This is an optimization exercise on Yosys and OpenROAD, whose aim is small area, not a production implementation. RTL that was checked went through simulation tests only; none was proved equivalent to the original. The series may have gaps, and a smaller design here may also do less where the tests do not look. For runs 2, 3, 11 and 13, only the layout was checked, not whether the RTL still works. Power figures rest on the tool's default switching activity, not on a simulated workload.

==> design/flow/design.v <==
`timescale 1ns / 1ps
module FIFO 
#(parameter data_width =32,parameter addr_width=4)
(input clk, 
input rd_en, 
input wr_en, 
input [data_width-1:0] data_in,  
input reset , 
output reg [data_width-1:0] data_out ,
output reg empty,
output reg full,
output reg [addr_width-1:0] data_counter 
);
reg [data_width-1:0] memory [2**addr_width-1:0]; 
reg [addr_width-1:0] rd_counter;
reg [addr_width-1:0] wr_counter;
reg add; 
reg sub; 
always @(posedge clk)
begin
     if(reset)
	  begin
	       rd_counter=0;
			 wr_counter=0;
			 data_counter=0;
			 full=0;
			 empty=1;
	  end
	  else if(rd_en&&(!empty))
	  begin
	       data_out=memory[rd_counter];
			 rd_counter=rd_counter+1;
			 data_counter=data_counter-1;
			 if(data_counter==0)
			 begin
			 empty=1'b1;
	       full=0;
			 end
			 else
			 begin
			 full=1'b0;
			 empty=0;
			 end
		end
	  else if((wr_en)&&(!full))
	  begin
	       memory[wr_counter]=data_in;
			 wr_counter=wr_counter+1;
			 data_counter=data_counter+1;
			 if(data_counter==0)
			 begin
	       full=1'b1;
			 empty=0;
			 end
			 else
			 begin
			 full=1'b0;
			 empty=0;
			 end
	  	end
end
endmodule 
==> design/flow/run.sh <==
#!/bin/bash
# synth_recipe.tcl (not shown) runs the flow's synth.tcl, then flattens the netlist and writes it again
# the make line also repeats each setting of config.mk as NAME=value (left out here)
make -C /OpenROAD-flow-scripts/flow DESIGN_CONFIG=/design/flow/config.mk WORK_HOME=/design/flow/orfs CLKGATE_MAP_FILE= SYNTH_SCRIPT=/design/flow/synth_recipe.tcl finish
==> design/flow/config.mk <==
export PLATFORM = sky130hd
export DESIGN_NAME = FIFO
export DESIGN_NICKNAME = FIFO
export VERILOG_FILES = /design/flow/design.v
export SDC_FILE = /design/flow/constraint.sdc
export NUM_CORES = 4
export LEC_CHECK = 0
export CAP_MARGIN = 20
export CORE_MARGIN = 2
export CORE_UTILIZATION = 40
export SLEW_MARGIN = 20
==> design/flow/constraint.sdc <==
create_clock -name core_clock -period 2.2 [get_ports {clk}]
set_input_delay 0.4400 -clock core_clock [delete_from_list [all_inputs] [get_ports {clk}]]
set_output_delay 0.4400 -clock core_clock [all_outputs]
set_load 0.01 [all_outputs]
**Run 1: gate-type map**

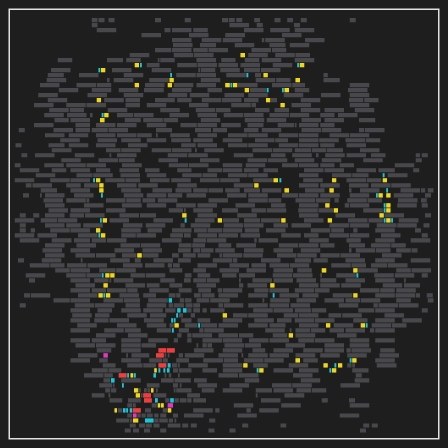
| family | colour | cells |
|---|---|---|
| AND and OR gates | magenta | 3 |
| NAND gates | cyan | 54 |
| adder and majority cells | red | 8 |
| inverting AOI/OAI gates | yellow | 74 |
most common cell after layout, fill and taps aside: edfxtp_1
final std cells w/o fill: 1813
fraction of area in multi-input gates: 16.5%

**Run 1: placement view**

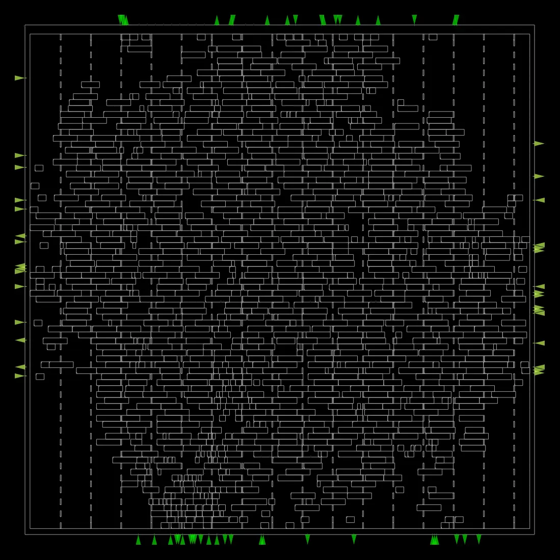
Filler cells: 4160
TAP cells: 680
FFs & Latches: 558

==> impl_metrics.json, run 1 <==
{
  "die_h_microns": 233,
  "grt_pass1_wl_mm": 68.1,
  "min_period_ps": 2080,
  "slew_violations": 0,
  "firstDrtPassIters": 7,
  "rsz0062_at_grt": "false",
  "synth.distinct_cells": 29,
  "cts_max_path_buffers": 3,
  "placed_cells": 1713,
  "core_sq_um": 51500,
  "cts_buffers": 56,
  "stdcell_area_sq_um": 25400,
  "final_cell_mix": "edfxtp_1 (544), mux4_2 (128), clkdlybuf4s50_1 (73)",
  "hold_depth": 2,
  "avgSynthCellArea_sq_um": 22.6,
  "drive_gt1_share_pct": 28.2,
  "dieArea_sq_um": 54100,
  "syn_to_final_growth_pct": 21.7,
  "tightest_slew_ps": 821,
  "place.gp.congestion": 0.770,
  "status": "no timing/DRC/antenna violations",
  "maxCapViolations": 0,
  "grt.overflow.total": 0,
  "final-hold-violation-count": 0,
  "setup_ws_ps": 116,
  "ant_nets": 0,
  "skew_ps": 18.7,
  "timing.fmax_ghz": 0.480,
  "fin_crit_sh_pct": 94.7,
  "vias_per_cell": 5.42,
  "postCtsSetupBuffers": 0,
  "seq_area_frac_synth_pct": 79.5,
  "cts-root-buf": "clkbuf_16",
  "pre_cts_slack_ps": -213,
  "yosysWarnings": 1,
  "cts_sinks": 558,
  "dpl_cell_area_sq_um": 23600,
  "dieWidth_microns": 233,
  "peakVddDrop_uv": 561,
  "synth_top_cell_area_share_pct": 78.1,
  "n_antenna_cell": 0,
  "hpwlAfterDp_mm": 28.5,
  "finalSetupViolations": 0,
  "clkSlewWorstSetupHoldPaths_ps": 60,
  "antenna_found_initial": 0,
  "holdWs_ps": 519,
  "fin_util_pct": 49.4
}
**Run 1: port wiring**

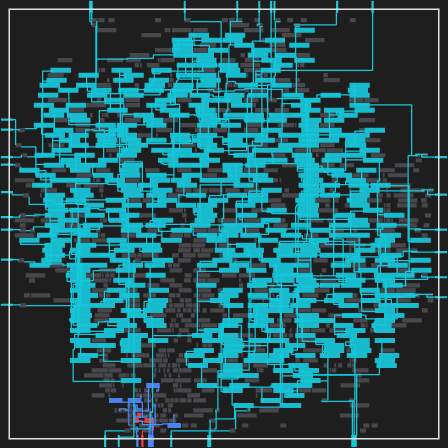
| port | colour | direction | edge | end cells | wire |
|---|---|---|---|---|---|
| `data_in` | cyan | input | 9 north, 9 west, 8 south, 6 east | 512 | 8360 microns |
| `wr_en` | red | input | south | 3 | 23.5 microns |
| `data_counter` | blue | output | south | 4 | 181 microns |
number of I/O port buffers: 73
Ports: 74

**Run 1: placed cells, one colour a class**

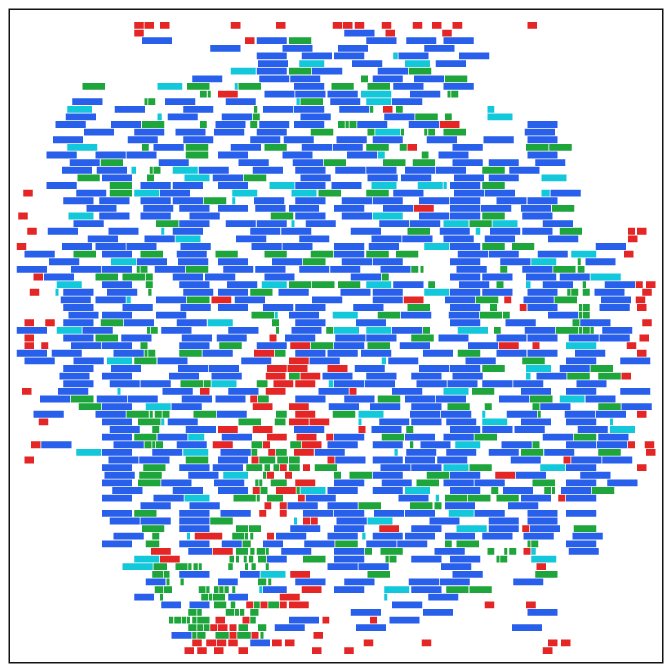
| class | colour | cells | share of their area |
|---|---|---|---|
| combinational and other logic | green | 318 | 17% |
| flops | blue | 558 | 68% |
| other buffers and delay cells | red | 157 | 7.7% |
| clock drivers and dummy loads | cyan | 100 | 7.6% |

## run 1: kinds of logic (layout without fill, tap and decap cells)
kind of cell	count (synthesis)	after routing	synth area share [%]
AOI/OAI and AO/OA	75	75	2.62
and+or+nand+nor	93	93	1.92
adders and majority gates	8	8	0.479
DFF	558	558	79.5
buffers and inverters	55	261	1.30
muxes	128	128	13.8
xor gates and xnor gates	10	10	0.419
## run 1: flip-flops by register name, indices dropped and copies added (netlist names)
| name | flops |
|---|---|
| memory | 512 |
| data_out | 32 |
| data_counter | 4 |
| rd_counter | 4 |
| wr_counter | 4 |
| empty | 1 |
| full | 1 |
## run 1: per-layer routing
metal  track usage [%]  routed length [microns]  vias to the layer above
met5                 0                        0                        -
met4              5.35                      991                        0
met3              2.68                     2320                       60
met2              28.8                    23100                      326
met1              24.0                    19700                     5207
li1                  -                        -                     4232
## run 1: final timing paths
check,startpoint,to,slack [ps]
worst max register to register,rd_counter[0],data_out[31],200
worst min register to register,wr_counter[1],wr_counter[1],520
worst min-delay path,wr_counter[1],wr_counter[1],520
worst max-delay path,data_counter[2],data_counter[2],120
## run 1: power by group
part / switching [mW] / internal, mW / leakage, nW
Clock: 3.87 / 5.73 / 0.905
Combinational: 0.584 / 0.536 / 1.95
Sequential: 0.0437 / 11.8 / 5.02
## run 1: synth_stat cells
master / n
xor2_1: 5
edfxtp_1: 544
a22oi_1: 64
ha_1: 8
nor2b_1: 4
buf_2: 4
nand2_1: 43
dfxtp_1: 14
nor3_1: 10
a41oi_1: 1
and3_1: 1
nor2_1: 22
buf_4: 6
a21o_1: 1
nand3_1: 6
nand4_1: 1
inv_1: 4
a31oi_1: 1
clkbuf_1: 34
a21oi_1: 5
buf_6: 5
xnor2_1: 5
a211oi_1: 2
o21ai_0: 1
nand2b_1: 4
mux4_2: 128
and3b_1: 1
and2_1: 1
buf_1: 2
## run 1: cell type report
cell class	instances	share of cell area [%]
flip-flops and latches	558	65.4
multi-input cells	314	16.5
repair buffers	157	7.40
clock buffers	69	5.87
well taps	680	3.34
clock inverters	31	1.43
inverters	4	0.0590
**Run 1: where the registers sit**

Other sequential cells in the stronger grey, the rest of the logic in the fainter grey.
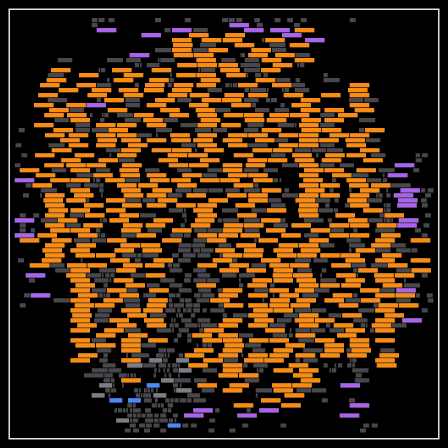

==> run 2: changes to the inputs <==
==> design/flow/design.v (replaced) <==
`timescale 1ns / 1ps
module FIFO
#(parameter data_width =32,parameter addr_width=4)
(input clk,
input rd_en,
input wr_en,
input [data_width-1:0] data_in,
input reset,
output reg [data_width-1:0] data_out,
output reg empty,
output reg full,
output reg [addr_width-1:0] data_counter
);
localparam depth = 2**addr_width;
reg [data_width-1:0] memory [depth-1:0];
wire rd_ok = rd_en & ~empty;
wire wr_ok = wr_en & ~full & ~rd_ok;
wire [addr_width-1:0] rd_idx = data_counter - 1'b1;
integer i;
always @(posedge clk) begin
    if (wr_ok) begin
        memory[0] <= data_in;
        for (i = 1; i < depth; i = i + 1)
            memory[i] <= memory[i-1];
    end
end
wire [depth-1:0] sel;
genvar g;
generate
  for (g = 0; g < depth-1; g = g + 1) begin : s
    assign sel[g] = (data_counter == g+1);
  end
endgenerate
assign sel[depth-1] = full;
reg [data_width-1:0] rd_data;
always @* begin
    rd_data = 0;
    for (i = 0; i < depth; i = i + 1)
        rd_data = rd_data | (memory[i] & {data_width{sel[i]}});
end
always @(posedge clk)
    if (rd_ok)
        data_out <= rd_data;
always @(posedge clk) begin
    if (reset) begin
        data_counter <= 0;
        full <= 1'b0;
        empty <= 1'b1;
    end else if (rd_ok) begin
        data_counter <= data_counter - 1'b1;
        full <= 1'b0;
        empty <= (data_counter == 1);
    end else if (wr_ok) begin
        data_counter <= data_counter + 1'b1;
        full <= (data_counter == depth-1);
        empty <= 1'b0;
    end
end
endmodule
--- a/design/flow/config.mk
+++ b/design/flow/config.mk
@@ -9,3 +9,4 @@
 export CORE_MARGIN = 2
-export CORE_UTILIZATION = 40
+export CORE_UTILIZATION = 70
+export CTS_BUF_LIST = sky130_fd_sc_hd__clkbuf_4 sky130_fd_sc_hd__clkbuf_8
 export SLEW_MARGIN = 20
**Run 2: where the registers sit**

Other sequential cells in the stronger grey, the rest of the logic in the fainter grey.
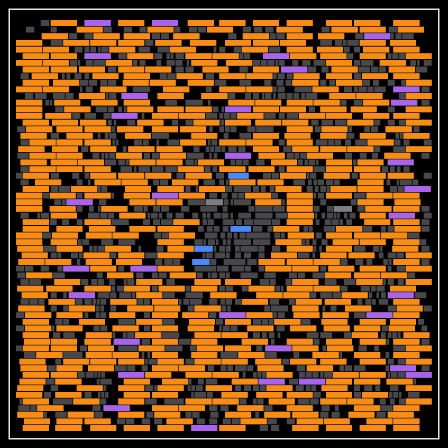
| signal | colour | sequential cells | where |
|---|---|---|---|
| `data_counter` | blue | 4 | centre |
| `memory` | orange | 512 | spread over the die |
| `data_out` | purple | 32 | spread over the die |
not coloured: 2
fin util: 83.4%
Seq group: 12.8 mW
fraction of area in registers: 68.6%
sequential cell area: 16500 sq um

**Run 2: port wiring**

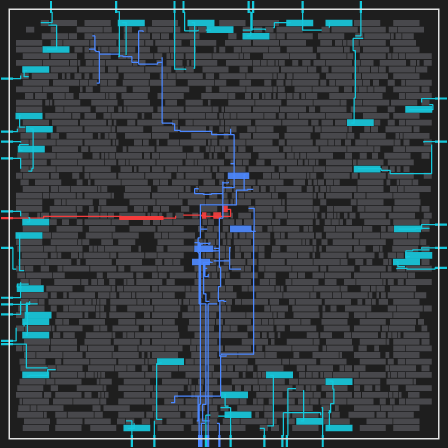
| port | colour | direction | edge | end cells | wire |
|---|---|---|---|---|---|
| `wr_en` | red | input | west | 3 | 96.3 microns |
| `data_in` | cyan | input | 11 west, 8 north, 8 south, 5 east | 32 | 799 microns |
| `data_counter` | blue | output | south | 4 | 753 microns |

==> impl_metrics.json, run 2 <==
{
  "r2r-start": "data_counter[0]",
  "grt_pass1_wl_mm": 69.6,
  "finalSetupViolations": 0,
  "hpwlAfterDp_mm": 26.8,
  "die_h_microns": 175,
  "slew_violations": 0,
  "hold_end": "memory[0][17]",
  "stdcell_area_sq_um": 24000,
  "vias_per_cell": 6.82,
  "swShare_pct": 23.7,
  "seq_area_frac_synth_pct": 80.1,
  "clock_power_share_pct": 34.5,
  "rsz0062_at_grt": "false",
  "portBuffers": 73,
  "peakVddDrop_uv": 788,
  "timing.fmax_ghz": 0.468,
  "tightest_slew_ps": 532,
  "synth-edff-count": 544,
  "cts_buffers": 83,
  "ant_nets": 0,
  "dieWidth_microns": 175,
  "clkSlewWorstSetupHoldPaths_ps": 60,
  "hold_depth": 1,
  "hold_path_startpoint": "data_in[17]",
  "status": "no timing/DRC/antenna violations",
  "firstDrtPassIters": 8,
  "dpl_cell_area_sq_um": 22300,
  "place.gp.congestion": 0.814,
  "synth.distinct_cells": 52,
  "p_sw_mw": 5.49,
  "fin_crit_sh_pct": 97.1,
  "syn_to_final_growth_pct": 16.8,
  "mostFrequentLayoutCell": "edfxtp_1",
  "antenna_found_initial": 1,
  "cts_sinks": 550,
  "async_reset_ff_share_pct": 0,
  "min_period_ps": 2140
}
**Run 2: placement view**

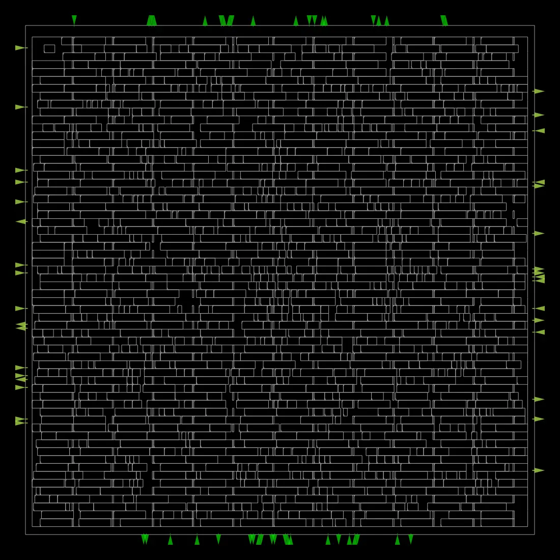
Filler cells: 1354
CORE AREA: 28800 sq um
row cnt: 62
TAP cells: 384
final std cells w/o fill: 1752

==> run 2: layout make-up <==
type                            count  area [sq um]  area share (%)
Tap cell                          384           480            2.00
Multi-Input combinational cell    502          3660            15.3
Inverter                            5          22.5          0.0938
Clock inverter                     15          80.1           0.334
Sequential cell                   550         16500            68.6
Timing Repair Buffer              171          1810            7.54
Clock buffer                      125          1480            6.18
==> run 2: how the worst max path moves through the flow <==
stage / start / endpoint / slack, ps / cells past startpoint
detailed placement: rd_en / memory[13][11] / -10 / 5
global route: data_counter[0] / data_out[14] / 3 / 6
global placement: rd_en / memory[9][11] / 10 / 5
floorplan: rd_en / data_counter[1] / -7400 / 5
finish: data_counter[3] / data_counter[3] / 60 / 2
CTS: data_counter[0] / data_out[8] / 20 / 6
==> run 2: kinds of logic (layout without fill, tap and decap cells) <==
family,after synthesis,count (layout),synth area share [%]
flops,550,550,80.1
simple gates,149,149,3.42
buf+inv,87,316,2.37
mux,34,34,1.95
xor+xnor,2,2,0.0853
fa+ha+maj,5,5,0.304
compound gates,312,312,11.8
==> run 2: repair_timing <==
action | 4_1_cts | 5_1_grt
hold endpoints to repair | 0 | 0
setup endpoints to repair | 2 | 15
buffers inserted | 7 | 0
pin swaps | 0 | 2
gates resized for setup | 0 | 3
==> run 2: metrics by stage <==
stage / setup slack [ps] / total power, mW / instances / hold WS, ps
CTS: 16.3 / 23.2 / 1752 / 364
finish: 64.6 / 23.2 / 1752 / 385
floorplan: -7400 / 14.3 / 1139 / 417
detailed placement: -9.99 / 15.2 / 1605 / 431
global route: 2.83 / 23.9 / 1752 / 372
global placement: 13.9 / 15.2 / 1605 / 422
==> run 2: layer usage <==
layer  global-route usage [%]  up-vias  wire length [microns]
li1                         -     5113                      -
met1                     43.6     5968                  18000
met2                     47.7      756                  22400
met3                     5.80      109                   4660
met4                     11.1        2                   1230
met5                        0        -                     16
==> run 2: worst max-delay path, cell delays in order (launching register included) <==
cell,delay [ps]
dfxtp_4,380
buf_12,170
clkdlybuf4s50_1,550
==> run 2: power by group through the flow <==
stage               clock network (mW)  logic, mW  registers [mW]
floorplan                            0       1.32            13.0
finish                            8.00       2.36            12.8
CTS                               8.11       2.33            12.8
global route                      8.53       2.51            12.9
detailed placement                   0       2.22            13.0
global placement                     0       2.16            13.0
**Run 2: gate-type map**

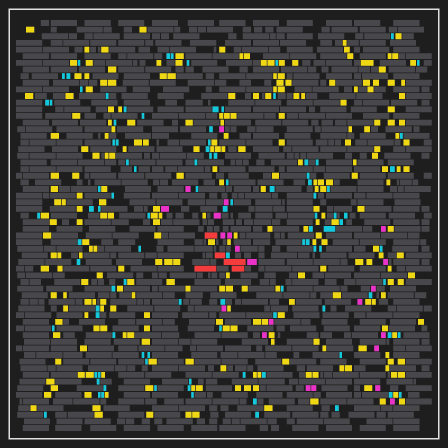

==> run 3: changes to the inputs <==
--- a/design/flow/config.mk
+++ b/design/flow/config.mk
@@ -9,4 +9,3 @@
 export CORE_MARGIN = 2
-export CORE_UTILIZATION = 70
-export CTS_BUF_LIST = sky130_fd_sc_hd__clkbuf_4 sky130_fd_sc_hd__clkbuf_8
+export CORE_UTILIZATION = 40
 export SLEW_MARGIN = 20
**Run 3: gate-type map**

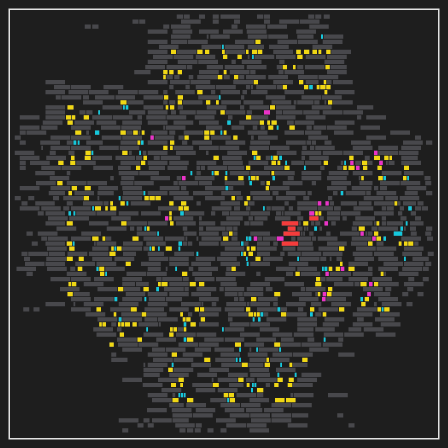
| family | colour | cells | most used |
|---|---|---|---|
| NAND gates | cyan | 101 | nand2_1 |
| AND and OR gates | magenta | 22 | and2_1 |
| inverting AOI/OAI gates | yellow | 264 | a22oi_1 |
| adder and majority cells | red | 5 | ha_4 |

**Run 3: port wiring**

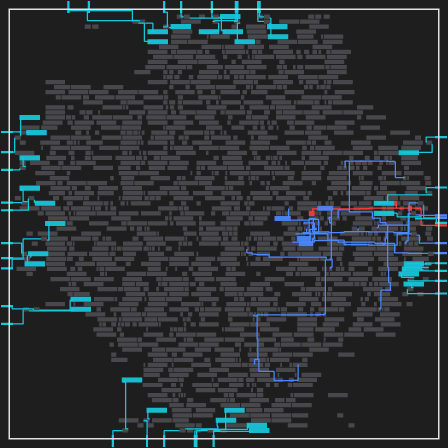
| port | colour | direction | edge | end cells | wire |
|---|---|---|---|---|---|
| `data_in` | cyan | input | 10 west, 9 north, 7 east, 6 south | 32 | 836 microns |
| `data_counter` | blue | output | east | 4 | 813 microns |
| `wr_en` | red | input | east | 3 | 86.1 microns |

**Run 3: placed cells, one colour a class**

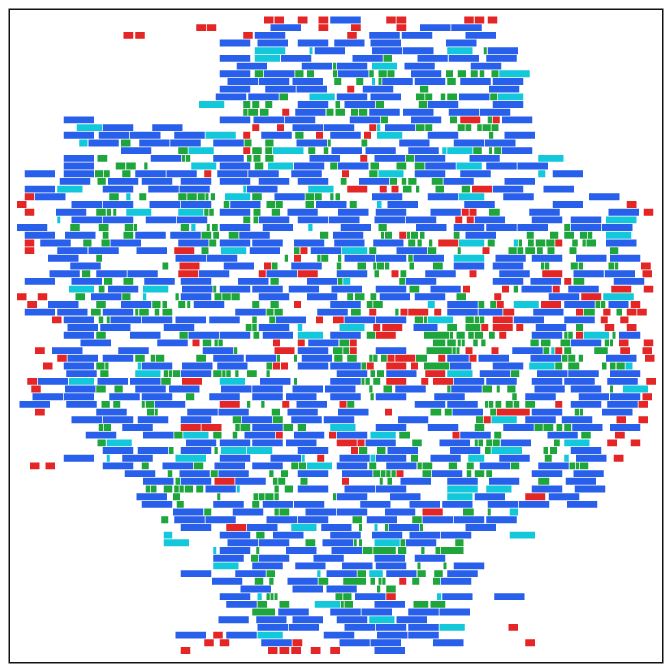
| class | colour | cells | share of their area |
|---|---|---|---|
| other buffers and delay cells | red | 185 | 8.3% |
| combinational and other logic | green | 507 | 15% |
| clock drivers and dummy loads | cyan | 102 | 8.1% |
| flops | blue | 550 | 68% |
fin util: 48.9%
Design Area, Final: 25000 sq um

==> impl_metrics.json, run 3 <==
{
  "wl_met1_mm": 21.9,
  "status": "no timing/DRC/antenna violations",
  "cp_cell_sequence": "buf_4, buf_4, nand2b_1, a221oi_1, a21oi_1, a211o_1",
  "crit_top_cell": "buf_4",
  "drive_gt1_share_pct": 17.3,
  "hold_end": "memory[0][26]",
  "vias_per_cell": 5.74,
  "cp_top_family": "compound AO/OA/AOI/OAI gates",
  "rrSetupSlack_ps": 50,
  "firstDrtPassIters": 7,
  "slew_violations": 0,
  "wl_met2_mm": 21.4,
  "seq_area_frac_synth_pct": 80.1,
  "ys.flop_type": "edfxtp_1",
  "final_cell_mix": "edfxtp_1 (544), buf_4 (77), clkdlybuf4s50_1 (72)",
  "route.met3.wl_mm": 3.63,
  "finalSetupViolations": 0,
  "finalPower_mw": 25.3,
  "hold_depth": 1,
  "grt_pass1_wl_mm": 72.3,
  "fin_crit_sh_pct": 97.5,
  "place.gp.congestion": 0.806,
  "clkSlewWorstSetupHoldPaths_ps": 60,
  "rsz0062_at_grt": "false",
  "portBuffers": 73,
  "maxCapViolations": 0,
  "cpPeakStageDelay_ps": 380,
  "ioPinCount": 74,
  "core_sq_um": 51100,
  "routed.top_layer": "met4",
  "rr_endpoint": "data_out[5]",
  "rows": 83,
  "synth.distinct_cells": 52,
  "mostFrequentLayoutCell": "edfxtp_1",
  "peakVddDrop_uv": 641,
  "final-hold-violation-count": 0,
  "worst-path-buf-inv": 2,
  "dieArea_sq_um": 53200,
  "largest_reg_flops": 512,
  "syn_to_final_growth_pct": 21.5,
  "n_antenna_cell": 0,
  "cts_max_path_buffers": 3,
  "min_period_ps": 2150,
  "cts-root-buf": "clkbuf_16",
  "die_h_microns": 231,
  "avgSynthCellArea_sq_um": 18.0,
  "wl_mm": 48.0,
  "antenna_found_initial": 0,
  "hpwlAfterDp_mm": 28.5,
  "pre_cts_slack_ps": -32.4,
  "async_reset_ff_share_pct": 0,
  "crit_slowest_cell": "a221oi_1",
  "setup_ws_ps": 54.0,
  "dieWidth_microns": 231,
  "ant_nets": 0,
  "tightest_slew_ps": 842,
  "hold_path_startpoint": "data_in[26]",
  "synth_common_cells": "edfxtp_1 (544), nand2_1 (68), a22oi_1 (65)"
}
-- run 3: cell counts after synthesis --
Identical to the previous run, type by type.
-- run 3: power by group --
part | switching, mW | internal (mW) | total (mW)
clock network | 4.03 | 6.01 | 10.0
logic | 1.40 | 1.05 | 2.46
registers | 0.376 | 12.4 | 12.8
-- run 3: how the worst max path moves through the flow --
| stage | startpoint | end | slack (ps) | cells past startpoint |
|---|---|---|---|---|
| 2_1_floorplan | rd_en | data_counter[1] | -7400 | 5 |
| 3_3_place_gp | rd_en | memory[9][4] | -8 | 6 |
| 3_5_place_dp | rd_en | memory[0][17] | -30 | 6 |
| 4_1_cts | data_counter[0] | data_counter[0] | 10 | 2 |
| 5_1_grt | data_counter[1] | data_out[14] | 3 | 6 |
| 6_report | data_counter[2] | data_out[5] | 50 | 6 |
-- run 3: metrics by stage --
step                hold WS [ps]  TNS (ps)  utilization (%)  std cells  area [sq um]
finish                       379         0             48.9       2024         25000
global route                 361         0             48.9       2024         25000
CTS                          349         0             48.8       2022         24900
detailed placement           432     -3830             44.8       1915         22900
global placement             425      -760             44.8       1915         22900
floorplan                    417  -3577340                -       1139         20600
-- run 3: kinds of logic after synthesis --
logic type	after synthesis	share of synthesized area [%]
AND/OR/NAND/NOR	149	3.42
adder cells (fa/ha/maj)	5	0.304
multiplexers	34	1.95
flip-flops	550	80.1
AO/OA/AOI/OAI	312	11.8
buffers and inverters	87	2.37
XOR/XNOR	2	0.0853
-- run 3: what timing repair did --
item | CTS | global route
gates cloned | 1 | 0
resized for setup | 2 | 5
endpoints found under the setup margin | 3 | 13
buffers inserted | 4 | 2
pin swaps | 0 | 3
-- run 3: final cells by class --
type	instances	area [sq um]
clock buffer	66	1490
clock inverter	36	454
fill	4217	26100
inverter	5	22.5
multi-input combinational	502	3680
sequential	550	16500
tap	680	851
timing repair buffer	185	2000
-- run 3: layer usage --
layer	vias up	GRT usage, %
li1	5088	-
met1	5949	26.5
met2	496	26.8
met3	78	3.15
met4	0	5.67
met5	-	0
**Run 3: where the registers sit**

Other sequential cells in the stronger grey, the rest of the logic in the fainter grey.
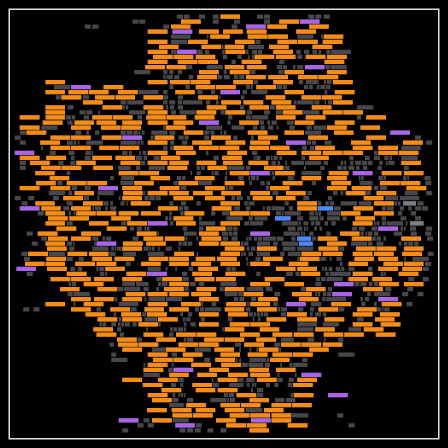

==> run 4: changes to the inputs <==
--- a/design/flow/design.v
+++ b/design/flow/design.v
@@ -38,7 +38,7 @@
     for (i = 0; i < depth; i = i + 1)
-        rd_data = rd_data | (memory[i] & {data_width{sel[i]}});
+        rd_data = rd_data | (memory[i] & {data_width{sel[i] & rd_ok}});
+    rd_data = rd_data | (data_out & {data_width{~rd_ok}});
 end
 always @(posedge clk)
-    if (rd_ok)
-        data_out <= rd_data;
+    data_out <= rd_data;
 always @(posedge clk) begin
==> design/flow/flow/run.sh (new file) <==
#!/bin/bash
# Own layout flow: the standard ORFS flow, with two changes.
#  1. Synthesis is the standard one (synth_recipe.tcl via standard.sh), but ABC
#     maps the combinational logic with an area-oriented script
#     (flow/abc_area.script) instead of ORFS's delay-oriented abc_speed.script.
#     Flip-flops are mapped by dfflibmap before ABC runs, so the registers,
#     their names and cell types are exactly the standard synthesis's.
#  2. Ports are buffered with buf_1 instead of ORFS's default pick, clock tree
#     without dummy loads.
# Each step's full output goes to a log file of its own in the work folder.
set -euo pipefail
cd "$(dirname "$0")/.."
W=$PWD

rm -rf "$W/scripts_abc"
cp -r "$FLOW_HOME/scripts" "$W/scripts_abc"
cp "$W/flow/abc_area.script" "$W/scripts_abc/abc_speed.script"

bash standard.sh synth SCRIPTS_DIR="$W/scripts_abc" > "$W/synth.log" 2>&1

bash standard.sh finish \
  BUFFER_PORTS_ARGS="-buffer_cell sky130_fd_sc_hd__buf_1" \
  CTS_ARGS="-sink_clustering_enable -repair_clock_nets -buf_list {sky130_fd_sc_hd__clkbuf_4 sky130_fd_sc_hd__clkbuf_8} -sink_clustering_size 16 -sink_clustering_max_diameter 60 -dont_use_dummy_load" \
  > "$W/layout.log" 2>&1
==> design/flow/flow/abc_area.script (new file) <==
&get -n
&st
&dch
&nf -R 1000
&put
==> design/flow/standard.sh (new file) <==
#!/bin/bash
# synth_recipe.tcl (not shown) runs the flow's synth.tcl, then flattens the netlist and writes it again
# the make line also repeats each setting of config.mk as NAME=value (left out here)
make -C /OpenROAD-flow-scripts/flow DESIGN_CONFIG=/design/flow/config.mk WORK_HOME=/design/flow/orfs CLKGATE_MAP_FILE= SYNTH_SCRIPT=/design/flow/synth_recipe.tcl "${@:-finish}"
--- a/design/flow/config.mk
+++ b/design/flow/config.mk
@@ -9,3 +9,3 @@
 export CORE_MARGIN = 2
-export CORE_UTILIZATION = 40
+export CORE_UTILIZATION = 75
 export SLEW_MARGIN = 20
removed: design/flow/run.sh
**Run 4: where the registers sit**

Other sequential cells in the stronger grey, the rest of the logic in the fainter grey.
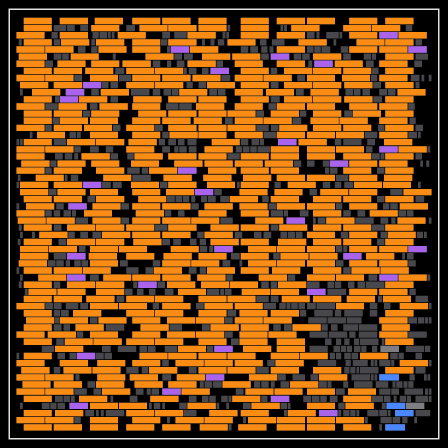
| signal | colour | sequential cells | where |
|---|---|---|---|
| `data_counter` | blue | 4 | south-east |
| `data_out` | purple | 32 | spread over the die |
| `memory` | orange | 512 | spread over the die |

**Run 4: placement view**

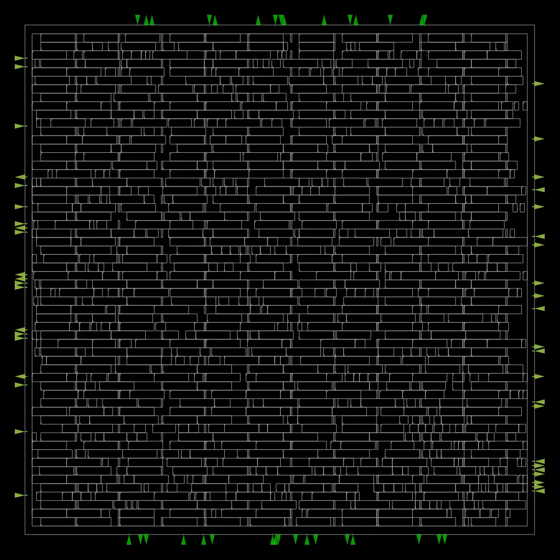
final std cells w/o fill: 1415
TAP cells: 330
CORE AREA: 25000 sq um

**Run 4: placed cells, one colour a class**

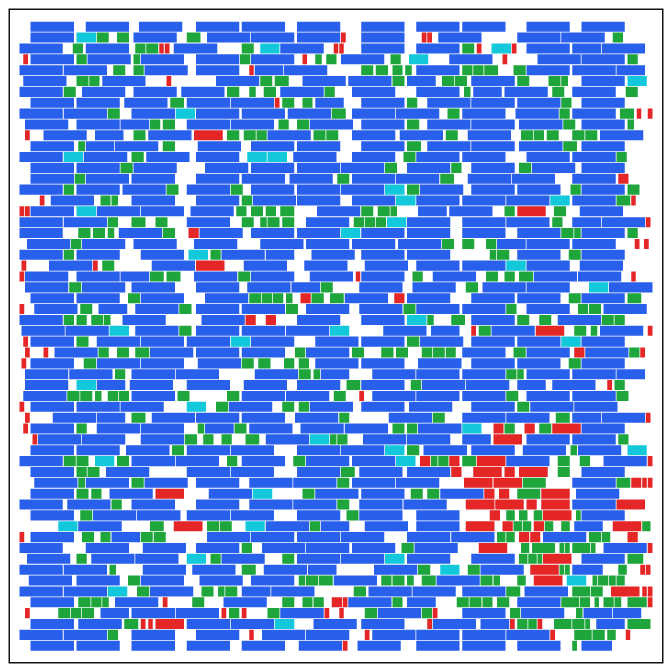
| class | colour | cells | share of their area |
|---|---|---|---|
| other buffers and delay cells | red | 124 | 4.8% |
| combinational and other logic | green | 371 | 14% |
| clock drivers | cyan | 40 | 2.7% |
| flops | blue | 550 | 78% |

==> impl_metrics.json, run 4 <==
{
  "status": "no timing/DRC/antenna violations",
  "synth_top_cell_area_share_pct": 80.8,
  "maxCapViolations": 0,
  "peakVddDrop_uv": 764,
  "timing.fmax_ghz": 0.475,
  "worst-path-buf-inv": 2,
  "grt.busiest_layer": "met2",
  "finalSetupViolations": 0,
  "die_h_microns": 163,
  "firstDrtPassIters": 6,
  "hold_depth": 1,
  "hold_end": "memory[0][10]",
  "cpPeakStageDelay_ps": 430,
  "skew_ps": 47.9,
  "cp_cell_sequence": "clkinv_1, ha_1, nand2_1, nor2_2, buf_12, a22o_1, a221oi_1, nand3_1",
  "yosysWarnings": 2,
  "rr_endpoint": "data_out[8]",
  "rrSetupSlack_ps": 100,
  "rows": 58,
  "async_reset_ff_share_pct": 0,
  "ys.flop_type": "edfxtp_1",
  "grt_pass1_wl_mm": 61.9,
  "min_period_ps": 2100,
  "cts_sinks": 550,
  "final-hold-violation-count": 0,
  "dieArea_sq_um": 26700,
  "synth.distinct_cells": 24,
  "rsz0062_at_grt": "false",
  "placed_cells": 1375,
  "cp_top_family": "compound AO/OA/AOI/OAI gates",
  "largest_reg_flops": 512,
  "synth-edff-count": 512,
  "dieWidth_microns": 163,
  "ioPinCount": 74,
  "place.gp.congestion": 0.821,
  "hpwlAfterDp_mm": 24.1
}
-- run 4: what timing repair did --
action                     CTS  global route
setup endpoints to repair    2            31
cloned                       0             0
hold buffers                 0             0
resized for setup            1             2
-- run 4: worst max-delay path by stage --
| stage | startpoint | end | slack (ps) | depth (start not counted) |
|---|---|---|---|---|
| 6_report | data_counter[1] | data_out[8] | 100 | 8 |
| 5_1_grt | data_counter[1] | data_out[27] | 10 | 8 |
| 4_1_cts | data_counter[0] | data_out[5] | 20 | 8 |
| 3_5_place_dp | data_counter[1] | data_out[8] | -30 | 8 |
| 3_3_place_gp | data_counter[1] | data_out[18] | 160 | 8 |
| 2_1_floorplan | rd_en | data_counter[2] | -6860 | 5 |
-- run 4: metrics by stage --
stage / setup WS (ps) / TNS (ps)
after floorplan: -6860 / -3316070
after global placement: 163 / 0
after detailed placement: -30.5 / -30.5
after CTS: 17.4 / 0
after global routing: 11.8 / 0
final: 96.3 / 0
-- run 4: power breakdown --
part	leakage (nW)	switching [mW]	internal (mW)
sequential	5.25	0.516	12.4
combinational	1.14	0.761	0.481
clock	0.288	2.89	1.64
-- run 4: area by class of cell --
| class | count | area share [%] |
|---|---|---|
| Multi-Input combinational cell | 368 | 14.1 |
| Clock buffer | 40 | 2.61 |
| Tap cell | 330 | 1.96 |
| Timing Repair Buffer | 124 | 4.72 |
| Sequential cell | 550 | 76.5 |
| Inverter | 3 | 0.0534 |
-- run 4: cells by family (layout without fill, tap and decap cells) --
logic type	Yosys count	after routing	share of synthesized area, %
compound gates	265	265	11.7
xor+xnor	1	1	0.0460
fa+ha+maj	5	5	0.329
buf+inv	3	167	0.0592
flops	550	550	84.8
simple gates	97	97	3.08
-- run 4: worst register-to-register path: stages, from the launching register on --
cell	delay (ps)
dfxtp_2	430
clkinv_1	150
ha_1	220
nand2_1	200
nor2_2	80
buf_12	180
a22o_1	290
a221oi_1	300
nand3_1	150
-- run 4: layer usage --
metal	share of wire (%)	vias to the layer above
met4	3.0	0
met3	12	97
met5	0	-
met1	37	5259
met2	48	785
li1	-	4383
**Run 4: port wiring**

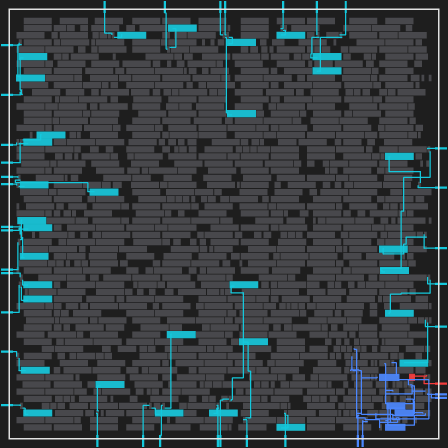

==> run 5: changes to the inputs <==
--- a/design/flow/flow/run.sh
+++ b/design/flow/flow/run.sh
@@ -8,3 +8,4 @@
 #  2. Ports are buffered with buf_1 instead of ORFS's default pick, clock tree
-#     without dummy loads.
+#     without dummy loads, and non-critical gates are downsized after global
+#     routing (RECOVER_POWER).
 # Each step's full output goes to a log file of its own in the work folder.
@@ -23,2 +24,4 @@
   CTS_ARGS="-sink_clustering_enable -repair_clock_nets -buf_list {sky130_fd_sc_hd__clkbuf_4 sky130_fd_sc_hd__clkbuf_8} -sink_clustering_size 16 -sink_clustering_max_diameter 60 -dont_use_dummy_load" \
+  RECOVER_POWER=100 \
+  REMOVE_ABC_BUFFERS=1 \
   > "$W/layout.log" 2>&1
--- a/design/flow/config.mk
+++ b/design/flow/config.mk
@@ -10,2 +10,3 @@
 export CORE_UTILIZATION = 75
+export SETUP_SLACK_MARGIN = 0.05
 export SLEW_MARGIN = 20
**Run 5: port wiring**

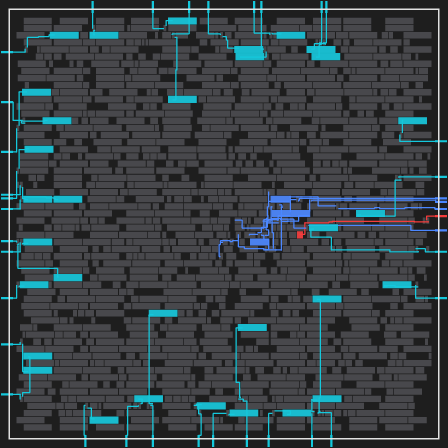
| port | colour | direction | edge | end cells | wire |
|---|---|---|---|---|---|
| `data_counter` | blue | output | east | 4 | 418 microns |
| `data_in` | cyan | input | 11 west, 9 south, 8 north, 4 east | 32 | 824 microns |
| `wr_en` | red | input | east | 1 | 60.0 microns |

**Run 5: where the registers sit**

Other sequential cells in the stronger grey, the rest of the logic in the fainter grey.
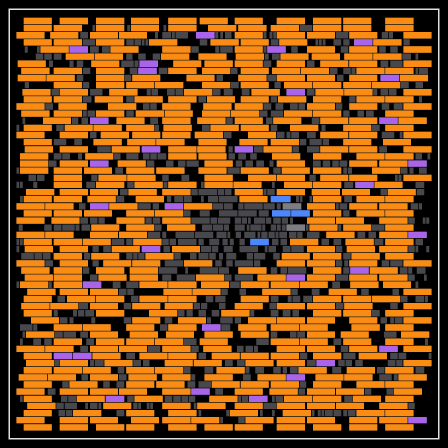
| signal | colour | sequential cells |
|---|---|---|
| `data_out` | purple | 32 |
| `memory` | orange | 512 |
| `data_counter` | blue | 4 |
not coloured: 2

**Run 5: gate-type map**

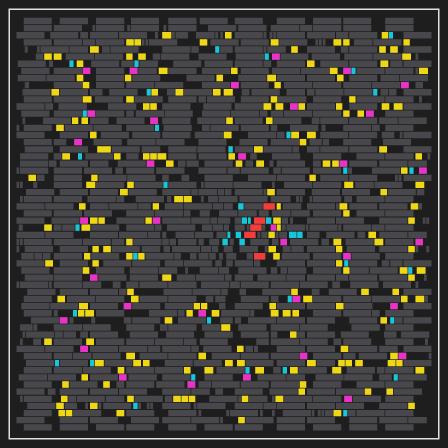
| family | colour | cells | most used | where |
|---|---|---|---|---|
| AND and OR gates | magenta | 34 | and4_1 | spread over the die |
| inverting AOI/OAI gates | yellow | 199 | a22oi_1 | spread over the die |
| NAND gates | cyan | 42 | nand3_1 | spread over the die |
| adder and majority cells | red | 5 | ha_1 | centre |
fraction of area in multi-input gates: 14.2%
final std cells w/o fill: 1439

==> impl_metrics.json, run 5 <==
{
  "hold_depth": 1,
  "clock_power_share_pct": 24.3,
  "synth.distinct_cells": 24,
  "timing.fmax_ghz": 0.479,
  "die_h_microns": 163,
  "place.gp.congestion": 0.854,
  "intPower_mw": 14.5,
  "finalSetupViolations": 0,
  "ys.flop_type": "edfxtp_1",
  "seq_area_frac_synth_pct": 84.8,
  "setup-tns-final_ps": 0,
  "setup_ws_ps": 114,
  "cts_buffers": 40,
  "grt_pass1_wl_mm": 63.8,
  "ant_nets": 0,
  "synth_common_cells": "edfxtp_1 (512), a22oi_1 (97), a221oi_1 (65)",
  "peakVddDrop_uv": 674,
  "syn_to_final_growth_pct": 11.0,
  "status": "no timing/DRC/antenna violations",
  "stdcell_area_sq_um": 21100,
  "yosysWarnings": 2,
  "rsz0062_at_grt": "false",
  "vias_per_cell": 7.48,
  "p_seq_share_pct": 69.1,
  "dieArea_sq_um": 26700,
  "slew_violations": 0,
  "synth-edff-count": 512
}
==> run 5: changes by cell type in the layout (fill, tap and decap cells not counted), moves of 2 or more <==
cell | previous run | this run
buf_6 | 0 | 4
buf_4 | 24 | 27
buf_12 | 27 | 17
clkbuf_2 | 0 | 15
nor2_2 | 12 | 2
nor2_4 | 1 | 11
nor3_2 | 0 | 2
nand2_2 | 1 | 4
clkbuf_4 | 0 | 7
nor3_4 | 3 | 0
nand2_1 | 5 | 2
clkbuf_1 | 0 | 4
==> run 5: path summary, 6_finish.rpt <==
| kind | from | to | slack (ps) |
|---|---|---|---|
| max | data_counter[0] | data_out[7] | 110 |
| max reg2reg | data_counter[0] | data_out[7] | 110 |
| min | data_in[26] | memory[0][26] | 20 |
| min reg2reg | memory[10][28] | memory[11][28] | 420 |
==> run 5: what timing repair did <==
action,in CTS,in global routing
resized for setup,2,5
setup endpoints to repair,23,29
pin swaps,0,0
setup buffers,0,0
==> run 5: cell families after synthesis <==
| group | synth area share, % |
|---|---|
| adders and majority gates | 0.329 |
| AOI/OAI and AO/OA | 11.7 |
| DFF | 84.8 |
| buffers and inverters | 0.0592 |
| and+or+nand+nor | 3.08 |
| xor gates and xnor gates | 0.0460 |
==> run 5: through the flow <==
stage | std cells | total power [mW] | hold WS (ps)
3_5_place_dp | 1398 | 14.5 | 434
3_3_place_gp | 1398 | 14.3 | 430
5_1_grt | 1438 | 19.3 | 15.4
2_1_floorplan | 921 | 13.9 | 426
4_1_cts | 1438 | 18.9 | 20.1
6_report | 1439 | 18.8 | 22.4
==> run 5: metal layers <==
metal / up-vias / routed length [microns] / global-route usage, % / share of wire (%)
met5: - / 0 / 0 / 0
li1: 4433 / - / - / -
met1: 5407 / 15700 / 47.2 / 37
met2: 784 / 20000 / 50.2 / 47
met3: 133 / 5350 / 7.34 / 13
met4: 0 / 1500 / 12.4 / 3.5
==> run 5: critical path, stage by stage, from the launching register on <==
cell      delay, ps
dfxtp_1         330
buf_4           150
ha_1            230
nand2_1         130
buf_4           170
nor2_4           50
clkbuf_2        230
a222oi_1        330
and4_1          250
nand3_1          80
==> run 5: power groups by stage <==
| stage | registers (mW) | logic [mW] | clock network, mW |
|---|---|---|---|
| 2_1_floorplan | 13.3 | 0.583 | 0 |
| 3_3_place_gp | 13.1 | 1.25 | 0 |
| 3_5_place_dp | 13.2 | 1.33 | 0 |
| 4_1_cts | 12.9 | 1.34 | 4.60 |
| 5_1_grt | 13.0 | 1.35 | 4.91 |
| 6_report | 13.0 | 1.24 | 4.55 |
==> run 5: final cells by class <==
type                    instances  share of cell area [%]
well taps                     330                    1.95
diodes                          1                  0.0118
flip-flops and latches        550                    76.4
clock buffers                  40                    2.61
inverters                       3                  0.0533
repair buffers                147                    4.76
multi-input cells             368                    14.2
**Run 5: placed cells, one colour a class**

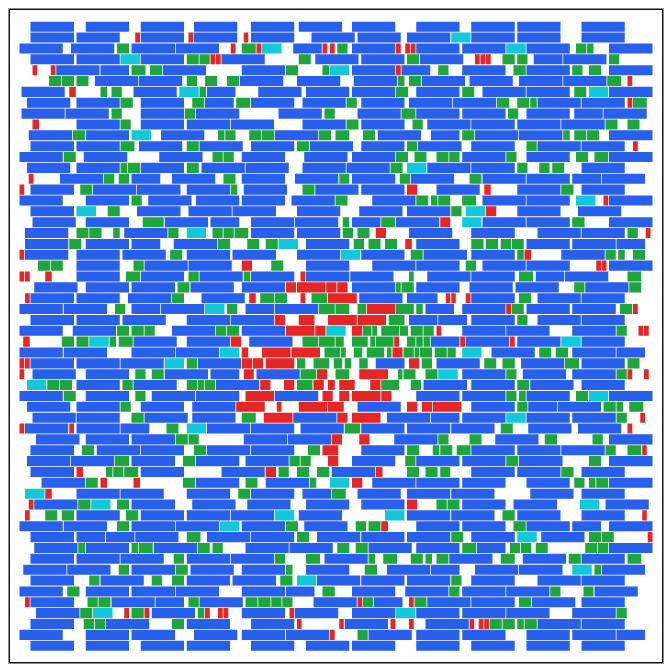

==> run 6: changes to the inputs <==
--- a/design/flow/flow/run.sh
+++ b/design/flow/flow/run.sh
@@ -25,3 +25,2 @@
   RECOVER_POWER=100 \
-  REMOVE_ABC_BUFFERS=1 \
   > "$W/layout.log" 2>&1
**Run 6: placed cells, one colour a class**

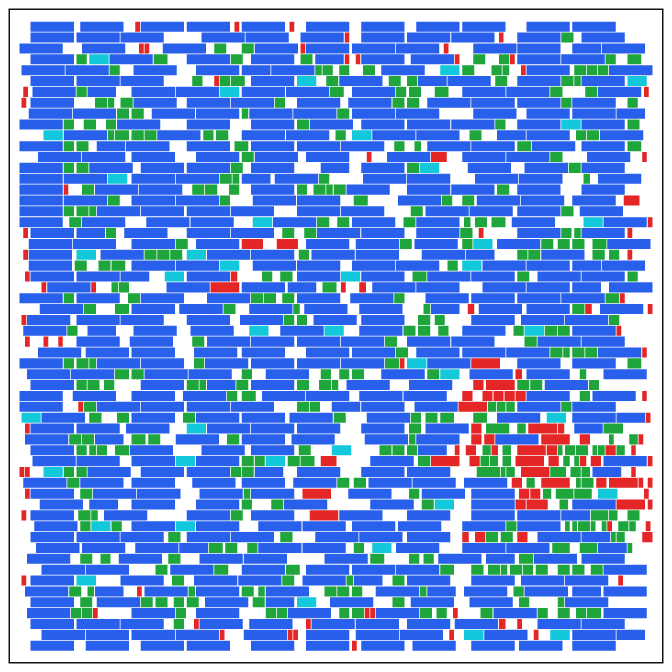
| class | colour | cells | share of their area |
|---|---|---|---|
| clock drivers | cyan | 40 | 2.7% |
| combinational and other logic | green | 371 | 14% |
| flops | blue | 550 | 79% |
| other buffers and delay cells | red | 130 | 4.3% |
fraction of area in registers: 77.0%
fin util: 83.7%
row cnt: 58
Design Area, Final: 21000 sq um

**Run 6: gate-type map**

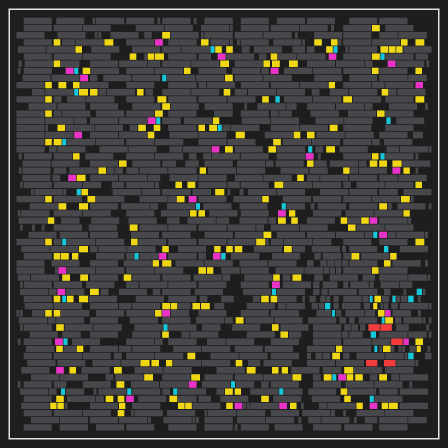
| family | colour | cells | most used | where |
|---|---|---|---|---|
| inverting AOI/OAI gates | yellow | 199 | a22oi_1 | spread over the die |
| AND and OR gates | magenta | 34 | and4_1 | spread over the die |
| adder and majority cells | red | 5 | ha_1 | south-east |
| NAND gates | cyan | 42 | nand3_1 | spread over the die |

**Run 6: placement view**

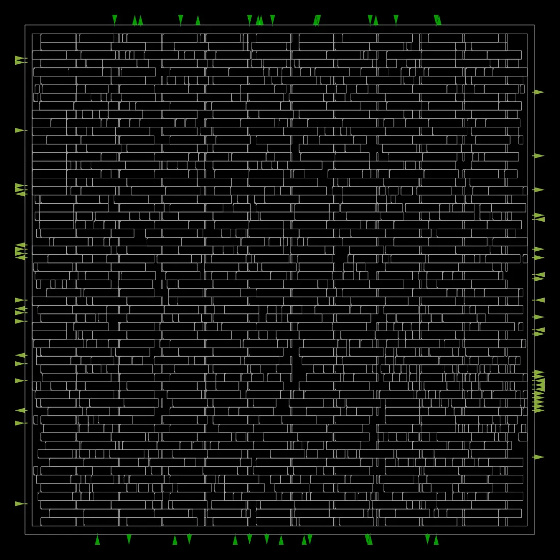
final std cells w/o fill: 1421
FFs & Latches: 550
Filler cells: 1124

==> impl_metrics.json, run 6 <==
{
  "mostFrequentLayoutCell": "edfxtp_1",
  "cts_buffers": 40,
  "yosysWarnings": 2,
  "ys.flop_type": "edfxtp_1",
  "use_met1_pct": 46.5,
  "rrSetupSlack_ps": 110,
  "cts_max_path_buffers": 3,
  "synth_top_family_by_area": "compound AO/OA/AOI/OAI gates",
  "status": "no timing/DRC/antenna violations",
  "synth-edff-count": 512,
  "slew_violations": 0,
  "timing.fmax_ghz": 0.479,
  "largest_reg_flops": 512,
  "seq_area_frac_synth_pct": 84.8,
  "clkSlewWorstSetupHoldPaths_ps": 90,
  "antenna_found_initial": 0,
  "synth_top_cell_area_share_pct": 80.8,
  "grt_pass1_wl_mm": 61.5,
  "dpl_cell_area_sq_um": 20500,
  "synth-compound-area-share_pct": 11.7,
  "dieWidth_microns": 163,
  "syn_to_final_growth_pct": 10.1,
  "setup-tns-final_ps": 0,
  "synth_xor_area_share_pct": 0.0460,
  "yosysMostFrequentCell": "edfxtp_1"
}
==> run 6: layout make-up <==
class	instances	area (sq um)
multi-input cells	368	2960
flip-flops and latches	550	16100
repair buffers	130	891
inverters	3	11.3
fillers	1124	4080
clock buffers	40	551
well taps	330	413
==> run 6: worst max-delay path by stage <==
| stage | start | endpoint | cells past startpoint |
|---|---|---|---|
| after global routing | data_counter[3] | data_out[13] | 7 |
| final | data_counter[0] | data_out[9] | 8 |
| after floorplan | rd_en | data_counter[2] | 5 |
| after global placement | rd_en | data_out[4] | 9 |
| after detailed placement | rd_en | data_out[9] | 9 |
| after CTS | data_counter[0] | data_out[11] | 8 |
==> run 6: repair_timing <==
action	in CTS	in global routing
hold buffers	0	0
setup endpoints to repair	0	10
resized for setup	0	3
==> run 6: report_power, final <==
part           total, mW  internal (mW)  leakage, nW  switching, mW
logic               1.22          0.461         1.13          0.757
clock network       4.54           1.64        0.288           2.90
registers           12.9           12.4         5.25          0.501
total               18.7           14.5         6.67           4.16
==> run 6: per-layer routing <==
layer	share of wire (%)	vias to the layer above
li1	-	4396
met1	37	5246
met2	47	751
met3	13	118
met4	3.0	0
met5	0	-
==> run 6: kinds of logic (layout without fill, tap and decap cells) <==
| logic type | Yosys count | after routing |
|---|---|---|
| buf+inv | 3 | 173 |
| simple gates | 97 | 97 |
| compound gates | 265 | 265 |
| flops | 550 | 550 |
| fa+ha+maj | 5 | 5 |
| xor+xnor | 1 | 1 |
==> run 6: critical path: stages, from the launching register on <==
cell and delay [ps]:
dfxtp_1 340, buf_4 160, ha_1 200, nand2_1 240, nor2_2 110, buf_8 210, a22o_1 260, a221oi_1 310
nand3_1 150
==> run 6: per-stage QoR <==
stage               cells  utilization [%]
floorplan             921                -
global placement     1381             81.9
detailed placement   1381             81.9
CTS                  1421             84.1
global route         1421             83.7
finish               1421             83.7
==> run 7: changes to the inputs <==
--- a/design/flow/flow/run.sh
+++ b/design/flow/flow/run.sh
@@ -23,3 +23,3 @@
   BUFFER_PORTS_ARGS="-buffer_cell sky130_fd_sc_hd__buf_1" \
-  CTS_ARGS="-sink_clustering_enable -repair_clock_nets -buf_list {sky130_fd_sc_hd__clkbuf_4 sky130_fd_sc_hd__clkbuf_8} -sink_clustering_size 16 -sink_clustering_max_diameter 60 -dont_use_dummy_load" \
+  CTS_ARGS="-sink_clustering_enable -repair_clock_nets -buf_list {sky130_fd_sc_hd__clkbuf_8 sky130_fd_sc_hd__clkbuf_16} -sink_clustering_size 30 -sink_clustering_max_diameter 60 -dont_use_dummy_load" \
   RECOVER_POWER=100 \
--- a/design/flow/config.mk
+++ b/design/flow/config.mk
@@ -9,3 +9,3 @@
 export CORE_MARGIN = 2
-export CORE_UTILIZATION = 75
+export CORE_UTILIZATION = 85
 export SETUP_SLACK_MARGIN = 0.05
==> impl_metrics.json, run 7 <==
{
  "rows": 54,
  "pre_cts_slack_ps": -315,
  "synth_top_area_cell": "edfxtp_1",
  "synth_top_cell_area_share_pct": 80.8,
  "synth-edff-count": 512,
  "syn_area_sq_um": 19000,
  "ys.flop_type": "edfxtp_1",
  "synth.distinct_cells": 24,
  "ioPinCount": 74,
  "yosysMostFrequentCell": "edfxtp_1",
  "postCtsSetupBuffers": 0,
  "cts-root-buf": "clkbuf_16",
  "synthTopCellsByArea": "edfxtp_1 (81%), dfxtp_1 (4.0%), a22oi_1 (3.8%)",
  "cts_resized": 30,
  "die_h_microns": 154,
  "place.gp.congestion": 0.840,
  "async_reset_ff_share_pct": 0,
  "start_util_pct": 87.0,
  "synth_common_cells": "edfxtp_1 (512), a22oi_1 (97), a221oi_1 (65)",
  "cts_max_path_buffers": 3,
  "cts_sinks": 550,
  "synth-seq-cells": 550,
  "stop_stage": "4_1_cts",
  "cts_buffers": 28,
  "avgSynthCellArea_sq_um": 20.7,
  "hpwlAfterDp_mm": 29.2,
  "hold_buffers": 0,
  "seq_area_frac_synth_pct": 84.8,
  "dpl_cell_area_sq_um": 20500,
  "status": "did not finish",
  "yosysWarnings": 2,
  "syn_inst": 921,
  "htree_levels": 1,
  "tool.error": "[ERROR DPL-0033] detailed placement checks failed during check placement.",
  "portBuffers": 73,
  "dieWidth_microns": 154,
  "synth_nets": 962
}
run 7: kinds of logic after synthesis:
| logic type | Yosys count | share of synthesized area, % |
|---|---|---|
| compound gates | 265 | 11.7 |
| buf+inv | 3 | 0.0592 |
| fa+ha+maj | 5 | 0.329 |
| xor+xnor | 1 | 0.0460 |
| simple gates | 97 | 3.08 |
| flops | 550 | 84.8 |
run 7: worst max path at each step:
| stage | from | to | slack [ps] | cells after the start |
|---|---|---|---|---|
| 2_1_floorplan | rd_en | data_counter[2] | -6860 | 5 |
| 3_5_place_dp | data_counter[0] | data_out[20] | -320 | 8 |
| 3_3_place_gp | data_counter[1] | data_out[16] | 210 | 8 |
run 7: power groups by stage:
stage,logic [mW],clock network [mW],registers [mW]
after detailed placement,1.34,0,13.2
after global placement,1.17,0,13.1
after floorplan,0.623,0,13.2
run 7: stage by stage:
stage	hold slack (ps)	setup TNS (ps)	instances
2_1_floorplan	426	-3316080	921
3_3_place_gp	431	0	1325
3_5_place_dp	433	-1340	1325
==> run 8: changes to the inputs <==
--- a/design/flow/config.mk
+++ b/design/flow/config.mk
@@ -9,3 +9,3 @@
 export CORE_MARGIN = 2
-export CORE_UTILIZATION = 85
+export CORE_UTILIZATION = 80
 export SETUP_SLACK_MARGIN = 0.05
**Run 8: gate-type map**

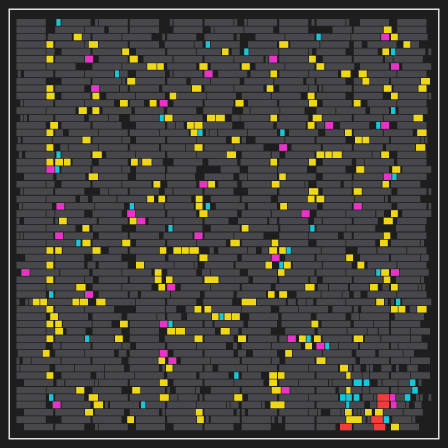
| family | colour | cells | most used | where |
|---|---|---|---|---|
| adder and majority cells | red | 5 | ha_1 | south-east |
| inverting AOI/OAI gates | yellow | 199 | a22oi_1 | spread over the die |
| AND and OR gates | magenta | 34 | and4_1 | spread over the die |
| NAND gates | cyan | 42 | nand3_1 | spread over the die |
fraction of area in multi-input gates: 14.4%
final std cells w/o fill: 1389

**Run 8: placed cells, one colour a class**

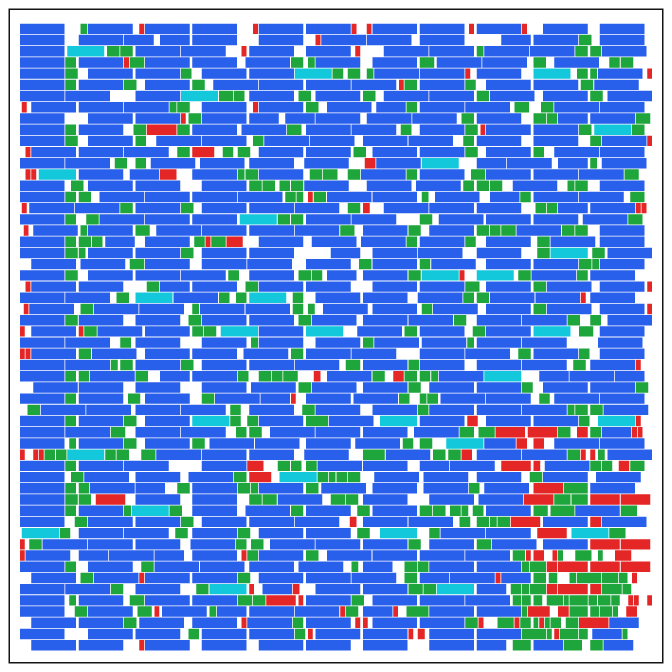
| class | colour | cells | share of their area |
|---|---|---|---|
| clock drivers | cyan | 29 | 3.5% |
| other buffers and delay cells | red | 120 | 4.3% |
| combinational and other logic | green | 371 | 15% |
| flops | blue | 550 | 78% |
fraction of area in registers: 76.1%
fin util: 90.6%
row cnt: 56
CORE AREA: 23400 sq um

**Run 8: placement view**

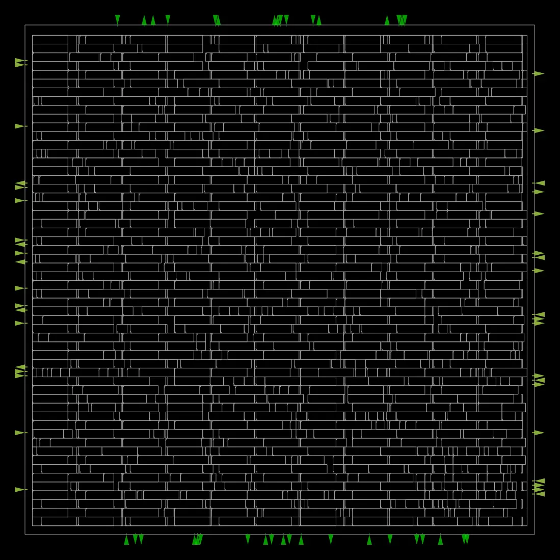
TAP cells: 319
Filler cells: 743

==> impl_metrics.json, run 8 <==
{
  "crit_slowest_cell": "a221oi_1",
  "tightest_slew_ps": 661,
  "cts_sinks": 550,
  "pre_cts_slack_ps": 59.1,
  "firstDrtPassIters": 6,
  "skew_ps": 54.1,
  "clock_power_share_pct": 27.3,
  "multi_input_area_sq_um": 3050,
  "maxCapViolations": 0,
  "final_cell_mix": "edfxtp_1 (512), a22oi_1 (97), buf_1 (73)",
  "synth-seq-cells": 550,
  "peakVddDrop_uv": 932,
  "die_h_microns": 158,
  "hpwlAfterDp_mm": 24.7,
  "async_reset_ff_share_pct": 0,
  "synth_top_area_cell": "edfxtp_1",
  "fin_crit_sh_pct": 97.6,
  "finalSetupViolations": 0,
  "p_sw_mw": 4.54,
  "timing.fmax_ghz": 0.466,
  "avgSynthCellArea_sq_um": 20.7,
  "antenna_found_initial": 0,
  "seq_area_frac_synth_pct": 84.8,
  "synth_common_cells": "edfxtp_1 (512), a22oi_1 (97), a221oi_1 (65)",
  "mostFrequentLayoutCell": "edfxtp_1",
  "swShare_pct": 22.9,
  "rsz0062_at_grt": "false",
  "final-hold-violation-count": 0,
  "dieWidth_microns": 158,
  "synth-edff-count": 512,
  "postCtsSetupBuffers": 0,
  "wl_mm": 48.3,
  "cts_buffers": 29,
  "vias_per_cell": 8.05,
  "p_seq_share_pct": 65.8,
  "hold_buffers": 0,
  "htree_levels": 1,
  "cp_top_family": "compound AO/OA/AOI/OAI gates",
  "dieArea_sq_um": 25000,
  "syn_to_final_growth_pct": 11.4,
  "yosysMostFrequentCell": "edfxtp_1",
  "synth_top_cell_area_share_pct": 80.8,
  "cp_cell_sequence": "clkinv_1, ha_1, nand2_2, nor2_1, buf_6, a22o_1, a221oi_1, nand3_1",
  "status": "no timing/DRC/antenna violations",
  "stdcell_area_sq_um": 21200,
  "grt_pass1_wl_mm": 69.7,
  "start_util_pct": 81.3,
  "ioPinCount": 74,
  "drive_gt1_share_pct": 9.53,
  "regArea_sq_um": 16100,
  "min_period_ps": 2150,
  "slew_violations": 0,
  "syn_inst": 921,
  "place.gp.congestion": 0.812,
  "synth.distinct_cells": 24
}
[run 8: cell counts after synthesis]
Identical to the previous run, type by type.
[run 8: power groups by stage]
stage | combinational, mW | sequential (mW) | clock, mW
final | 1.37 | 13.0 | 5.41
after detailed placement | 1.30 | 13.2 | 0
after CTS | 1.36 | 13.0 | 5.38
after floorplan | 0.623 | 13.2 | 0
after global placement | 1.20 | 13.1 | 0
after global routing | 1.45 | 13.1 | 5.66
[run 8: layout make-up]
cell class / count / share of cell area, %
sequential: 550 / 76.1
inverter: 3 / 0.0531
multi-input combinational: 368 / 14.4
clock buffer: 29 / 3.42
tap: 319 / 1.88
timing repair buffer: 120 / 4.18
[run 8: final timing paths]
kind	from	endpoint	cells past startpoint	slack (ps)
max reg2reg	data_counter[1]	data_out[1]	8	50
min	data_in[3]	memory[0][3]	1	5
min reg2reg	memory[2][1]	memory[3][1]	0	440
max	data_counter[1]	data_out[1]	8	50
[run 8: logic make-up (layout without fill, tap and decap cells)]
| group | Yosys count | after routing | synth area share (%) |
|---|---|---|---|
| flops | 550 | 550 | 84.8 |
| compound gates | 265 | 265 | 11.7 |
| simple gates | 97 | 97 | 3.08 |
| fa+ha+maj | 5 | 5 | 0.329 |
| buf+inv | 3 | 152 | 0.0592 |
| xor+xnor | 1 | 1 | 0.0460 |
[run 8: metrics by stage]
stage                     TNS (ps)  hold WS [ps]
after floorplan           -3316080           426
after global placement           0           427
after detailed placement         0           434
after CTS                        0          2.17
after global routing             0          6.95
final                            0          5.07
[run 8: metal layers]
| metal | global-route usage [%] | up-vias | part of all wire, % |
|---|---|---|---|
| met2 | 62.0 | 1126 | 48 |
| met4 | 22.2 | 0 | 6.2 |
| li1 | - | 4359 | - |
| met3 | 7.32 | 257 | 13 |
| met5 | 0 | - | 0 |
| met1 | 52.7 | 5433 | 32 |
[run 8: what timing repair did]
item / 4_1_cts / 5_1_grt
pin swaps: 0 / 2
endpoints found under the setup margin: 8 / 18
gates resized for setup: 3 / 8
**Run 8: port wiring**

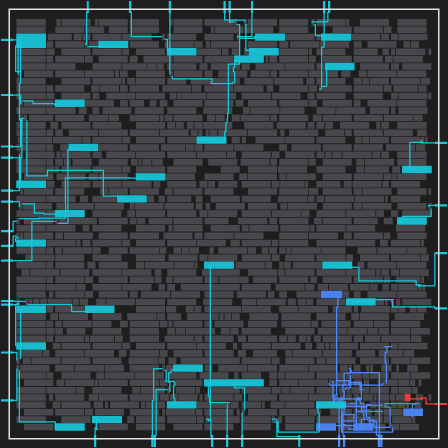

==> run 9: changes to the inputs <==
--- a/design/flow/flow/run.sh
+++ b/design/flow/flow/run.sh
@@ -23,3 +23,3 @@
   BUFFER_PORTS_ARGS="-buffer_cell sky130_fd_sc_hd__buf_1" \
-  CTS_ARGS="-sink_clustering_enable -repair_clock_nets -buf_list {sky130_fd_sc_hd__clkbuf_8 sky130_fd_sc_hd__clkbuf_16} -sink_clustering_size 30 -sink_clustering_max_diameter 60 -dont_use_dummy_load" \
+  CTS_ARGS="-sink_clustering_enable -repair_clock_nets -buf_list {sky130_fd_sc_hd__clkbuf_4} -sink_clustering_size 10 -sink_clustering_max_diameter 40 -dont_use_dummy_load" \
   RECOVER_POWER=100 \
--- a/design/flow/config.mk
+++ b/design/flow/config.mk
@@ -9,3 +9,3 @@
 export CORE_MARGIN = 2
-export CORE_UTILIZATION = 80
+export CORE_UTILIZATION = 75
 export SETUP_SLACK_MARGIN = 0.05
**Run 9: port wiring**

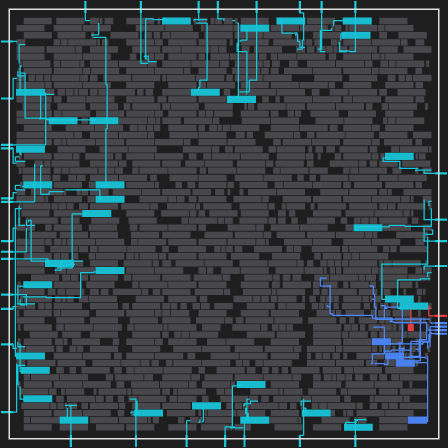
| port | colour | direction | edge | end cells | wire |
|---|---|---|---|---|---|
| `data_in` | cyan | input | 13 west, 8 north, 7 south, 4 east | 32 | 1310 microns |
| `data_counter` | blue | output | east | 4 | 319 microns |
| `wr_en` | red | input | east | 1 | 22.4 microns |

**Run 9: gate-type map**

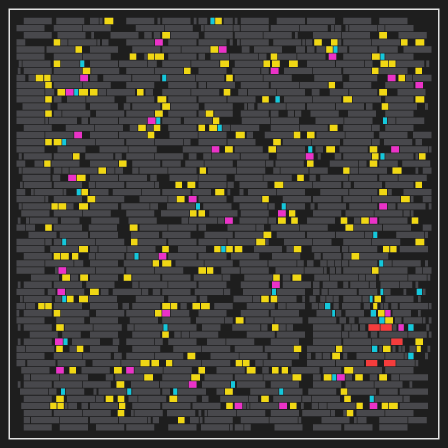
| family | colour | cells | most used | where |
|---|---|---|---|---|
| NAND gates | cyan | 42 | nand3_1 | spread over the die |
| inverting AOI/OAI gates | yellow | 199 | a22oi_1 | spread over the die |
| AND and OR gates | magenta | 34 | and4_1 | spread over the die |
| adder and majority cells | red | 5 | ha_1 | south-east |
fraction of area in multi-input gates: 14.0%
final std cells w/o fill: 1480

**Run 9: placement view**

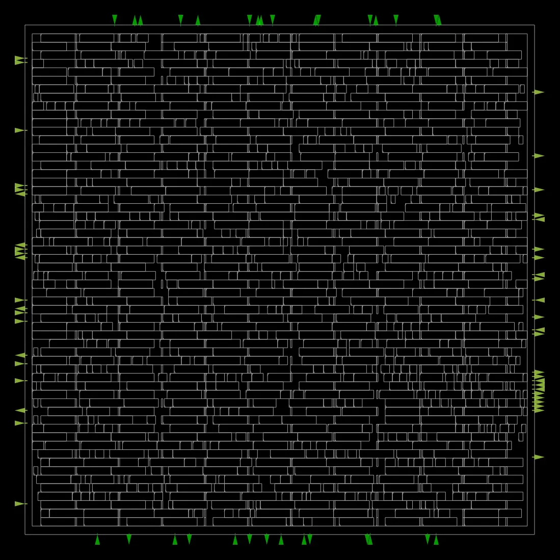
row cnt: 58
CORE AREA: 25000 sq um
fin util: 85.0%
Filler cells: 1088

==> impl_metrics.json, run 9 <==
{
  "synth-seq-cells": 550,
  "dieWidth_microns": 163,
  "holdWs_ps": 86.2,
  "hpwlAfterDp_mm": 24.1,
  "synthTopCellsByArea": "edfxtp_1 (81%), dfxtp_1 (4.0%), a22oi_1 (3.8%)",
  "start_util_pct": 76.0,
  "postCtsSetupBuffers": 0,
  "final_cell_mix": "edfxtp_1 (512), a22oi_1 (97), buf_1 (72)",
  "maxCapViolations": 0,
  "cts_max_path_buffers": 3,
  "peakVddDrop_uv": 587,
  "cts-root-buf": "clkbuf_4",
  "worst-path-buf-inv": 2,
  "rsz0062_at_grt": "false",
  "cp_cell_sequence": "clkbuf_1, ha_1, nand2_2, nor2_1, buf_4, a22o_1, a221oi_1, nand3_1",
  "largest_reg_flops": 512,
  "syn_to_final_growth_pct": 11.8,
  "ys.flop_type": "edfxtp_1",
  "die_h_microns": 163,
  "skew_ps": 73.4,
  "cts_sinks": 550,
  "drive_gt1_share_pct": 12.0,
  "ant_nets": 0,
  "yosysWarnings": 2,
  "slew_violations": 0,
  "portBuffers": 73,
  "setup_ws_ps": 131,
  "final-hold-violation-count": 0,
  "yosysMostFrequentCell": "edfxtp_1",
  "place.gp.congestion": 0.850,
  "syn_inst": 921,
  "pre_cts_slack_ps": -12.1,
  "vias_per_cell": 7.41,
  "synth_nets": 962,
  "timing.fmax_ghz": 0.483,
  "cpPeakStageDelay_ps": 340,
  "antenna_found_initial": 1,
  "synth_common_cells": "edfxtp_1 (512), a22oi_1 (97), a221oi_1 (65)",
  "dieArea_sq_um": 26700,
  "cts_buffers": 66,
  "status": "no timing/DRC/antenna violations",
  "syn_area_sq_um": 19000,
  "seq_area_frac_synth_pct": 84.8,
  "firstDrtPassIters": 6,
  "finalPower_mw": 18.6,
  "min_period_ps": 2070,
  "wl_mm": 43.3,
  "synth_top_area_cell": "edfxtp_1",
  "cp_top_family": "compound AO/OA/AOI/OAI gates",
  "synth.distinct_cells": 24,
  "grt.overflow.total": 0,
  "mostFrequentLayoutCell": "edfxtp_1"
}
[run 9: path summary, 6_finish.rpt]
check        slack, ps               to             from  cells past startpoint
max reg2reg        130      data_out[1]  data_counter[0]                      8
min                 90  data_counter[1]            reset                      2
min reg2reg        420     memory[7][0]     memory[6][0]                      0
max                130      data_out[1]  data_counter[0]                      8
[run 9: timing repair]
| item | in CTS | in global routing |
|---|---|---|
| setup endpoints to repair | 0 | 14 |
| hold buffers | 32 | 0 |
| resized for setup | 0 | 5 |
| hold endpoints to repair | 32 | 0 |
[run 9: routing by layer]
metal | global-route usage, % | part of all wire, % | up-vias
met3 | 7.19 | 13 | 148
met2 | 50.6 | 47 | 857
met5 | 0 | 0 | -
met4 | 15.4 | 3.7 | 0
li1 | - | - | 4547
met1 | 47.6 | 36 | 5414
[run 9: cell families after synthesis]
logic type	count (synthesis)	synth area share [%]
xor+xnor	1	0.0460
simple gates	97	3.08
fa+ha+maj	5	0.329
buf+inv	3	0.0592
compound gates	265	11.7
flops	550	84.8
[run 9: cell type report]
class	instances	area [sq um]	area share [%]
Antenna cell	1	2.50	0.0118
Timing Repair Buffer	162	1250	5.87
Tap cell	330	413	1.94
Inverter	3	11.3	0.0529
Clock buffer	66	495	2.33
Multi-Input combinational cell	368	2970	14.0
Sequential cell	550	16100	75.8
[run 9: stage by stage]
| step | instances | cell area, sq um | setup TNS [ps] | util (%) |
|---|---|---|---|---|
| 3_5_place_dp | 1381 | 20500 | -12.1 | 81.9 |
| 2_1_floorplan | 921 | 19100 | -3316080 | - |
| 4_1_cts | 1479 | 21300 | 0 | 85.2 |
| 3_3_place_gp | 1381 | 20500 | 0 | 81.9 |
| 5_1_grt | 1480 | 21300 | 0 | 85.0 |
| 6_report | 1480 | 21300 | 0 | 85.0 |
[run 9: where the power goes]
group / total (mW) / internal [mW] / switching (mW)
logic: 1.30 / 0.508 / 0.788
clock network: 4.39 / 1.39 / 3.00
registers: 12.9 / 12.4 / 0.514
total: 18.6 / 14.3 / 4.30
**Run 9: placed cells, one colour a class**

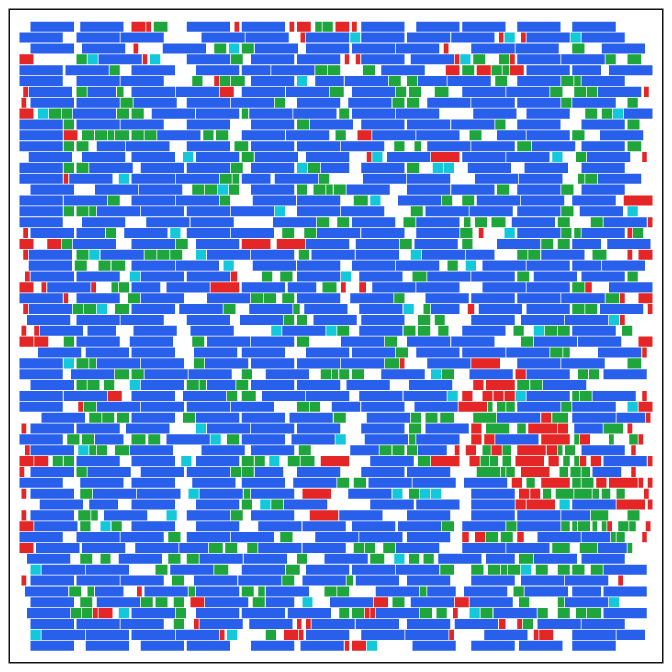

==> run 10: changes to the inputs <==
--- a/design/flow/flow/run.sh
+++ b/design/flow/flow/run.sh
@@ -23,3 +23,3 @@
   BUFFER_PORTS_ARGS="-buffer_cell sky130_fd_sc_hd__buf_1" \
-  CTS_ARGS="-sink_clustering_enable -repair_clock_nets -buf_list {sky130_fd_sc_hd__clkbuf_4} -sink_clustering_size 10 -sink_clustering_max_diameter 40 -dont_use_dummy_load" \
+  CTS_ARGS="-sink_clustering_enable -repair_clock_nets -buf_list {sky130_fd_sc_hd__clkbuf_8} -sink_clustering_size 22 -sink_clustering_max_diameter 50 -dont_use_dummy_load" \
   RECOVER_POWER=100 \
**Run 10: placed cells, one colour a class**

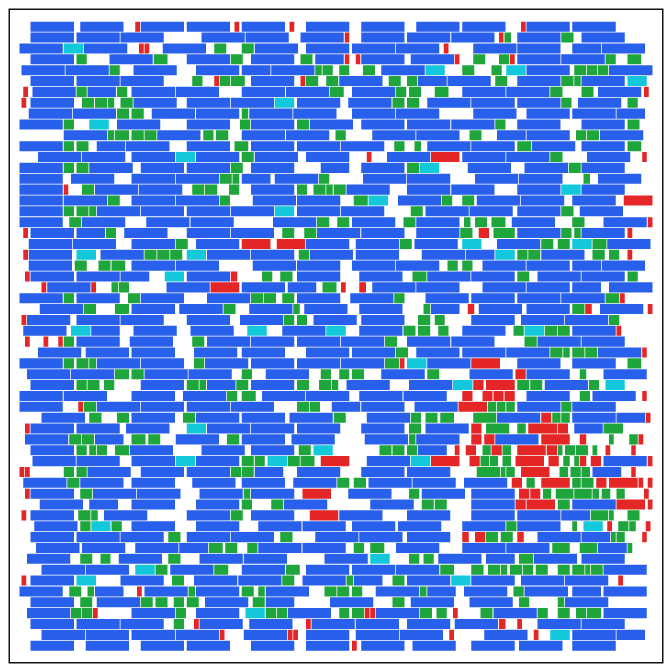
| class | colour | cells | share of their area |
|---|---|---|---|
| flops | blue | 550 | 78% |
| combinational and other logic | green | 371 | 15% |
| clock drivers | cyan | 37 | 2.5% |
| other buffers and delay cells | red | 130 | 4.5% |
fin util: 83.8%
Design Area, Final: 21000 sq um
fraction of area in registers: 76.9%

**Run 10: where the registers sit**

Other sequential cells in the stronger grey, the rest of the logic in the fainter grey.
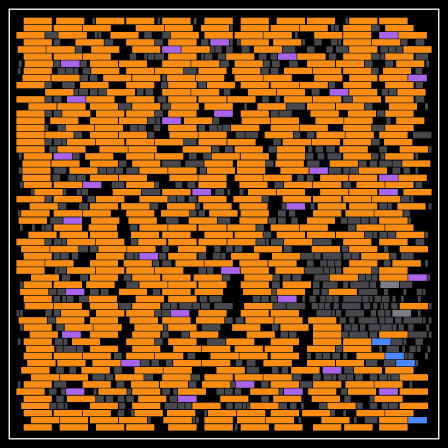
| signal | colour | sequential cells | where |
|---|---|---|---|
| `data_counter` | blue | 4 | south-east |
| `data_out` | purple | 32 | spread over the die |
| `memory` | orange | 512 | spread over the die |
not coloured: 2
sequential cell area: 16100 sq um
Seq group: 12.9 mW

==> impl_metrics.json, run 10 <==
{
  "cp_cell_sequence": "nand2b_1, buf_2, and2_0, a221oi_1, nor2_1",
  "die_h_microns": 163,
  "rr_endpoint": "data_counter[1]",
  "final-hold-violation-count": 0,
  "yosysMostFrequentCell": "edfxtp_1",
  "clkSlewWorstSetupHoldPaths_ps": 120,
  "slew_violations": 0,
  "ys.flop_type": "edfxtp_1",
  "synth_top_area_cell": "edfxtp_1",
  "rsz0062_at_grt": "false",
  "tightest_slew_ps": 1110,
  "syn_area_sq_um": 19000,
  "wl_mm": 40.6,
  "r2r-start": "empty",
  "ioPinCount": 74,
  "dieWidth_microns": 163,
  "synthTopCellsByArea": "edfxtp_1 (81%), dfxtp_1 (4.0%), a22oi_1 (3.8%)",
  "largest_reg_flops": 512,
  "dpl_cell_area_sq_um": 20500,
  "fin_crit_sh_pct": 95.9,
  "peakVddDrop_uv": 824,
  "cts_buffers": 37,
  "worstSetupEndpoint": "data_counter[1]",
  "setup_ws_ps": 90.4,
  "synth-seq-cells": 550,
  "firstDrtPassIters": 8,
  "min_period_ps": 2110,
  "hpwlAfterDp_mm": 24.1,
  "placed_cells": 1381,
  "use_met1_pct": 46.3,
  "status": "no timing/DRC/antenna violations",
  "avgSynthCellArea_sq_um": 20.7,
  "grt.busiest_layer": "met2",
  "finalSetupViolations": 0,
  "syn_to_final_growth_pct": 10.2,
  "hold_depth": 1,
  "start_util_pct": 76.0,
  "grtUsageMet3_pct": 6.15,
  "antenna_found_initial": 0,
  "crit_slowest_cell": "buf_2",
  "crit_start": "empty"
}
**Run 10: gate-type map**

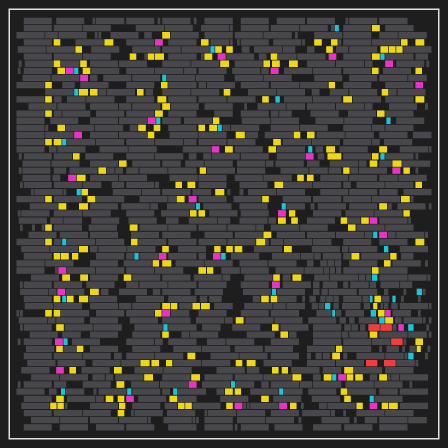
| family | colour | cells | most used | where |
|---|---|---|---|---|
| AND and OR gates | magenta | 34 | and4_1 | spread over the die |
| NAND gates | cyan | 42 | nand3_1 | spread over the die |
| adder and majority cells | red | 5 | ha_1 | south-east |
| inverting AOI/OAI gates | yellow | 199 | a22oi_1 | spread over the die |
fraction of area in multi-input gates: 14.2%
final std cells w/o fill: 1418

==> run 10: through the flow <==
step | utilization, % | hold slack [ps] | power (mW)
after floorplan | - | 426 | 13.8
after global placement | 81.9 | 430 | 14.3
after detailed placement | 81.9 | 432 | 14.4
after CTS | 84.0 | 1.12 | 18.6
after global routing | 83.8 | 4.93 | 19.1
final | 83.8 | 21.2 | 18.5
==> run 10: final cells by class <==
cell class              count  area share (%)
clock buffers              37            2.43
inverters                   3          0.0537
multi-input cells         368            14.2
flip-flops and latches    550            76.9
well taps                 330            1.97
repair buffers            130            4.44
==> run 10: where the power goes <==
group	switching, mW	internal (mW)
logic	0.765	0.472
registers	0.497	12.4
clock network	2.81	1.52
total	4.08	14.4
==> run 10: kinds of logic (layout without fill, tap and decap cells) <==
| logic type | count (synthesis) | in the layout | share of synthesized area [%] |
|---|---|---|---|
| flops | 550 | 550 | 84.8 |
| compound gates | 265 | 265 | 11.7 |
| simple gates | 97 | 97 | 3.08 |
| fa+ha+maj | 5 | 5 | 0.329 |
| buf+inv | 3 | 170 | 0.0592 |
| xor+xnor | 1 | 1 | 0.0460 |
==> run 10: worst max-delay path: cells and delay by family, from the launching register on <==
| kind | cells | cell delay, ps |
|---|---|---|
| buffers and inverters | 1 | 850 |
| and+or+nand+nor | 3 | 620 |
| DFF | 1 | 420 |
| AOI/OAI and AO/OA | 1 | 140 |
==> run 10: worst min-delay path by stage <==
| stage | start | endpoint | slack [ps] |
|---|---|---|---|
| 3_5_place_dp | memory[14][21] | memory[15][21] | 430 |
| 2_1_floorplan | memory[11][0] | memory[12][0] | 430 |
| 4_1_cts | data_in[30] | memory[0][30] | 1 |
| 6_report | data_in[30] | memory[0][30] | 20 |
| 5_1_grt | data_in[25] | memory[0][25] | 5 |
| 3_3_place_gp | memory[8][29] | memory[9][29] | 430 |
==> run 10: what timing repair did <==
| item | in CTS | in global routing |
|---|---|---|
| resized for setup | 1 | 4 |
| endpoints found under the setup margin | 1 | 6 |
| hold buffers | 0 | 0 |
==> run 10: metal layers <==
metal  part of all wire [%]  wire, microns
met1                     38          15400
met2                     46          18800
met3                     12           5060
met4                    3.2           1320
met5                      0              0
**Run 10: port wiring**

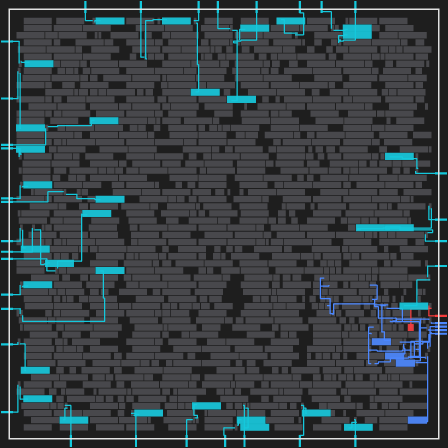

==> run 11: changes to the inputs <==
--- a/design/flow/design.v
+++ b/design/flow/design.v
@@ -27,6 +27,6 @@
 wire [depth-1:0] sel;
-genvar g;
+genvar g0;
 generate
-  for (g = 0; g < depth-1; g = g + 1) begin : s
-    assign sel[g] = (data_counter == g+1);
+  for (g0 = 0; g0 < depth-1; g0 = g0 + 1) begin : s
+    assign sel[g0] = (data_counter == g0+1);
   end
@@ -34,9 +34,18 @@
 assign sel[depth-1] = full;
-reg [data_width-1:0] rd_data;
-always @* begin
-    rd_data = 0;
-    for (i = 0; i < depth; i = i + 1)
-        rd_data = rd_data | (memory[i] & {data_width{sel[i] & rd_ok}});
-    rd_data = rd_data | (data_out & {data_width{~rd_ok}});
-end
+wire [depth:0] g;
+generate
+  for (g0 = 0; g0 < depth; g0 = g0 + 1) begin : gs
+    assign g[g0] = sel[g0] & rd_ok;
+  end
+endgenerate
+assign g[depth] = ~rd_ok;
+wire [data_width-1:0] t0, t1, t2, t3, t4, t5, u;
+assign t0 = ~((memory[0]  & {data_width{g[0]}})  | (memory[1]  & {data_width{g[1]}})  | (memory[2]  & {data_width{g[2]}}));
+assign t1 = ~((memory[3]  & {data_width{g[3]}})  | (memory[4]  & {data_width{g[4]}})  | (memory[5]  & {data_width{g[5]}}));
+assign t2 = ~((memory[6]  & {data_width{g[6]}})  | (memory[7]  & {data_width{g[7]}})  | (memory[8]  & {data_width{g[8]}}));
+assign t3 = ~((memory[9]  & {data_width{g[9]}})  | (memory[10] & {data_width{g[10]}}) | (memory[11] & {data_width{g[11]}}));
+assign t4 = ~((memory[12] & {data_width{g[12]}}) | (memory[13] & {data_width{g[13]}}) | (memory[14] & {data_width{g[14]}}));
+assign t5 = ~((memory[15] & {data_width{g[15]}}) | (data_out  & {data_width{g[16]}}));
+assign u = t0 & t1 & t2 & t3;
+wire [data_width-1:0] rd_data = ~(u & t4 & t5);
 always @(posedge clk)
--- a/design/flow/flow/run.sh
+++ b/design/flow/flow/run.sh
@@ -23,3 +23,3 @@
   BUFFER_PORTS_ARGS="-buffer_cell sky130_fd_sc_hd__buf_1" \
-  CTS_ARGS="-sink_clustering_enable -repair_clock_nets -buf_list {sky130_fd_sc_hd__clkbuf_8} -sink_clustering_size 22 -sink_clustering_max_diameter 50 -dont_use_dummy_load" \
+  CTS_ARGS="-sink_clustering_enable -repair_clock_nets -buf_list {sky130_fd_sc_hd__clkbuf_4 sky130_fd_sc_hd__clkbuf_8} -sink_clustering_size 16 -sink_clustering_max_diameter 60 -dont_use_dummy_load" \
   RECOVER_POWER=100 \
**Run 11: port wiring**

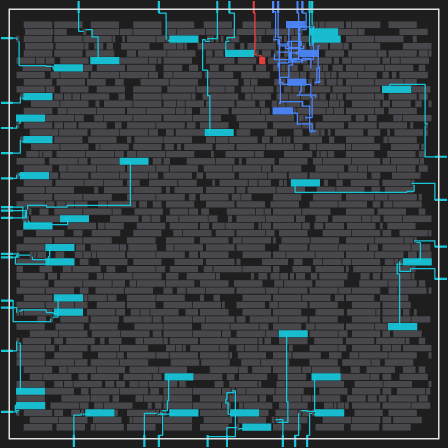
| port | colour | direction | edge | end cells | wire |
|---|---|---|---|---|---|
| `data_counter` | blue | output | north | 4 | 331 microns |
| `data_in` | cyan | input | 14 west, 8 south, 6 north, 4 east | 32 | 840 microns |
| `wr_en` | red | input | north | 1 | 20.4 microns |

**Run 11: where the registers sit**

Other sequential cells in the stronger grey, the rest of the logic in the fainter grey.
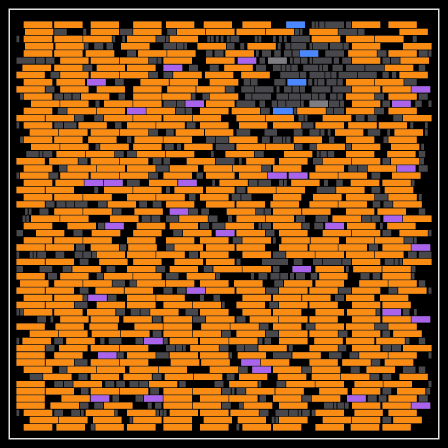
| signal | colour | sequential cells |
|---|---|---|
| `data_counter` | blue | 4 |
| `data_out` | purple | 32 |
| `memory` | orange | 512 |
sequential cell area: 16100 sq um
fraction of area in registers: 77.6%
fin util: 85.3%

==> impl_metrics.json, run 11 <==
{
  "firstDrtPassIters": 9,
  "start_util_pct": 76.7,
  "tightest_slew_ps": 718,
  "wl_mm": 42.4,
  "synthTopCellsByArea": "edfxtp_1 (82%), a222oi_1 (8.6%), dfxtp_1 (4.1%)",
  "p_seq_share_pct": 69.5,
  "n_antenna_cell": 0,
  "yosysWarnings": 2,
  "fin_crit_sh_pct": 96.9,
  "seq_area_frac_synth_pct": 86.2,
  "syn_area_sq_um": 18700,
  "dieWidth_microns": 162,
  "cts_max_path_buffers": 3,
  "maxCapViolations": 0,
  "die_h_microns": 162,
  "grt_pass1_wl_mm": 63.3,
  "core_sq_um": 24400,
  "clkSlewWorstSetupHoldPaths_ps": 100,
  "grt.overflow.total": 0,
  "cts_buffers": 40,
  "swShare_pct": 22.3,
  "p_sw_mw": 4.14,
  "status": "no timing/DRC/antenna violations",
  "avgSynthCellArea_sq_um": 21.8,
  "syn_inst": 857,
  "skew_ps": 49.7,
  "dieArea_sq_um": 26200,
  "largest_reg_flops": 512,
  "drive_gt1_share_pct": 11.5,
  "synth_top_area_cell": "edfxtp_1",
  "ys.flop_type": "edfxtp_1",
  "ioPinCount": 74,
  "synth-edff-count": 512,
  "place.gp.congestion": 0.809,
  "clock_power_share_pct": 24.4,
  "rows": 57,
  "synth_nets": 898
}
**Run 11: placed cells, one colour a class**

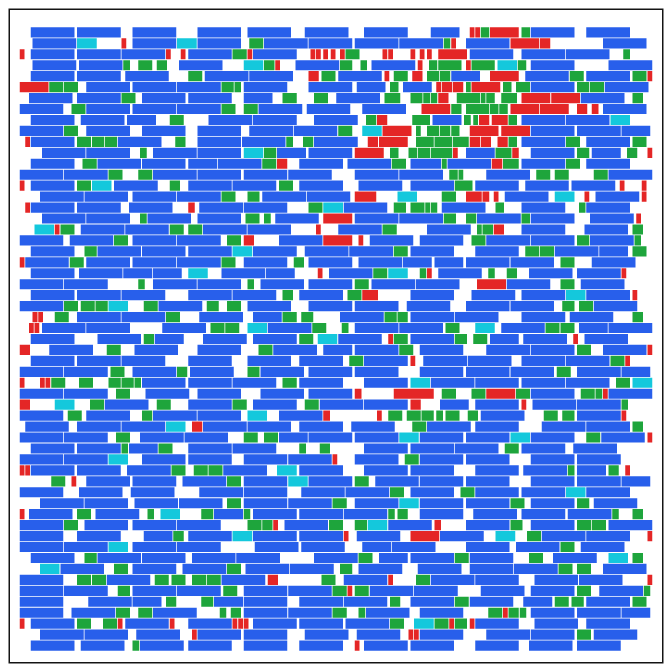
| class | colour | cells | share of their area |
|---|---|---|---|
| flops | blue | 550 | 79% |
| combinational and other logic | green | 307 | 13% |
| clock drivers | cyan | 40 | 2.7% |
| other buffers and delay cells | red | 140 | 5.0% |

-- run 11: layer usage --
metal  vias to the layer above  track usage (%)  share of wire, %
met2                       799             53.7                50
met5                         -                0                 0
met4                         0             13.8               3.9
met1                      5202             44.8                35
met3                       133             6.44                12
li1                       4283                -                 -
-- run 11: final cells by class --
cell class | instances | area (sq um)
flip-flops and latches | 550 | 16100
fillers | 1057 | 3590
multi-input cells | 304 | 2680
repair buffers | 140 | 1020
clock buffers | 40 | 551
well taps | 324 | 405
inverters | 3 | 12.5
-- run 11: worst paths after layout --
path / to / start / slack, ps / cells after the start
setup / recovery: data_out[26] / data_counter[0] / 70 / 10
hold / removal: memory[0][14] / data_in[14] / 30 / 1
hold reg to reg: memory[10][9] / memory[9][9] / 430 / 0
setup reg to reg: data_out[26] / data_counter[0] / 70 / 10
-- run 11: logic make-up (layout without fill, tap and decap cells) --
group                    count (synthesis)  count (layout)  share of synthesized area (%)
flip-flops                             550             550                           86.2
AO/OA/AOI/OAI                          201             201                           10.2
AND/OR/NAND/NOR                         97              97                           3.14
adder cells (fa/ha/maj)                  5               5                          0.334
buffers and inverters                    3             183                         0.0602
XOR/XNOR                                 1               1                         0.0468
-- run 11: worst max-delay path: stages (launching register included) --
cell and delay (ps):
dfxtp_1 360, inv_1 70, clkbuf_1 140, ha_2 200, nand2_2 70, buf_6 120
nor2_4 70, buf_12 170, a222oi_1 430, and4_1 270, nand3_1 100
-- run 11: stage by stage --
step                      area (sq um)  power [mW]  worst slack [ps]  TNS [ps]  std cells
after floorplan                  18800        13.7             -6860  -3316080        857
after global placement           20300        14.2              -333     -8250       1316
after detailed placement         20300        14.3              -179     -3750       1317
after CTS                        21000        18.7              51.0         0       1359
after global routing             20800        19.2              27.3         0       1361
final                            20800        18.6              69.3         0       1361
-- run 11: what timing repair did --
action / in CTS / in global routing
resized for setup: 9 / 9
endpoints found under the setup margin: 22 / 26
cloned: 2 / 0
setup buffers: 0 / 2
pin swaps: 17 / 9
hold buffers: 0 / 0
-- run 11: power groups by stage --
stage	sequential (mW)	clock, mW	combinational (mW)
after floorplan	13.2	0	0.510
after CTS	12.9	4.56	1.19
after global routing	13.0	4.92	1.22
final	12.9	4.53	1.13
after global placement	13.1	0	1.10
after detailed placement	13.2	0	1.17
==> run 12: changes to the inputs <==
--- a/design/flow/design.v
+++ b/design/flow/design.v
@@ -17,3 +17,2 @@
 wire wr_ok = wr_en & ~full & ~rd_ok;
-wire [addr_width-1:0] rd_idx = data_counter - 1'b1;
 integer i;
**Run 12: placement view**

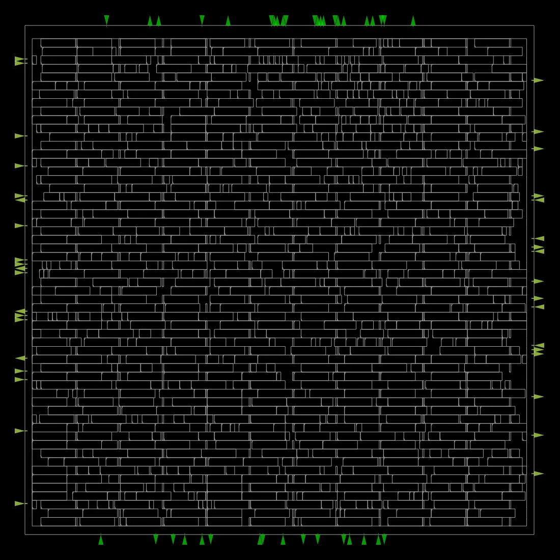
Filler cells: 1057
CORE AREA: 24400 sq um
final std cells w/o fill: 1361
row cnt: 57
TAP cells: 324

**Run 12: gate-type map**

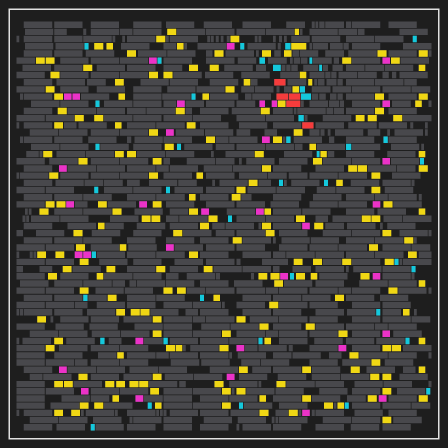
| family | colour | cells | most used |
|---|---|---|---|
| inverting AOI/OAI gates | yellow | 199 | a222oi_1 |
| adder and majority cells | red | 5 | ha_1 |
| AND and OR gates | magenta | 34 | and4_1 |
| NAND gates | cyan | 42 | nand3_1 |

==> impl_metrics.json, run 12 <==
{
  "peakVddDrop_uv": 706,
  "die_h_microns": 162,
  "status": "no timing/DRC/antenna violations",
  "timing.fmax_ghz": 0.469,
  "synth_common_cells": "edfxtp_1 (512), a222oi_1 (160), dfxtp_1 (38)",
  "place.gp.congestion": 0.809,
  "synth-edff-count": 512,
  "cts_max_path_buffers": 3,
  "fin_crit_sh_pct": 96.9,
  "fin_util_pct": 85.3,
  "maxCapViolations": 0,
  "synth.distinct_cells": 23,
  "synthTopCellsByArea": "edfxtp_1 (82%), a222oi_1 (8.6%), dfxtp_1 (4.1%)",
  "grtUsageMet3_pct": 6.44,
  "crit_slowest_cell": "a222oi_1",
  "grt.busiest_layer": "met2",
  "vias_per_cell": 7.65,
  "hpwlAfterDp_mm": 24.0,
  "use_met2_pct": 53.7,
  "regArea_sq_um": 16100,
  "stdcell_area_sq_um": 20800,
  "min_period_ps": 2130,
  "cp_cell_sequence": "inv_1, clkbuf_1, ha_2, nand2_2, buf_6, nor2_4, buf_12, a222oi_1, and4_1, nand3_1",
  "setup_ws_ps": 69.3,
  "finalSetupViolations": 0,
  "skew_ps": 49.7,
  "cts_sinks": 550,
  "ioPinCount": 74,
  "firstDrtPassIters": 9,
  "cts_buffers": 40,
  "start_util_pct": 76.7
}
==> run 12: report_power, final <==
group	switching (mW)	internal, mW	leakage [nW]
Combinational	0.748	0.386	1.05
Sequential	0.503	12.4	5.25
Clock	2.89	1.64	0.288
Total	4.14	14.5	6.59
==> run 12: layout make-up <==
class | instances | area share (%)
multi-input cells | 304 | 12.9
flip-flops and latches | 550 | 77.6
well taps | 324 | 1.95
inverters | 3 | 0.0602
clock buffers | 40 | 2.65
repair buffers | 140 | 4.88
==> run 12: worst max-delay path, delay by kind of cell (launching register included) <==
family | cells | cell delay [ps]
AOI/OAI and AO/OA | 1 | 430
adders and majority gates | 1 | 200
buffers and inverters | 4 | 500
DFF | 1 | 360
and+or+nand+nor | 4 | 510
==> run 12: repair_timing <==
action                                  CTS  global route
buffers inserted                          0             2
endpoints found under the setup margin   22            26
resized for setup                         9             9
cloned                                    2             0
pin swaps                                17             9
==> run 12: logic make-up (layout without fill, tap and decap cells) <==
logic type | count (synthesis) | after routing | share of synthesized area, %
xor+xnor | 1 | 1 | 0.0468
flops | 550 | 550 | 86.2
simple gates | 97 | 97 | 3.14
fa+ha+maj | 5 | 5 | 0.334
buf+inv | 3 | 183 | 0.0602
compound gates | 201 | 201 | 10.2
==> run 12: path summary, 6_finish.rpt <==
| path | from | end | slack (ps) | cells past startpoint |
|---|---|---|---|---|
| setup / recovery | data_counter[0] | data_out[26] | 70 | 10 |
| hold / removal | data_in[14] | memory[0][14] | 30 | 1 |
| setup reg to reg | data_counter[0] | data_out[26] | 70 | 10 |
| hold reg to reg | memory[9][9] | memory[10][9] | 430 | 0 |
==> run 12: routing by layer <==
| metal | vias to the layer above | wire [microns] |
|---|---|---|
| met5 | - | 0 |
| met4 | 0 | 1650 |
| met3 | 133 | 5020 |
| met2 | 799 | 21100 |
| met1 | 5202 | 14700 |
| li1 | 4283 | - |
==> run 13: changes to the inputs <==
--- a/design/flow/design.v
+++ b/design/flow/design.v
@@ -36,3 +36,3 @@
   for (g0 = 0; g0 < depth; g0 = g0 + 1) begin : gs
-    assign g[g0] = sel[g0] & rd_ok;
+    assign g[g0] = sel[g0] & rd_en;
   end
**Run 13: port wiring**

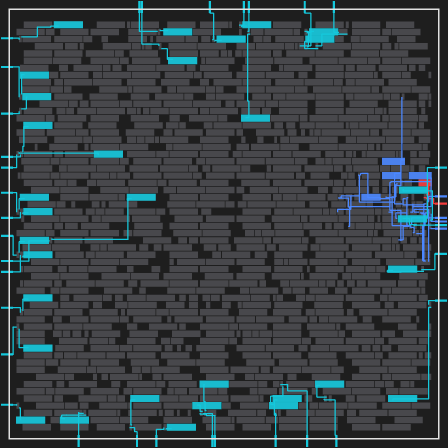
| port | colour | direction | edge | end cells | wire |
|---|---|---|---|---|---|
| `data_in` | cyan | input | 13 west, 8 south, 7 north, 4 east | 32 | 775 microns |
| `wr_en` | red | input | east | 1 | 12.4 microns |
| `data_counter` | blue | output | east | 4 | 388 microns |

**Run 13: gate-type map**

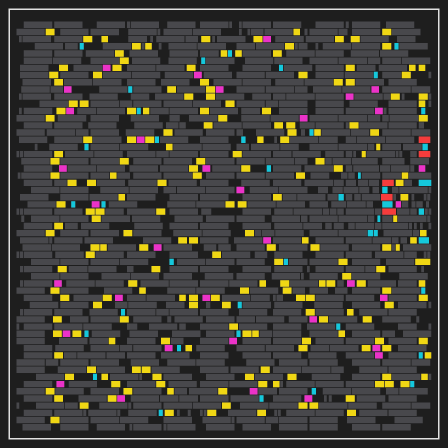
| family | colour | cells | most used | where |
|---|---|---|---|---|
| inverting AOI/OAI gates | yellow | 201 | a222oi_1 | spread over the die |
| NAND gates | cyan | 42 | nand3_1 | spread over the die |
| adder and majority cells | red | 5 | ha_1 | east |
| AND and OR gates | magenta | 34 | and4_1 | spread over the die |

==> impl_metrics.json, run 13 <==
{
  "seq_area_frac_synth_pct": 86.2,
  "pre_cts_slack_ps": -191,
  "syn_inst": 859,
  "dieArea_sq_um": 26200,
  "synth_top_cell_area_share_pct": 82.1,
  "final_cell_mix": "edfxtp_1 (512), a222oi_1 (160), buf_1 (73)",
  "peakVddDrop_uv": 683,
  "maxCapViolations": 0,
  "fin_crit_sh_pct": 97.4,
  "tightest_slew_ps": 1020,
  "die_h_microns": 162,
  "synth.distinct_cells": 23,
  "cts_buffers": 40,
  "avgSynthCellArea_sq_um": 21.8,
  "synthMuxAreaShare_pct": 0,
  "status": "no timing/DRC/antenna violations",
  "synthTopCellsByArea": "edfxtp_1 (82%), a222oi_1 (8.6%), dfxtp_1 (4.1%)",
  "ioPinCount": 74,
  "min_period_ps": 2140,
  "slew_violations": 0,
  "synth_top_family_by_area": "compound AO/OA/AOI/OAI gates",
  "setup_ws_ps": 57.6,
  "cts-root-buf": "clkbuf_8",
  "synth_fa_ha_area_share_pct": 0.334,
  "firstDrtPassIters": 10,
  "async_reset_ff_share_pct": 0,
  "synth_nets": 900,
  "hpwlAfterDp_mm": 24.7,
  "final-hold-violation-count": 0,
  "holdWs_ps": 12.2,
  "dieWidth_microns": 162,
  "core_sq_um": 24400,
  "start_util_pct": 76.7,
  "grt_pass1_wl_mm": 63.9,
  "mostFrequentLayoutCell": "edfxtp_1",
  "yosysMostFrequentCell": "edfxtp_1",
  "grt.overflow.total": 0,
  "synth-edff-count": 512,
  "ant_nets": 0,
  "finalPower_mw": 19.1,
  "synth_xor_area_share_pct": 0.0468,
  "synth_top_area_cell": "edfxtp_1",
  "timing.fmax_ghz": 0.467,
  "synth-compound-area-share_pct": 10.2,
  "htree_levels": 2,
  "largest_reg_flops": 512,
  "rows": 57,
  "synth-seq-cells": 550,
  "rsz0062_at_grt": "true",
  "synth_common_cells": "edfxtp_1 (512), a222oi_1 (160), dfxtp_1 (38)",
  "place.gp.congestion": 0.827,
  "rrSetupSlack_ps": 60,
  "yosysWarnings": 2,
  "cts_max_path_buffers": 3,
  "antenna_found_initial": 0
}
**Run 13: placement view**

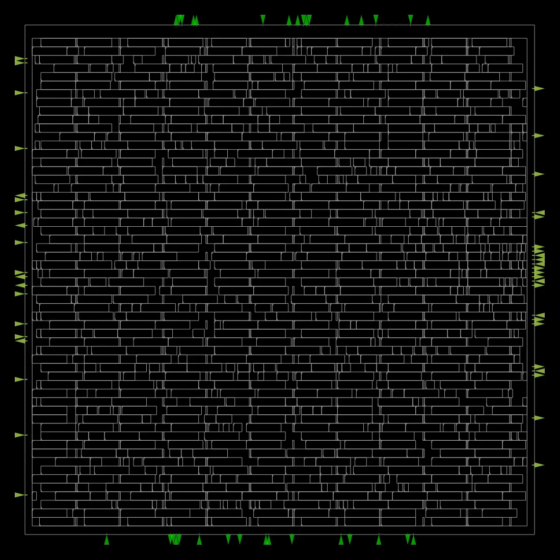
final std cells w/o fill: 1368
Filler cells: 1014
fin util: 86.2%
fraction of area in registers: 76.8%

## run 13: logic make-up (layout without fill, tap and decap cells)
family / after synthesis / in the layout
AO/OA/AOI/OAI: 202 / 202
AND/OR/NAND/NOR: 97 / 97
XOR/XNOR: 1 / 1
flip-flops: 550 / 550
adder cells (fa/ha/maj): 5 / 5
buffers and inverters: 4 / 189
## run 13: where the power goes
part           internal, mW  switching (mW)
clock network          1.64            2.94
registers              12.5           0.574
logic                 0.537           0.946
## run 13: path summary, 6_finish.rpt
check	from	to	cells after the start
max	data_counter[1]	data_out[26]	9
min	data_in[18]	memory[0][18]	1
max reg2reg	data_counter[1]	data_out[26]	9
min reg2reg	memory[3][22]	memory[4][22]	0
## run 13: what timing repair did
item                       CTS  global route
hold buffers                 1             1
pin swaps                    6            11
resized for setup            8             7
setup endpoints to repair   32            32
buffers inserted             5             9
hold endpoints to repair     1             1
## run 13: routing by layer
layer / wire [microns] / vias up / track usage, %
met2: 21300 / 934 / 51.8
met3: 5960 / 139 / 8.07
li1: - / 4304 / -
met1: 14800 / 5229 / 46.9
met4: 1450 / 0 / 12.7
met5: 0 / - / 0
## run 13: cell type report
class                           count  area share [%]
Clock buffer                       40            2.62
Tap cell                          324            1.93
Timing Repair Buffer              145            5.60
Inverter                            4          0.0774
Sequential cell                   550            76.8
Multi-Input combinational cell    305            13.0
## run 13: per-stage QoR
step	area, sq um	TNS (ps)
3_3_place_gp	20100	-10610
6_report	21000	0
3_5_place_dp	20400	-2470
4_1_cts	21000	0
5_1_grt	21000	0
2_1_floorplan	18800	-3300920
## run 13: critical path, stage by stage (launching register included)
cell	delay [ps]
dfxtp_4	390
inv_2	70
ha_1	210
nand2_2	140
buf_4	180
nor3_4	60
buf_4	190
a222oi_1	400
and4_1	290
nand3_1	80
**Run 13: placed cells, one colour a class**

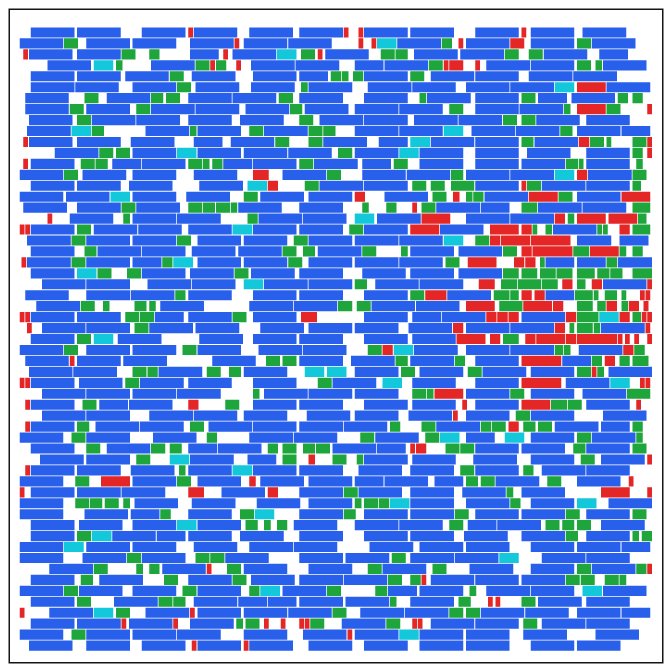

==> run 14: changes to the inputs <==
--- a/design/flow/design.v
+++ b/design/flow/design.v
@@ -51,2 +51,7 @@
     data_out <= rd_data;
+wire [addr_width-1:0] dc = data_counter;
+wire [addr_width-1:0] dc_inc = {dc[3] ^ (dc[2] & dc[1] & dc[0]), dc[2] ^ (dc[1] & dc[0]),
+                               dc[1] ^ dc[0], ~dc[0]};
+wire [addr_width-1:0] dc_dec = {dc[3] ^ ~(dc[2] | dc[1] | dc[0]), dc[2] ^ ~(dc[1] | dc[0]),
+                               dc[1] ^ ~dc[0], ~dc[0]};
 always @(posedge clk) begin
@@ -57,3 +62,3 @@
     end else if (rd_ok) begin
-        data_counter <= data_counter - 1'b1;
+        data_counter <= dc_dec;
         full <= 1'b0;
@@ -61,3 +66,3 @@
     end else if (wr_ok) begin
-        data_counter <= data_counter + 1'b1;
+        data_counter <= dc_inc;
         full <= (data_counter == depth-1);
--- a/design/flow/config.mk
+++ b/design/flow/config.mk
@@ -10,3 +10,2 @@
 export CORE_UTILIZATION = 75
-export SETUP_SLACK_MARGIN = 0.05
 export SLEW_MARGIN = 20
**Run 14: placed cells, one colour a class**

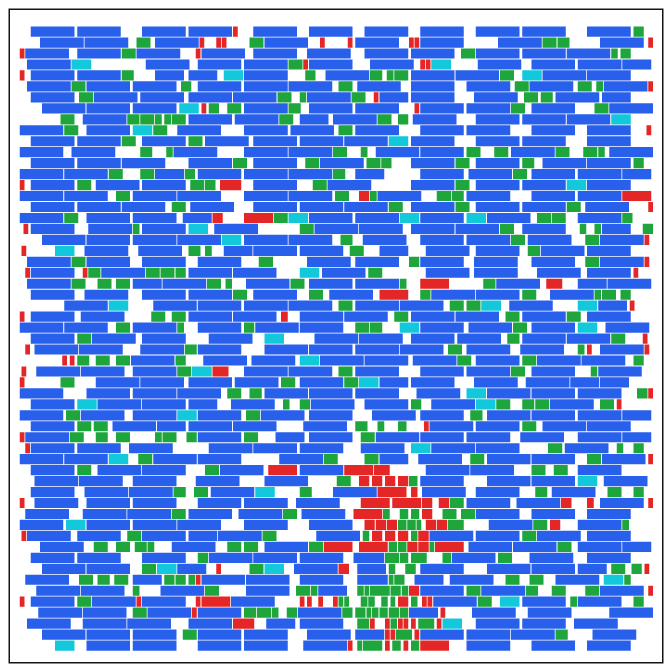
| class | colour | cells | share of their area |
|---|---|---|---|
| clock drivers | cyan | 40 | 2.7% |
| other buffers and delay cells | red | 123 | 4.2% |
| flops | blue | 550 | 80% |
| combinational and other logic | green | 304 | 13% |
Design Area, Final: 20500 sq um
fraction of area in registers: 78.6%
fin util: 84.2%

**Run 14: placement view**

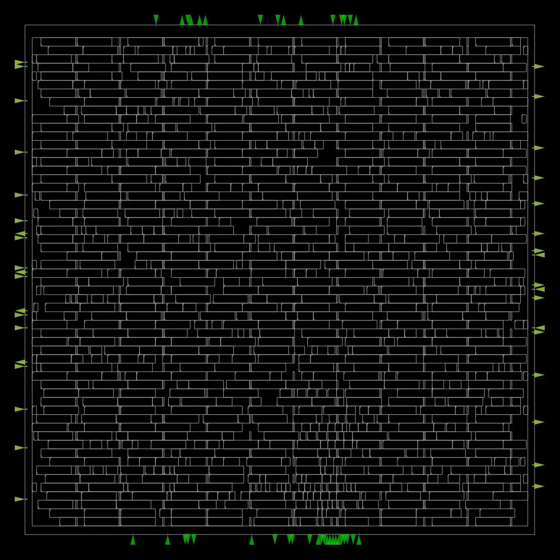
final std cells w/o fill: 1341
Filler cells: 1080

==> impl_metrics.json, run 14 <==
{
  "status": "no timing/DRC/antenna violations",
  "postCtsSetupBuffers": 0,
  "cts_max_path_buffers": 3,
  "mostFrequentLayoutCell": "edfxtp_1",
  "syn_area_sq_um": 18700,
  "hold_buffers": 0,
  "clkSlewWorstSetupHoldPaths_ps": 100,
  "dieWidth_microns": 162,
  "wl_mm": 38.5,
  "tightest_slew_ps": 738,
  "synth-compound-area-share_pct": 10.2,
  "rows": 57,
  "setup-tns-final_ps": 0,
  "yosysWarnings": 2,
  "fin_crit_sh_pct": 95.5,
  "hold_path_startpoint": "data_in[10]",
  "ioPinCount": 74,
  "synth_top_area_cell": "edfxtp_1",
  "largest_reg_flops": 512,
  "placed_cells": 1301,
  "drive_gt1_share_pct": 10.2,
  "start_util_pct": 76.5,
  "yosys.area_share.simple_pct": 3.27,
  "min_period_ps": 2100,
  "synth-seq-cells": 550,
  "syn_to_final_growth_pct": 10.0,
  "peakVddDrop_uv": 662,
  "hold_depth": 1,
  "n_antenna_cell": 0,
  "synthMuxAreaShare_pct": 0.0603,
  "rsz0062_at_grt": "false",
  "holdWs_ps": 27.1,
  "syn_inst": 854,
  "crit_start": "empty",
  "die_h_microns": 162,
  "synth_nets": 890,
  "ant_nets": 0
}
**Run 14: gate-type map**

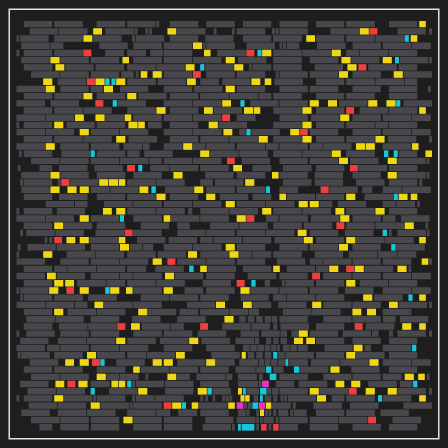
| family | colour | cells | most used |
|---|---|---|---|
| AND-OR and OR-AND gates | magenta | 3 | o21a_1 |
| NAND gates | cyan | 43 | nand3_1 |
| AND and OR gates | red | 34 | and4_1 |
| inverting AOI/OAI gates | yellow | 198 | a222oi_1 |
fraction of area in multi-input gates: 12.6%

run 14: critical path, cell delays in order (launching register included):
cell	delay (ps)
dfxtp_1	440
nor2b_4	60
nor2_1	440
buf_12	320
buf_8	420
run 14: kinds of logic after synthesis:
kind of cell,count (synthesis)
buffers and inverters,1
xor gates and xnor gates,1
DFF,550
and+or+nand+nor,100
AOI/OAI and AO/OA,201
muxes,1
run 14: layout make-up:
type	instances	area, sq um	area share [%]
inverters	1	3.75	0.0183
repair buffers	123	848	4.13
well taps	324	405	1.97
flip-flops and latches	550	16100	78.6
clock buffers	40	551	2.68
multi-input cells	303	2590	12.6
run 14: per-stage QoR:
| stage | instance area, sq um | total power, mW |
|---|---|---|
| 2_1_floorplan | 18700 | 13.9 |
| 4_1_cts | 20600 | 18.9 |
| 3_5_place_dp | 20100 | 14.6 |
| 5_1_grt | 20500 | 19.4 |
| 6_report | 20500 | 18.8 |
| 3_3_place_gp | 20100 | 14.4 |
run 14: path summary, 6_finish.rpt:
kind / slack [ps] / to
worst max-delay path: 100 / memory[1][1]
worst min-delay path: 30 / memory[0][10]
worst max register to register: 100 / memory[1][1]
worst min register to register: 420 / memory[11][2]
run 14: where the power goes:
part	total (mW)	internal, mW	switching [mW]
sequential	13.0	12.5	0.530
clock	4.49	1.64	2.85
combinational	1.32	0.483	0.832
total	18.8	14.6	4.21
run 14: routing by layer:
layer	track usage, %	vias to the layer above	part of all wire, %
met5	0	-	0
met4	11.3	0	2.6
met3	4.26	90	10
met2	50.5	703	52
met1	40.8	5048	35
li1	-	4240	-
run 14: timing repair:
action	CTS	global route
gates cloned	0	0
pin swaps	0	1
setup endpoints to repair	2	24
gates resized for setup	1	4
**Run 14: where the registers sit**

Other sequential cells in the stronger grey, the rest of the logic in the fainter grey.
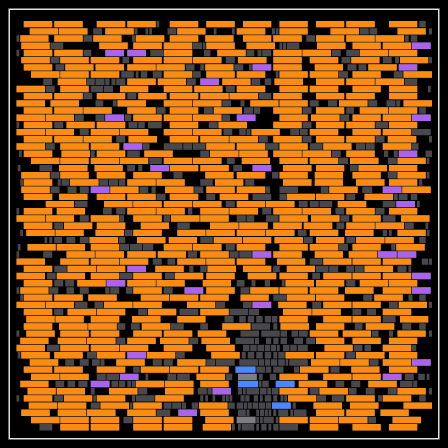

==> run 15: changes to the inputs <==
==> design/flow/flow/abc_area.script (replaced) <==
&get -n
&st
&dch
&nf -R 1000
&put
topo
stime -c
upsize -c
dnsize -c
--- a/design/flow/config.mk
+++ b/design/flow/config.mk
@@ -10,2 +10,3 @@
 export CORE_UTILIZATION = 75
+export SETUP_SLACK_MARGIN = 0.05
 export SLEW_MARGIN = 20
**Run 15: where the registers sit**

Other sequential cells in the stronger grey, the rest of the logic in the fainter grey.
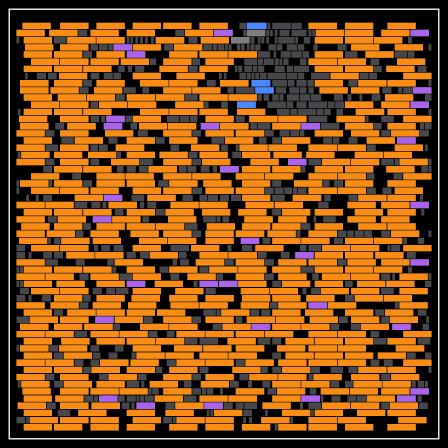
| signal | colour | sequential cells | where |
|---|---|---|---|
| `data_out` | purple | 32 | spread over the die |
| `memory` | orange | 512 | spread over the die |
| `data_counter` | blue | 4 | north |
not coloured: 2

**Run 15: gate-type map**

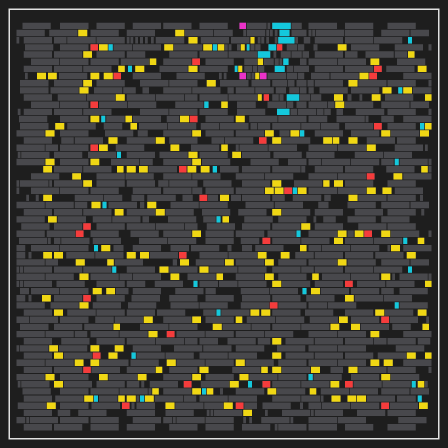
| family | colour | cells | most used |
|---|---|---|---|
| NAND gates | cyan | 43 | nand3_1 |
| inverting AOI/OAI gates | yellow | 198 | a222oi_1 |
| AND-OR and OR-AND gates | magenta | 3 | o21a_1 |
| AND and OR gates | red | 34 | and4_1 |
fraction of area in multi-input gates: 13.4%
final std cells w/o fill: 1352

==> impl_metrics.json, run 15 <==
{
  "cts-root-buf": "clkbuf_8",
  "fin_crit_sh_pct": 97.3,
  "mostFrequentLayoutCell": "edfxtp_1",
  "reg2reg_depth": 6,
  "seq_area_frac_synth_pct": 85.7,
  "antenna_found_initial": 0,
  "synthTopCellsByArea": "edfxtp_1 (82%), a222oi_1 (8.5%), dfxtp_1 (4.0%)",
  "ys.flop_type": "edfxtp_1",
  "peakVddDrop_uv": 775,
  "timing.fmax_ghz": 0.467,
  "final-hold-violation-count": 0,
  "firstDrtPassIters": 9,
  "start_util_pct": 76.9,
  "syn_area_sq_um": 18800,
  "synth_common_cells": "edfxtp_1 (512), a222oi_1 (160), dfxtp_1 (38)",
  "dieWidth_microns": 162,
  "dieArea_sq_um": 26400,
  "finalSetupViolations": 0,
  "stdcell_area_sq_um": 20700,
  "rrSetupSlack_ps": 60,
  "syn_inst": 854,
  "hold_depth": 1,
  "crit_start": "data_counter[0]",
  "rr_endpoint": "data_out[1]",
  "grt.overflow.total": 0,
  "wl_mm": 41.8,
  "hold_path_startpoint": "data_in[20]",
  "cts_buffers": 40,
  "clkSlewWorstSetupHoldPaths_ps": 100,
  "tightest_slew_ps": 911,
  "finalPower_mw": 18.9,
  "placed_cells": 1298,
  "synth_nets": 890,
  "status": "no timing/DRC/antenna violations",
  "yosysMostFrequentCell": "edfxtp_1",
  "synth_top_cell_area_share_pct": 81.7,
  "slew_violations": 0,
  "die_h_microns": 162,
  "core_sq_um": 24500,
  "setup-tns-final_ps": 0,
  "cts_sinks": 550,
  "yosysWarnings": 2,
  "synth-seq-cells": 550,
  "dpl_cell_area_sq_um": 20100,
  "drive_gt1_share_pct": 11.4,
  "largest_reg_flops": 512,
  "portBuffers": 73,
  "ioPinCount": 74,
  "vias_per_cell": 7.74,
  "place.gp.congestion": 0.792,
  "grt_pass1_wl_mm": 62.0
}
**Run 15: placed cells, one colour a class**

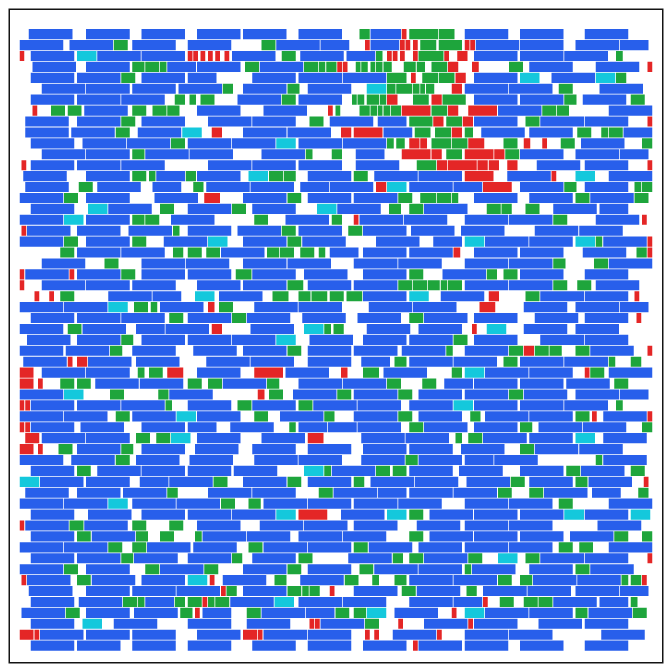
| class | colour | cells | share of their area |
|---|---|---|---|
| clock drivers | cyan | 40 | 2.7% |
| flops | blue | 550 | 80% |
| combinational and other logic | green | 310 | 14% |
| other buffers and delay cells | red | 128 | 4.0% |

-- run 15: cell count changes in the layout (fill, tap and decap cells not counted), sizes merged --
| cell | change |
|---|---|
| nor2 | +6 |
| dlygate4sd3 | +6 |
| clkbuf | +7 |
| buf | -8 |
-- run 15: worst max-delay path by stage --
stage	cells after the start	to	slack, ps
after floorplan	6	data_counter[3]	-6970
after global placement	7	data_out[20]	-250
after detailed placement	6	data_out[30]	-310
after CTS	8	data_out[12]	80
after global routing	6	data_out[28]	50
final	6	data_out[1]	60
-- run 15: cell families after synthesis --
logic type      after synthesis  synth area share [%]
mux                           1                0.0598
compound gates              201                  10.1
simple gates                100                  4.08
buf+inv                       1                0.0199
flops                       550                  85.7
xor+xnor                      1                0.0465
-- run 15: area by class of cell --
| class | instances | area [sq um] |
|---|---|---|
| repair buffers | 128 | 817 |
| multi-input cells | 309 | 2780 |
| flip-flops and latches | 550 | 16100 |
| inverters | 1 | 3.75 |
| well taps | 324 | 405 |
| fillers | 1068 | 3770 |
| clock buffers | 40 | 551 |
-- run 15: timing repair --
action / 4_1_cts / 5_1_grt
hold endpoints to repair: 6 / 0
endpoints found under the setup margin: 32 / 32
buffers inserted: 0 / 2
gates cloned: 6 / 0
pin swaps: 6 / 1
hold buffers: 6 / 0
gates resized for setup: 7 / 3
-- run 15: routing by layer --
layer	up-vias	global-route usage, %	wire [microns]
li1	4266	-	-
met1	5202	43.2	14400
met4	0	13.0	1650
met3	148	5.50	5010
met2	848	53.8	20700
met5	-	0	0
-- run 15: worst max-delay path: stages, from the launching register on --
cell and delay, ps:
dfxtp_1 400, nand3b_4 240, nor2_4 740, buf_4 280
a222oi_1 100, and4_1 220, nand3_1 80
-- run 15: report_power, final --
| group | internal, mW | switching, mW | total [mW] |
|---|---|---|---|
| Sequential | 12.5 | 0.535 | 13.0 |
| Combinational | 0.496 | 0.885 | 1.38 |
| Clock | 1.64 | 2.93 | 4.57 |
**Run 15: placement view**

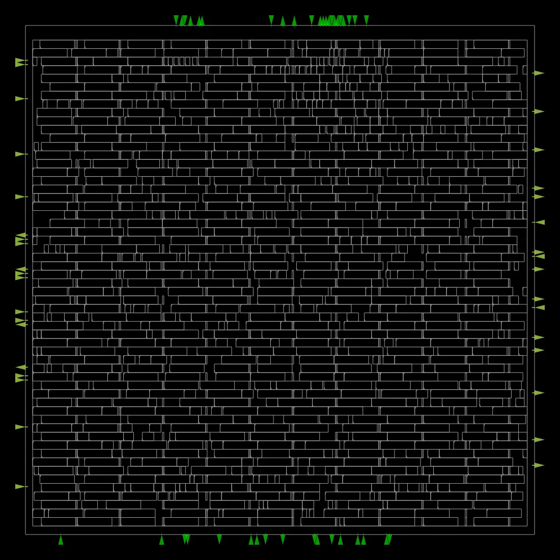

==> run 16: changes to the inputs <==
==> design/flow/flow/abc_area.script (replaced) <==
&get -n
&st
&dch
&nf -R 1000
&put
**Run 16: placement view**

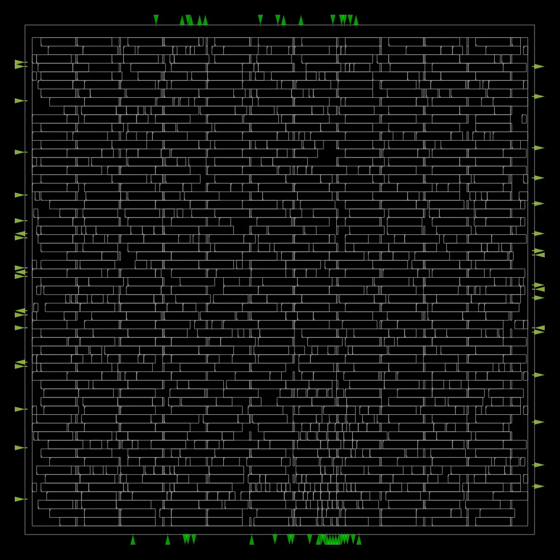
final std cells w/o fill: 1341
fraction of area in registers: 78.5%
fin util: 84.3%

**Run 16: where the registers sit**

Other sequential cells in the stronger grey, the rest of the logic in the fainter grey.
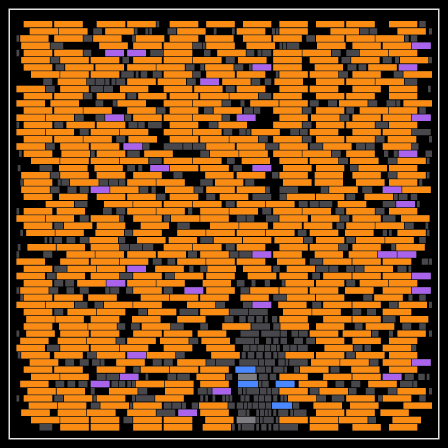
| signal | colour | sequential cells | where |
|---|---|---|---|
| `data_out` | purple | 32 | spread over the die |
| `memory` | orange | 512 | spread over the die |
| `data_counter` | blue | 4 | south |
sequential cell area: 16100 sq um
Seq group: 13.0 mW

==> impl_metrics.json, run 16 <==
{
  "status": "no timing/DRC/antenna violations",
  "cts-root-buf": "clkbuf_8",
  "start_util_pct": 76.5,
  "min_period_ps": 2070,
  "antenna_found_initial": 0,
  "maxCapViolations": 0,
  "syn_area_sq_um": 18700,
  "wl_mm": 38.6,
  "cts_max_path_buffers": 3,
  "seq_area_frac_synth_pct": 86.4,
  "skew_ps": 30.4,
  "postCtsSetupBuffers": 0,
  "hpwlAfterDp_mm": 23.2,
  "rsz0062_at_grt": "false",
  "yosysWarnings": 2,
  "rrSetupSlack_ps": 130,
  "ant_nets": 0,
  "portBuffers": 73,
  "holdWs_ps": 24.7,
  "place.gp.congestion": 0.854,
  "slew_violations": 0,
  "clkSlewWorstSetupHoldPaths_ps": 100,
  "n_antenna_cell": 0,
  "rows": 57,
  "fin_crit_sh_pct": 94.1,
  "drive_gt1_share_pct": 10.4,
  "synthTopCellsByArea": "edfxtp_1 (82%), a222oi_1 (8.6%), dfxtp_1 (4.1%)",
  "cts_sinks": 550,
  "core_sq_um": 24400,
  "synth_top_area_cell": "edfxtp_1",
  "htree_levels": 2,
  "ys.flop_type": "edfxtp_1",
  "synth.distinct_cells": 21,
  "grt.overflow.total": 0,
  "dieWidth_microns": 162,
  "final_cell_mix": "edfxtp_1 (512), a222oi_1 (160), buf_1 (73)",
  "synth_nets": 890,
  "final-hold-violation-count": 0,
  "async_reset_ff_share_pct": 0,
  "grt_pass1_wl_mm": 58.6,
  "mostFrequentLayoutCell": "edfxtp_1",
  "avgSynthCellArea_sq_um": 21.9,
  "vias_per_cell": 7.49,
  "finalSetupViolations": 0,
  "timing.fmax_ghz": 0.483,
  "synth_top_cell_area_share_pct": 82.4,
  "ioPinCount": 74,
  "nFillCells": 1079,
  "firstDrtPassIters": 8,
  "hold_buffers": 0,
  "synth-edff-count": 512,
  "synth_common_cells": "edfxtp_1 (512), a222oi_1 (160), dfxtp_1 (38)",
  "syn_inst": 854,
  "dieArea_sq_um": 26200,
  "syn_to_final_growth_pct": 10.2,
  "tightest_slew_ps": 545
}
**Run 16: placed cells, one colour a class**

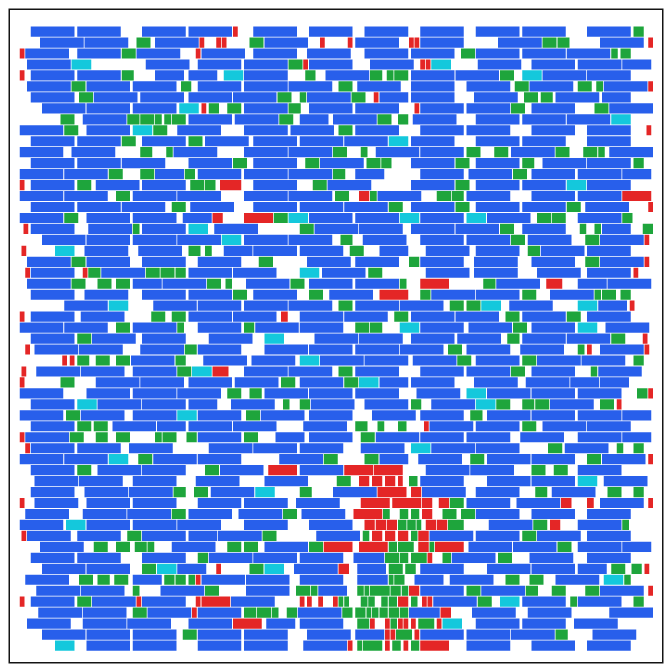
| class | colour | cells | share of their area |
|---|---|---|---|
| combinational and other logic | green | 304 | 13% |
| other buffers and delay cells | red | 123 | 4.3% |
| flops | blue | 550 | 80% |
| clock drivers | cyan | 40 | 2.7% |

==> run 16: cell types whose count changed in the layout (fill, tap and decap cells not counted), moves of 3 or more <==
cell	delta
nor3_4	-3
nor2_2	+6
nand2b_1	+3
dlygate4sd3_1	-6
clkbuf_2	-5
buf_6	-3
buf_12	+7
nor2_4	-13
==> run 16: critical path, stage by stage, from the launching register on <==
cell,delay [ps]
dfxtp_2,380
nand3b_1,260
clkbuf_1,200
nor3_1,380
buf_4,320
a222oi_1,120
and4_1,240
nand3_1,110
==> run 16: what timing repair did <==
item,CTS,global route
resized for setup,3,6
endpoints found under the hold margin,0,0
setup endpoints to repair,7,22
==> run 16: worst paths after layout <==
path / start / endpoint / cells after the start
worst max-delay path: data_counter[1] / data_out[9] / 7
worst min-delay path: data_in[10] / memory[0][10] / 1
worst max register to register: data_counter[1] / data_out[9] / 7
worst min register to register: memory[10][2] / memory[11][2] / 0
==> run 16: area by class of cell <==
cell class	count	area [sq um]	share of cell area, %
clock buffers	40	551	2.68
inverters	1	3.75	0.0183
multi-input cells	303	2600	12.7
repair buffers	123	861	4.19
well taps	324	405	1.97
flip-flops and latches	550	16100	78.5
==> run 16: logic make-up (layout without fill, tap and decap cells) <==
logic type,count (synthesis),in the layout,share of synthesized area [%]
muxes,1,1,0.0603
AOI/OAI and AO/OA,201,201,10.2
and+or+nand+nor,100,100,3.27
DFF,550,550,86.4
buffers and inverters,1,164,0.0201
xor gates and xnor gates,1,1,0.0469
==> run 16: per-stage QoR <==
step	power, mW	instance area (sq um)	cells	setup slack (ps)	TNS, ps
after CTS	18.9	20600	1341	93.4	0
after floorplan	13.9	18700	854	-6950	-3310400
after global routing	19.4	20600	1341	49.8	0
final	18.8	20600	1341	130	0
after global placement	14.4	20100	1301	38.4	0
after detailed placement	14.6	20100	1301	-126	-1200
==> run 16: where the power goes <==
group / total [mW] / switching, mW / internal, mW / leakage (nW)
combinational: 1.32 / 0.835 / 0.485 / 0.947
clock: 4.50 / 2.86 / 1.64 / 0.288
sequential: 13.0 / 0.530 / 12.5 / 5.26
total: 18.8 / 4.23 / 14.6 / 6.50
==> run 16: layer usage <==
layer	GRT usage [%]	part of all wire (%)
met1	40.9	35
met2	50.5	51
met3	4.14	10
met4	11.5	3.0
met5	0	0

## static timing again, ports no longer ideal
No port has a modelled driver above. Below, the same layouts with a new extraction and two added sets of constraints.
Step 1: set_driving_cell puts a clkbuf_16 on clk and a buf_2 on each other input, an assumption about the parent block.
Step 2 times the ports against the registers' clock, not the clock port: input delays grow and output delays shrink by t, the midpoint of the rising clock arrivals with the driver on.
a / b / c = ideal / step 1 / step 2; a / b = the first two.
run | t, ns | setup slack, ns | hold WS [ns] | worst slew at a driven data input, ns | cell pins on the clock port's net
run 1 | 0.645 | 0.116 / 0.059 / -0.219 | 0.519 / 0.519 / 0.519 | 0.08 | 1
run 2 | 0.639 | 0.065 / 0.017 / -0.060 | 0.385 / 0.361 / 0.439 | 0.09 | 1
run 3 | 0.661 | 0.054 / 0.019 / -0.068 | 0.379 / 0.347 / 0.437 | 0.04 | 1
run 4 | 0.607 | 0.096 / 0.096 / 0.066 | 0.023 / -0.001 / 0.432 | 0.03 | 1
run 5 | 0.607 | 0.114 / 0.114 / -0.165 | 0.022 / 0.004 / 0.419 | 0.08 | 1
run 6 | 0.599 | 0.112 / 0.112 / -0.035 | 0.030 / 0.009 / 0.415 | 0.04 | 1
run 8 | 0.623 | 0.052 / 0.052 / -0.069 | 0.005 / -0.014 / 0.436 | 0.05 | 1
run 9 | 0.711 | 0.131 / 0.131 / -0.090 | 0.086 / 0.062 / 0.415 | 0.04 | 1
run 10 | 0.597 | 0.090 / 0.090 / -0.069 | 0.021 / 0.003 / 0.423 | 0.04 | 1
run 11 | 0.585 | 0.069 / 0.069 / -0.193 | 0.032 / 0.014 / 0.429 | 0.04 | 1
run 12 | 0.585 | 0.069 / 0.069 / -0.193 | 0.032 / 0.014 / 0.429 | 0.04 | 1
run 13 | 0.617 | 0.058 / 0.058 / -0.327 | 0.012 / -0.011 / 0.424 | 0.04 | 1
run 14 | 0.609 | 0.100 / 0.100 / -0.293 | 0.027 / 0.000 / 0.419 | 0.04 | 1
run 15 | 0.617 | 0.060 / 0.060 / -0.425 | 0.021 / -0.002 / 0.425 | 0.04 | 1
run 16 | 0.613 | 0.130 / 0.130 / -0.266 | 0.025 / -0.003 / 0.421 | 0.04 | 1
Met with ideal ports but missed after step 2: setup timing in 14 of these runs. For run 15, which loses most, drivers alone change the setup slack by 0.000 ns; drivers and shift together by -0.485 ns.
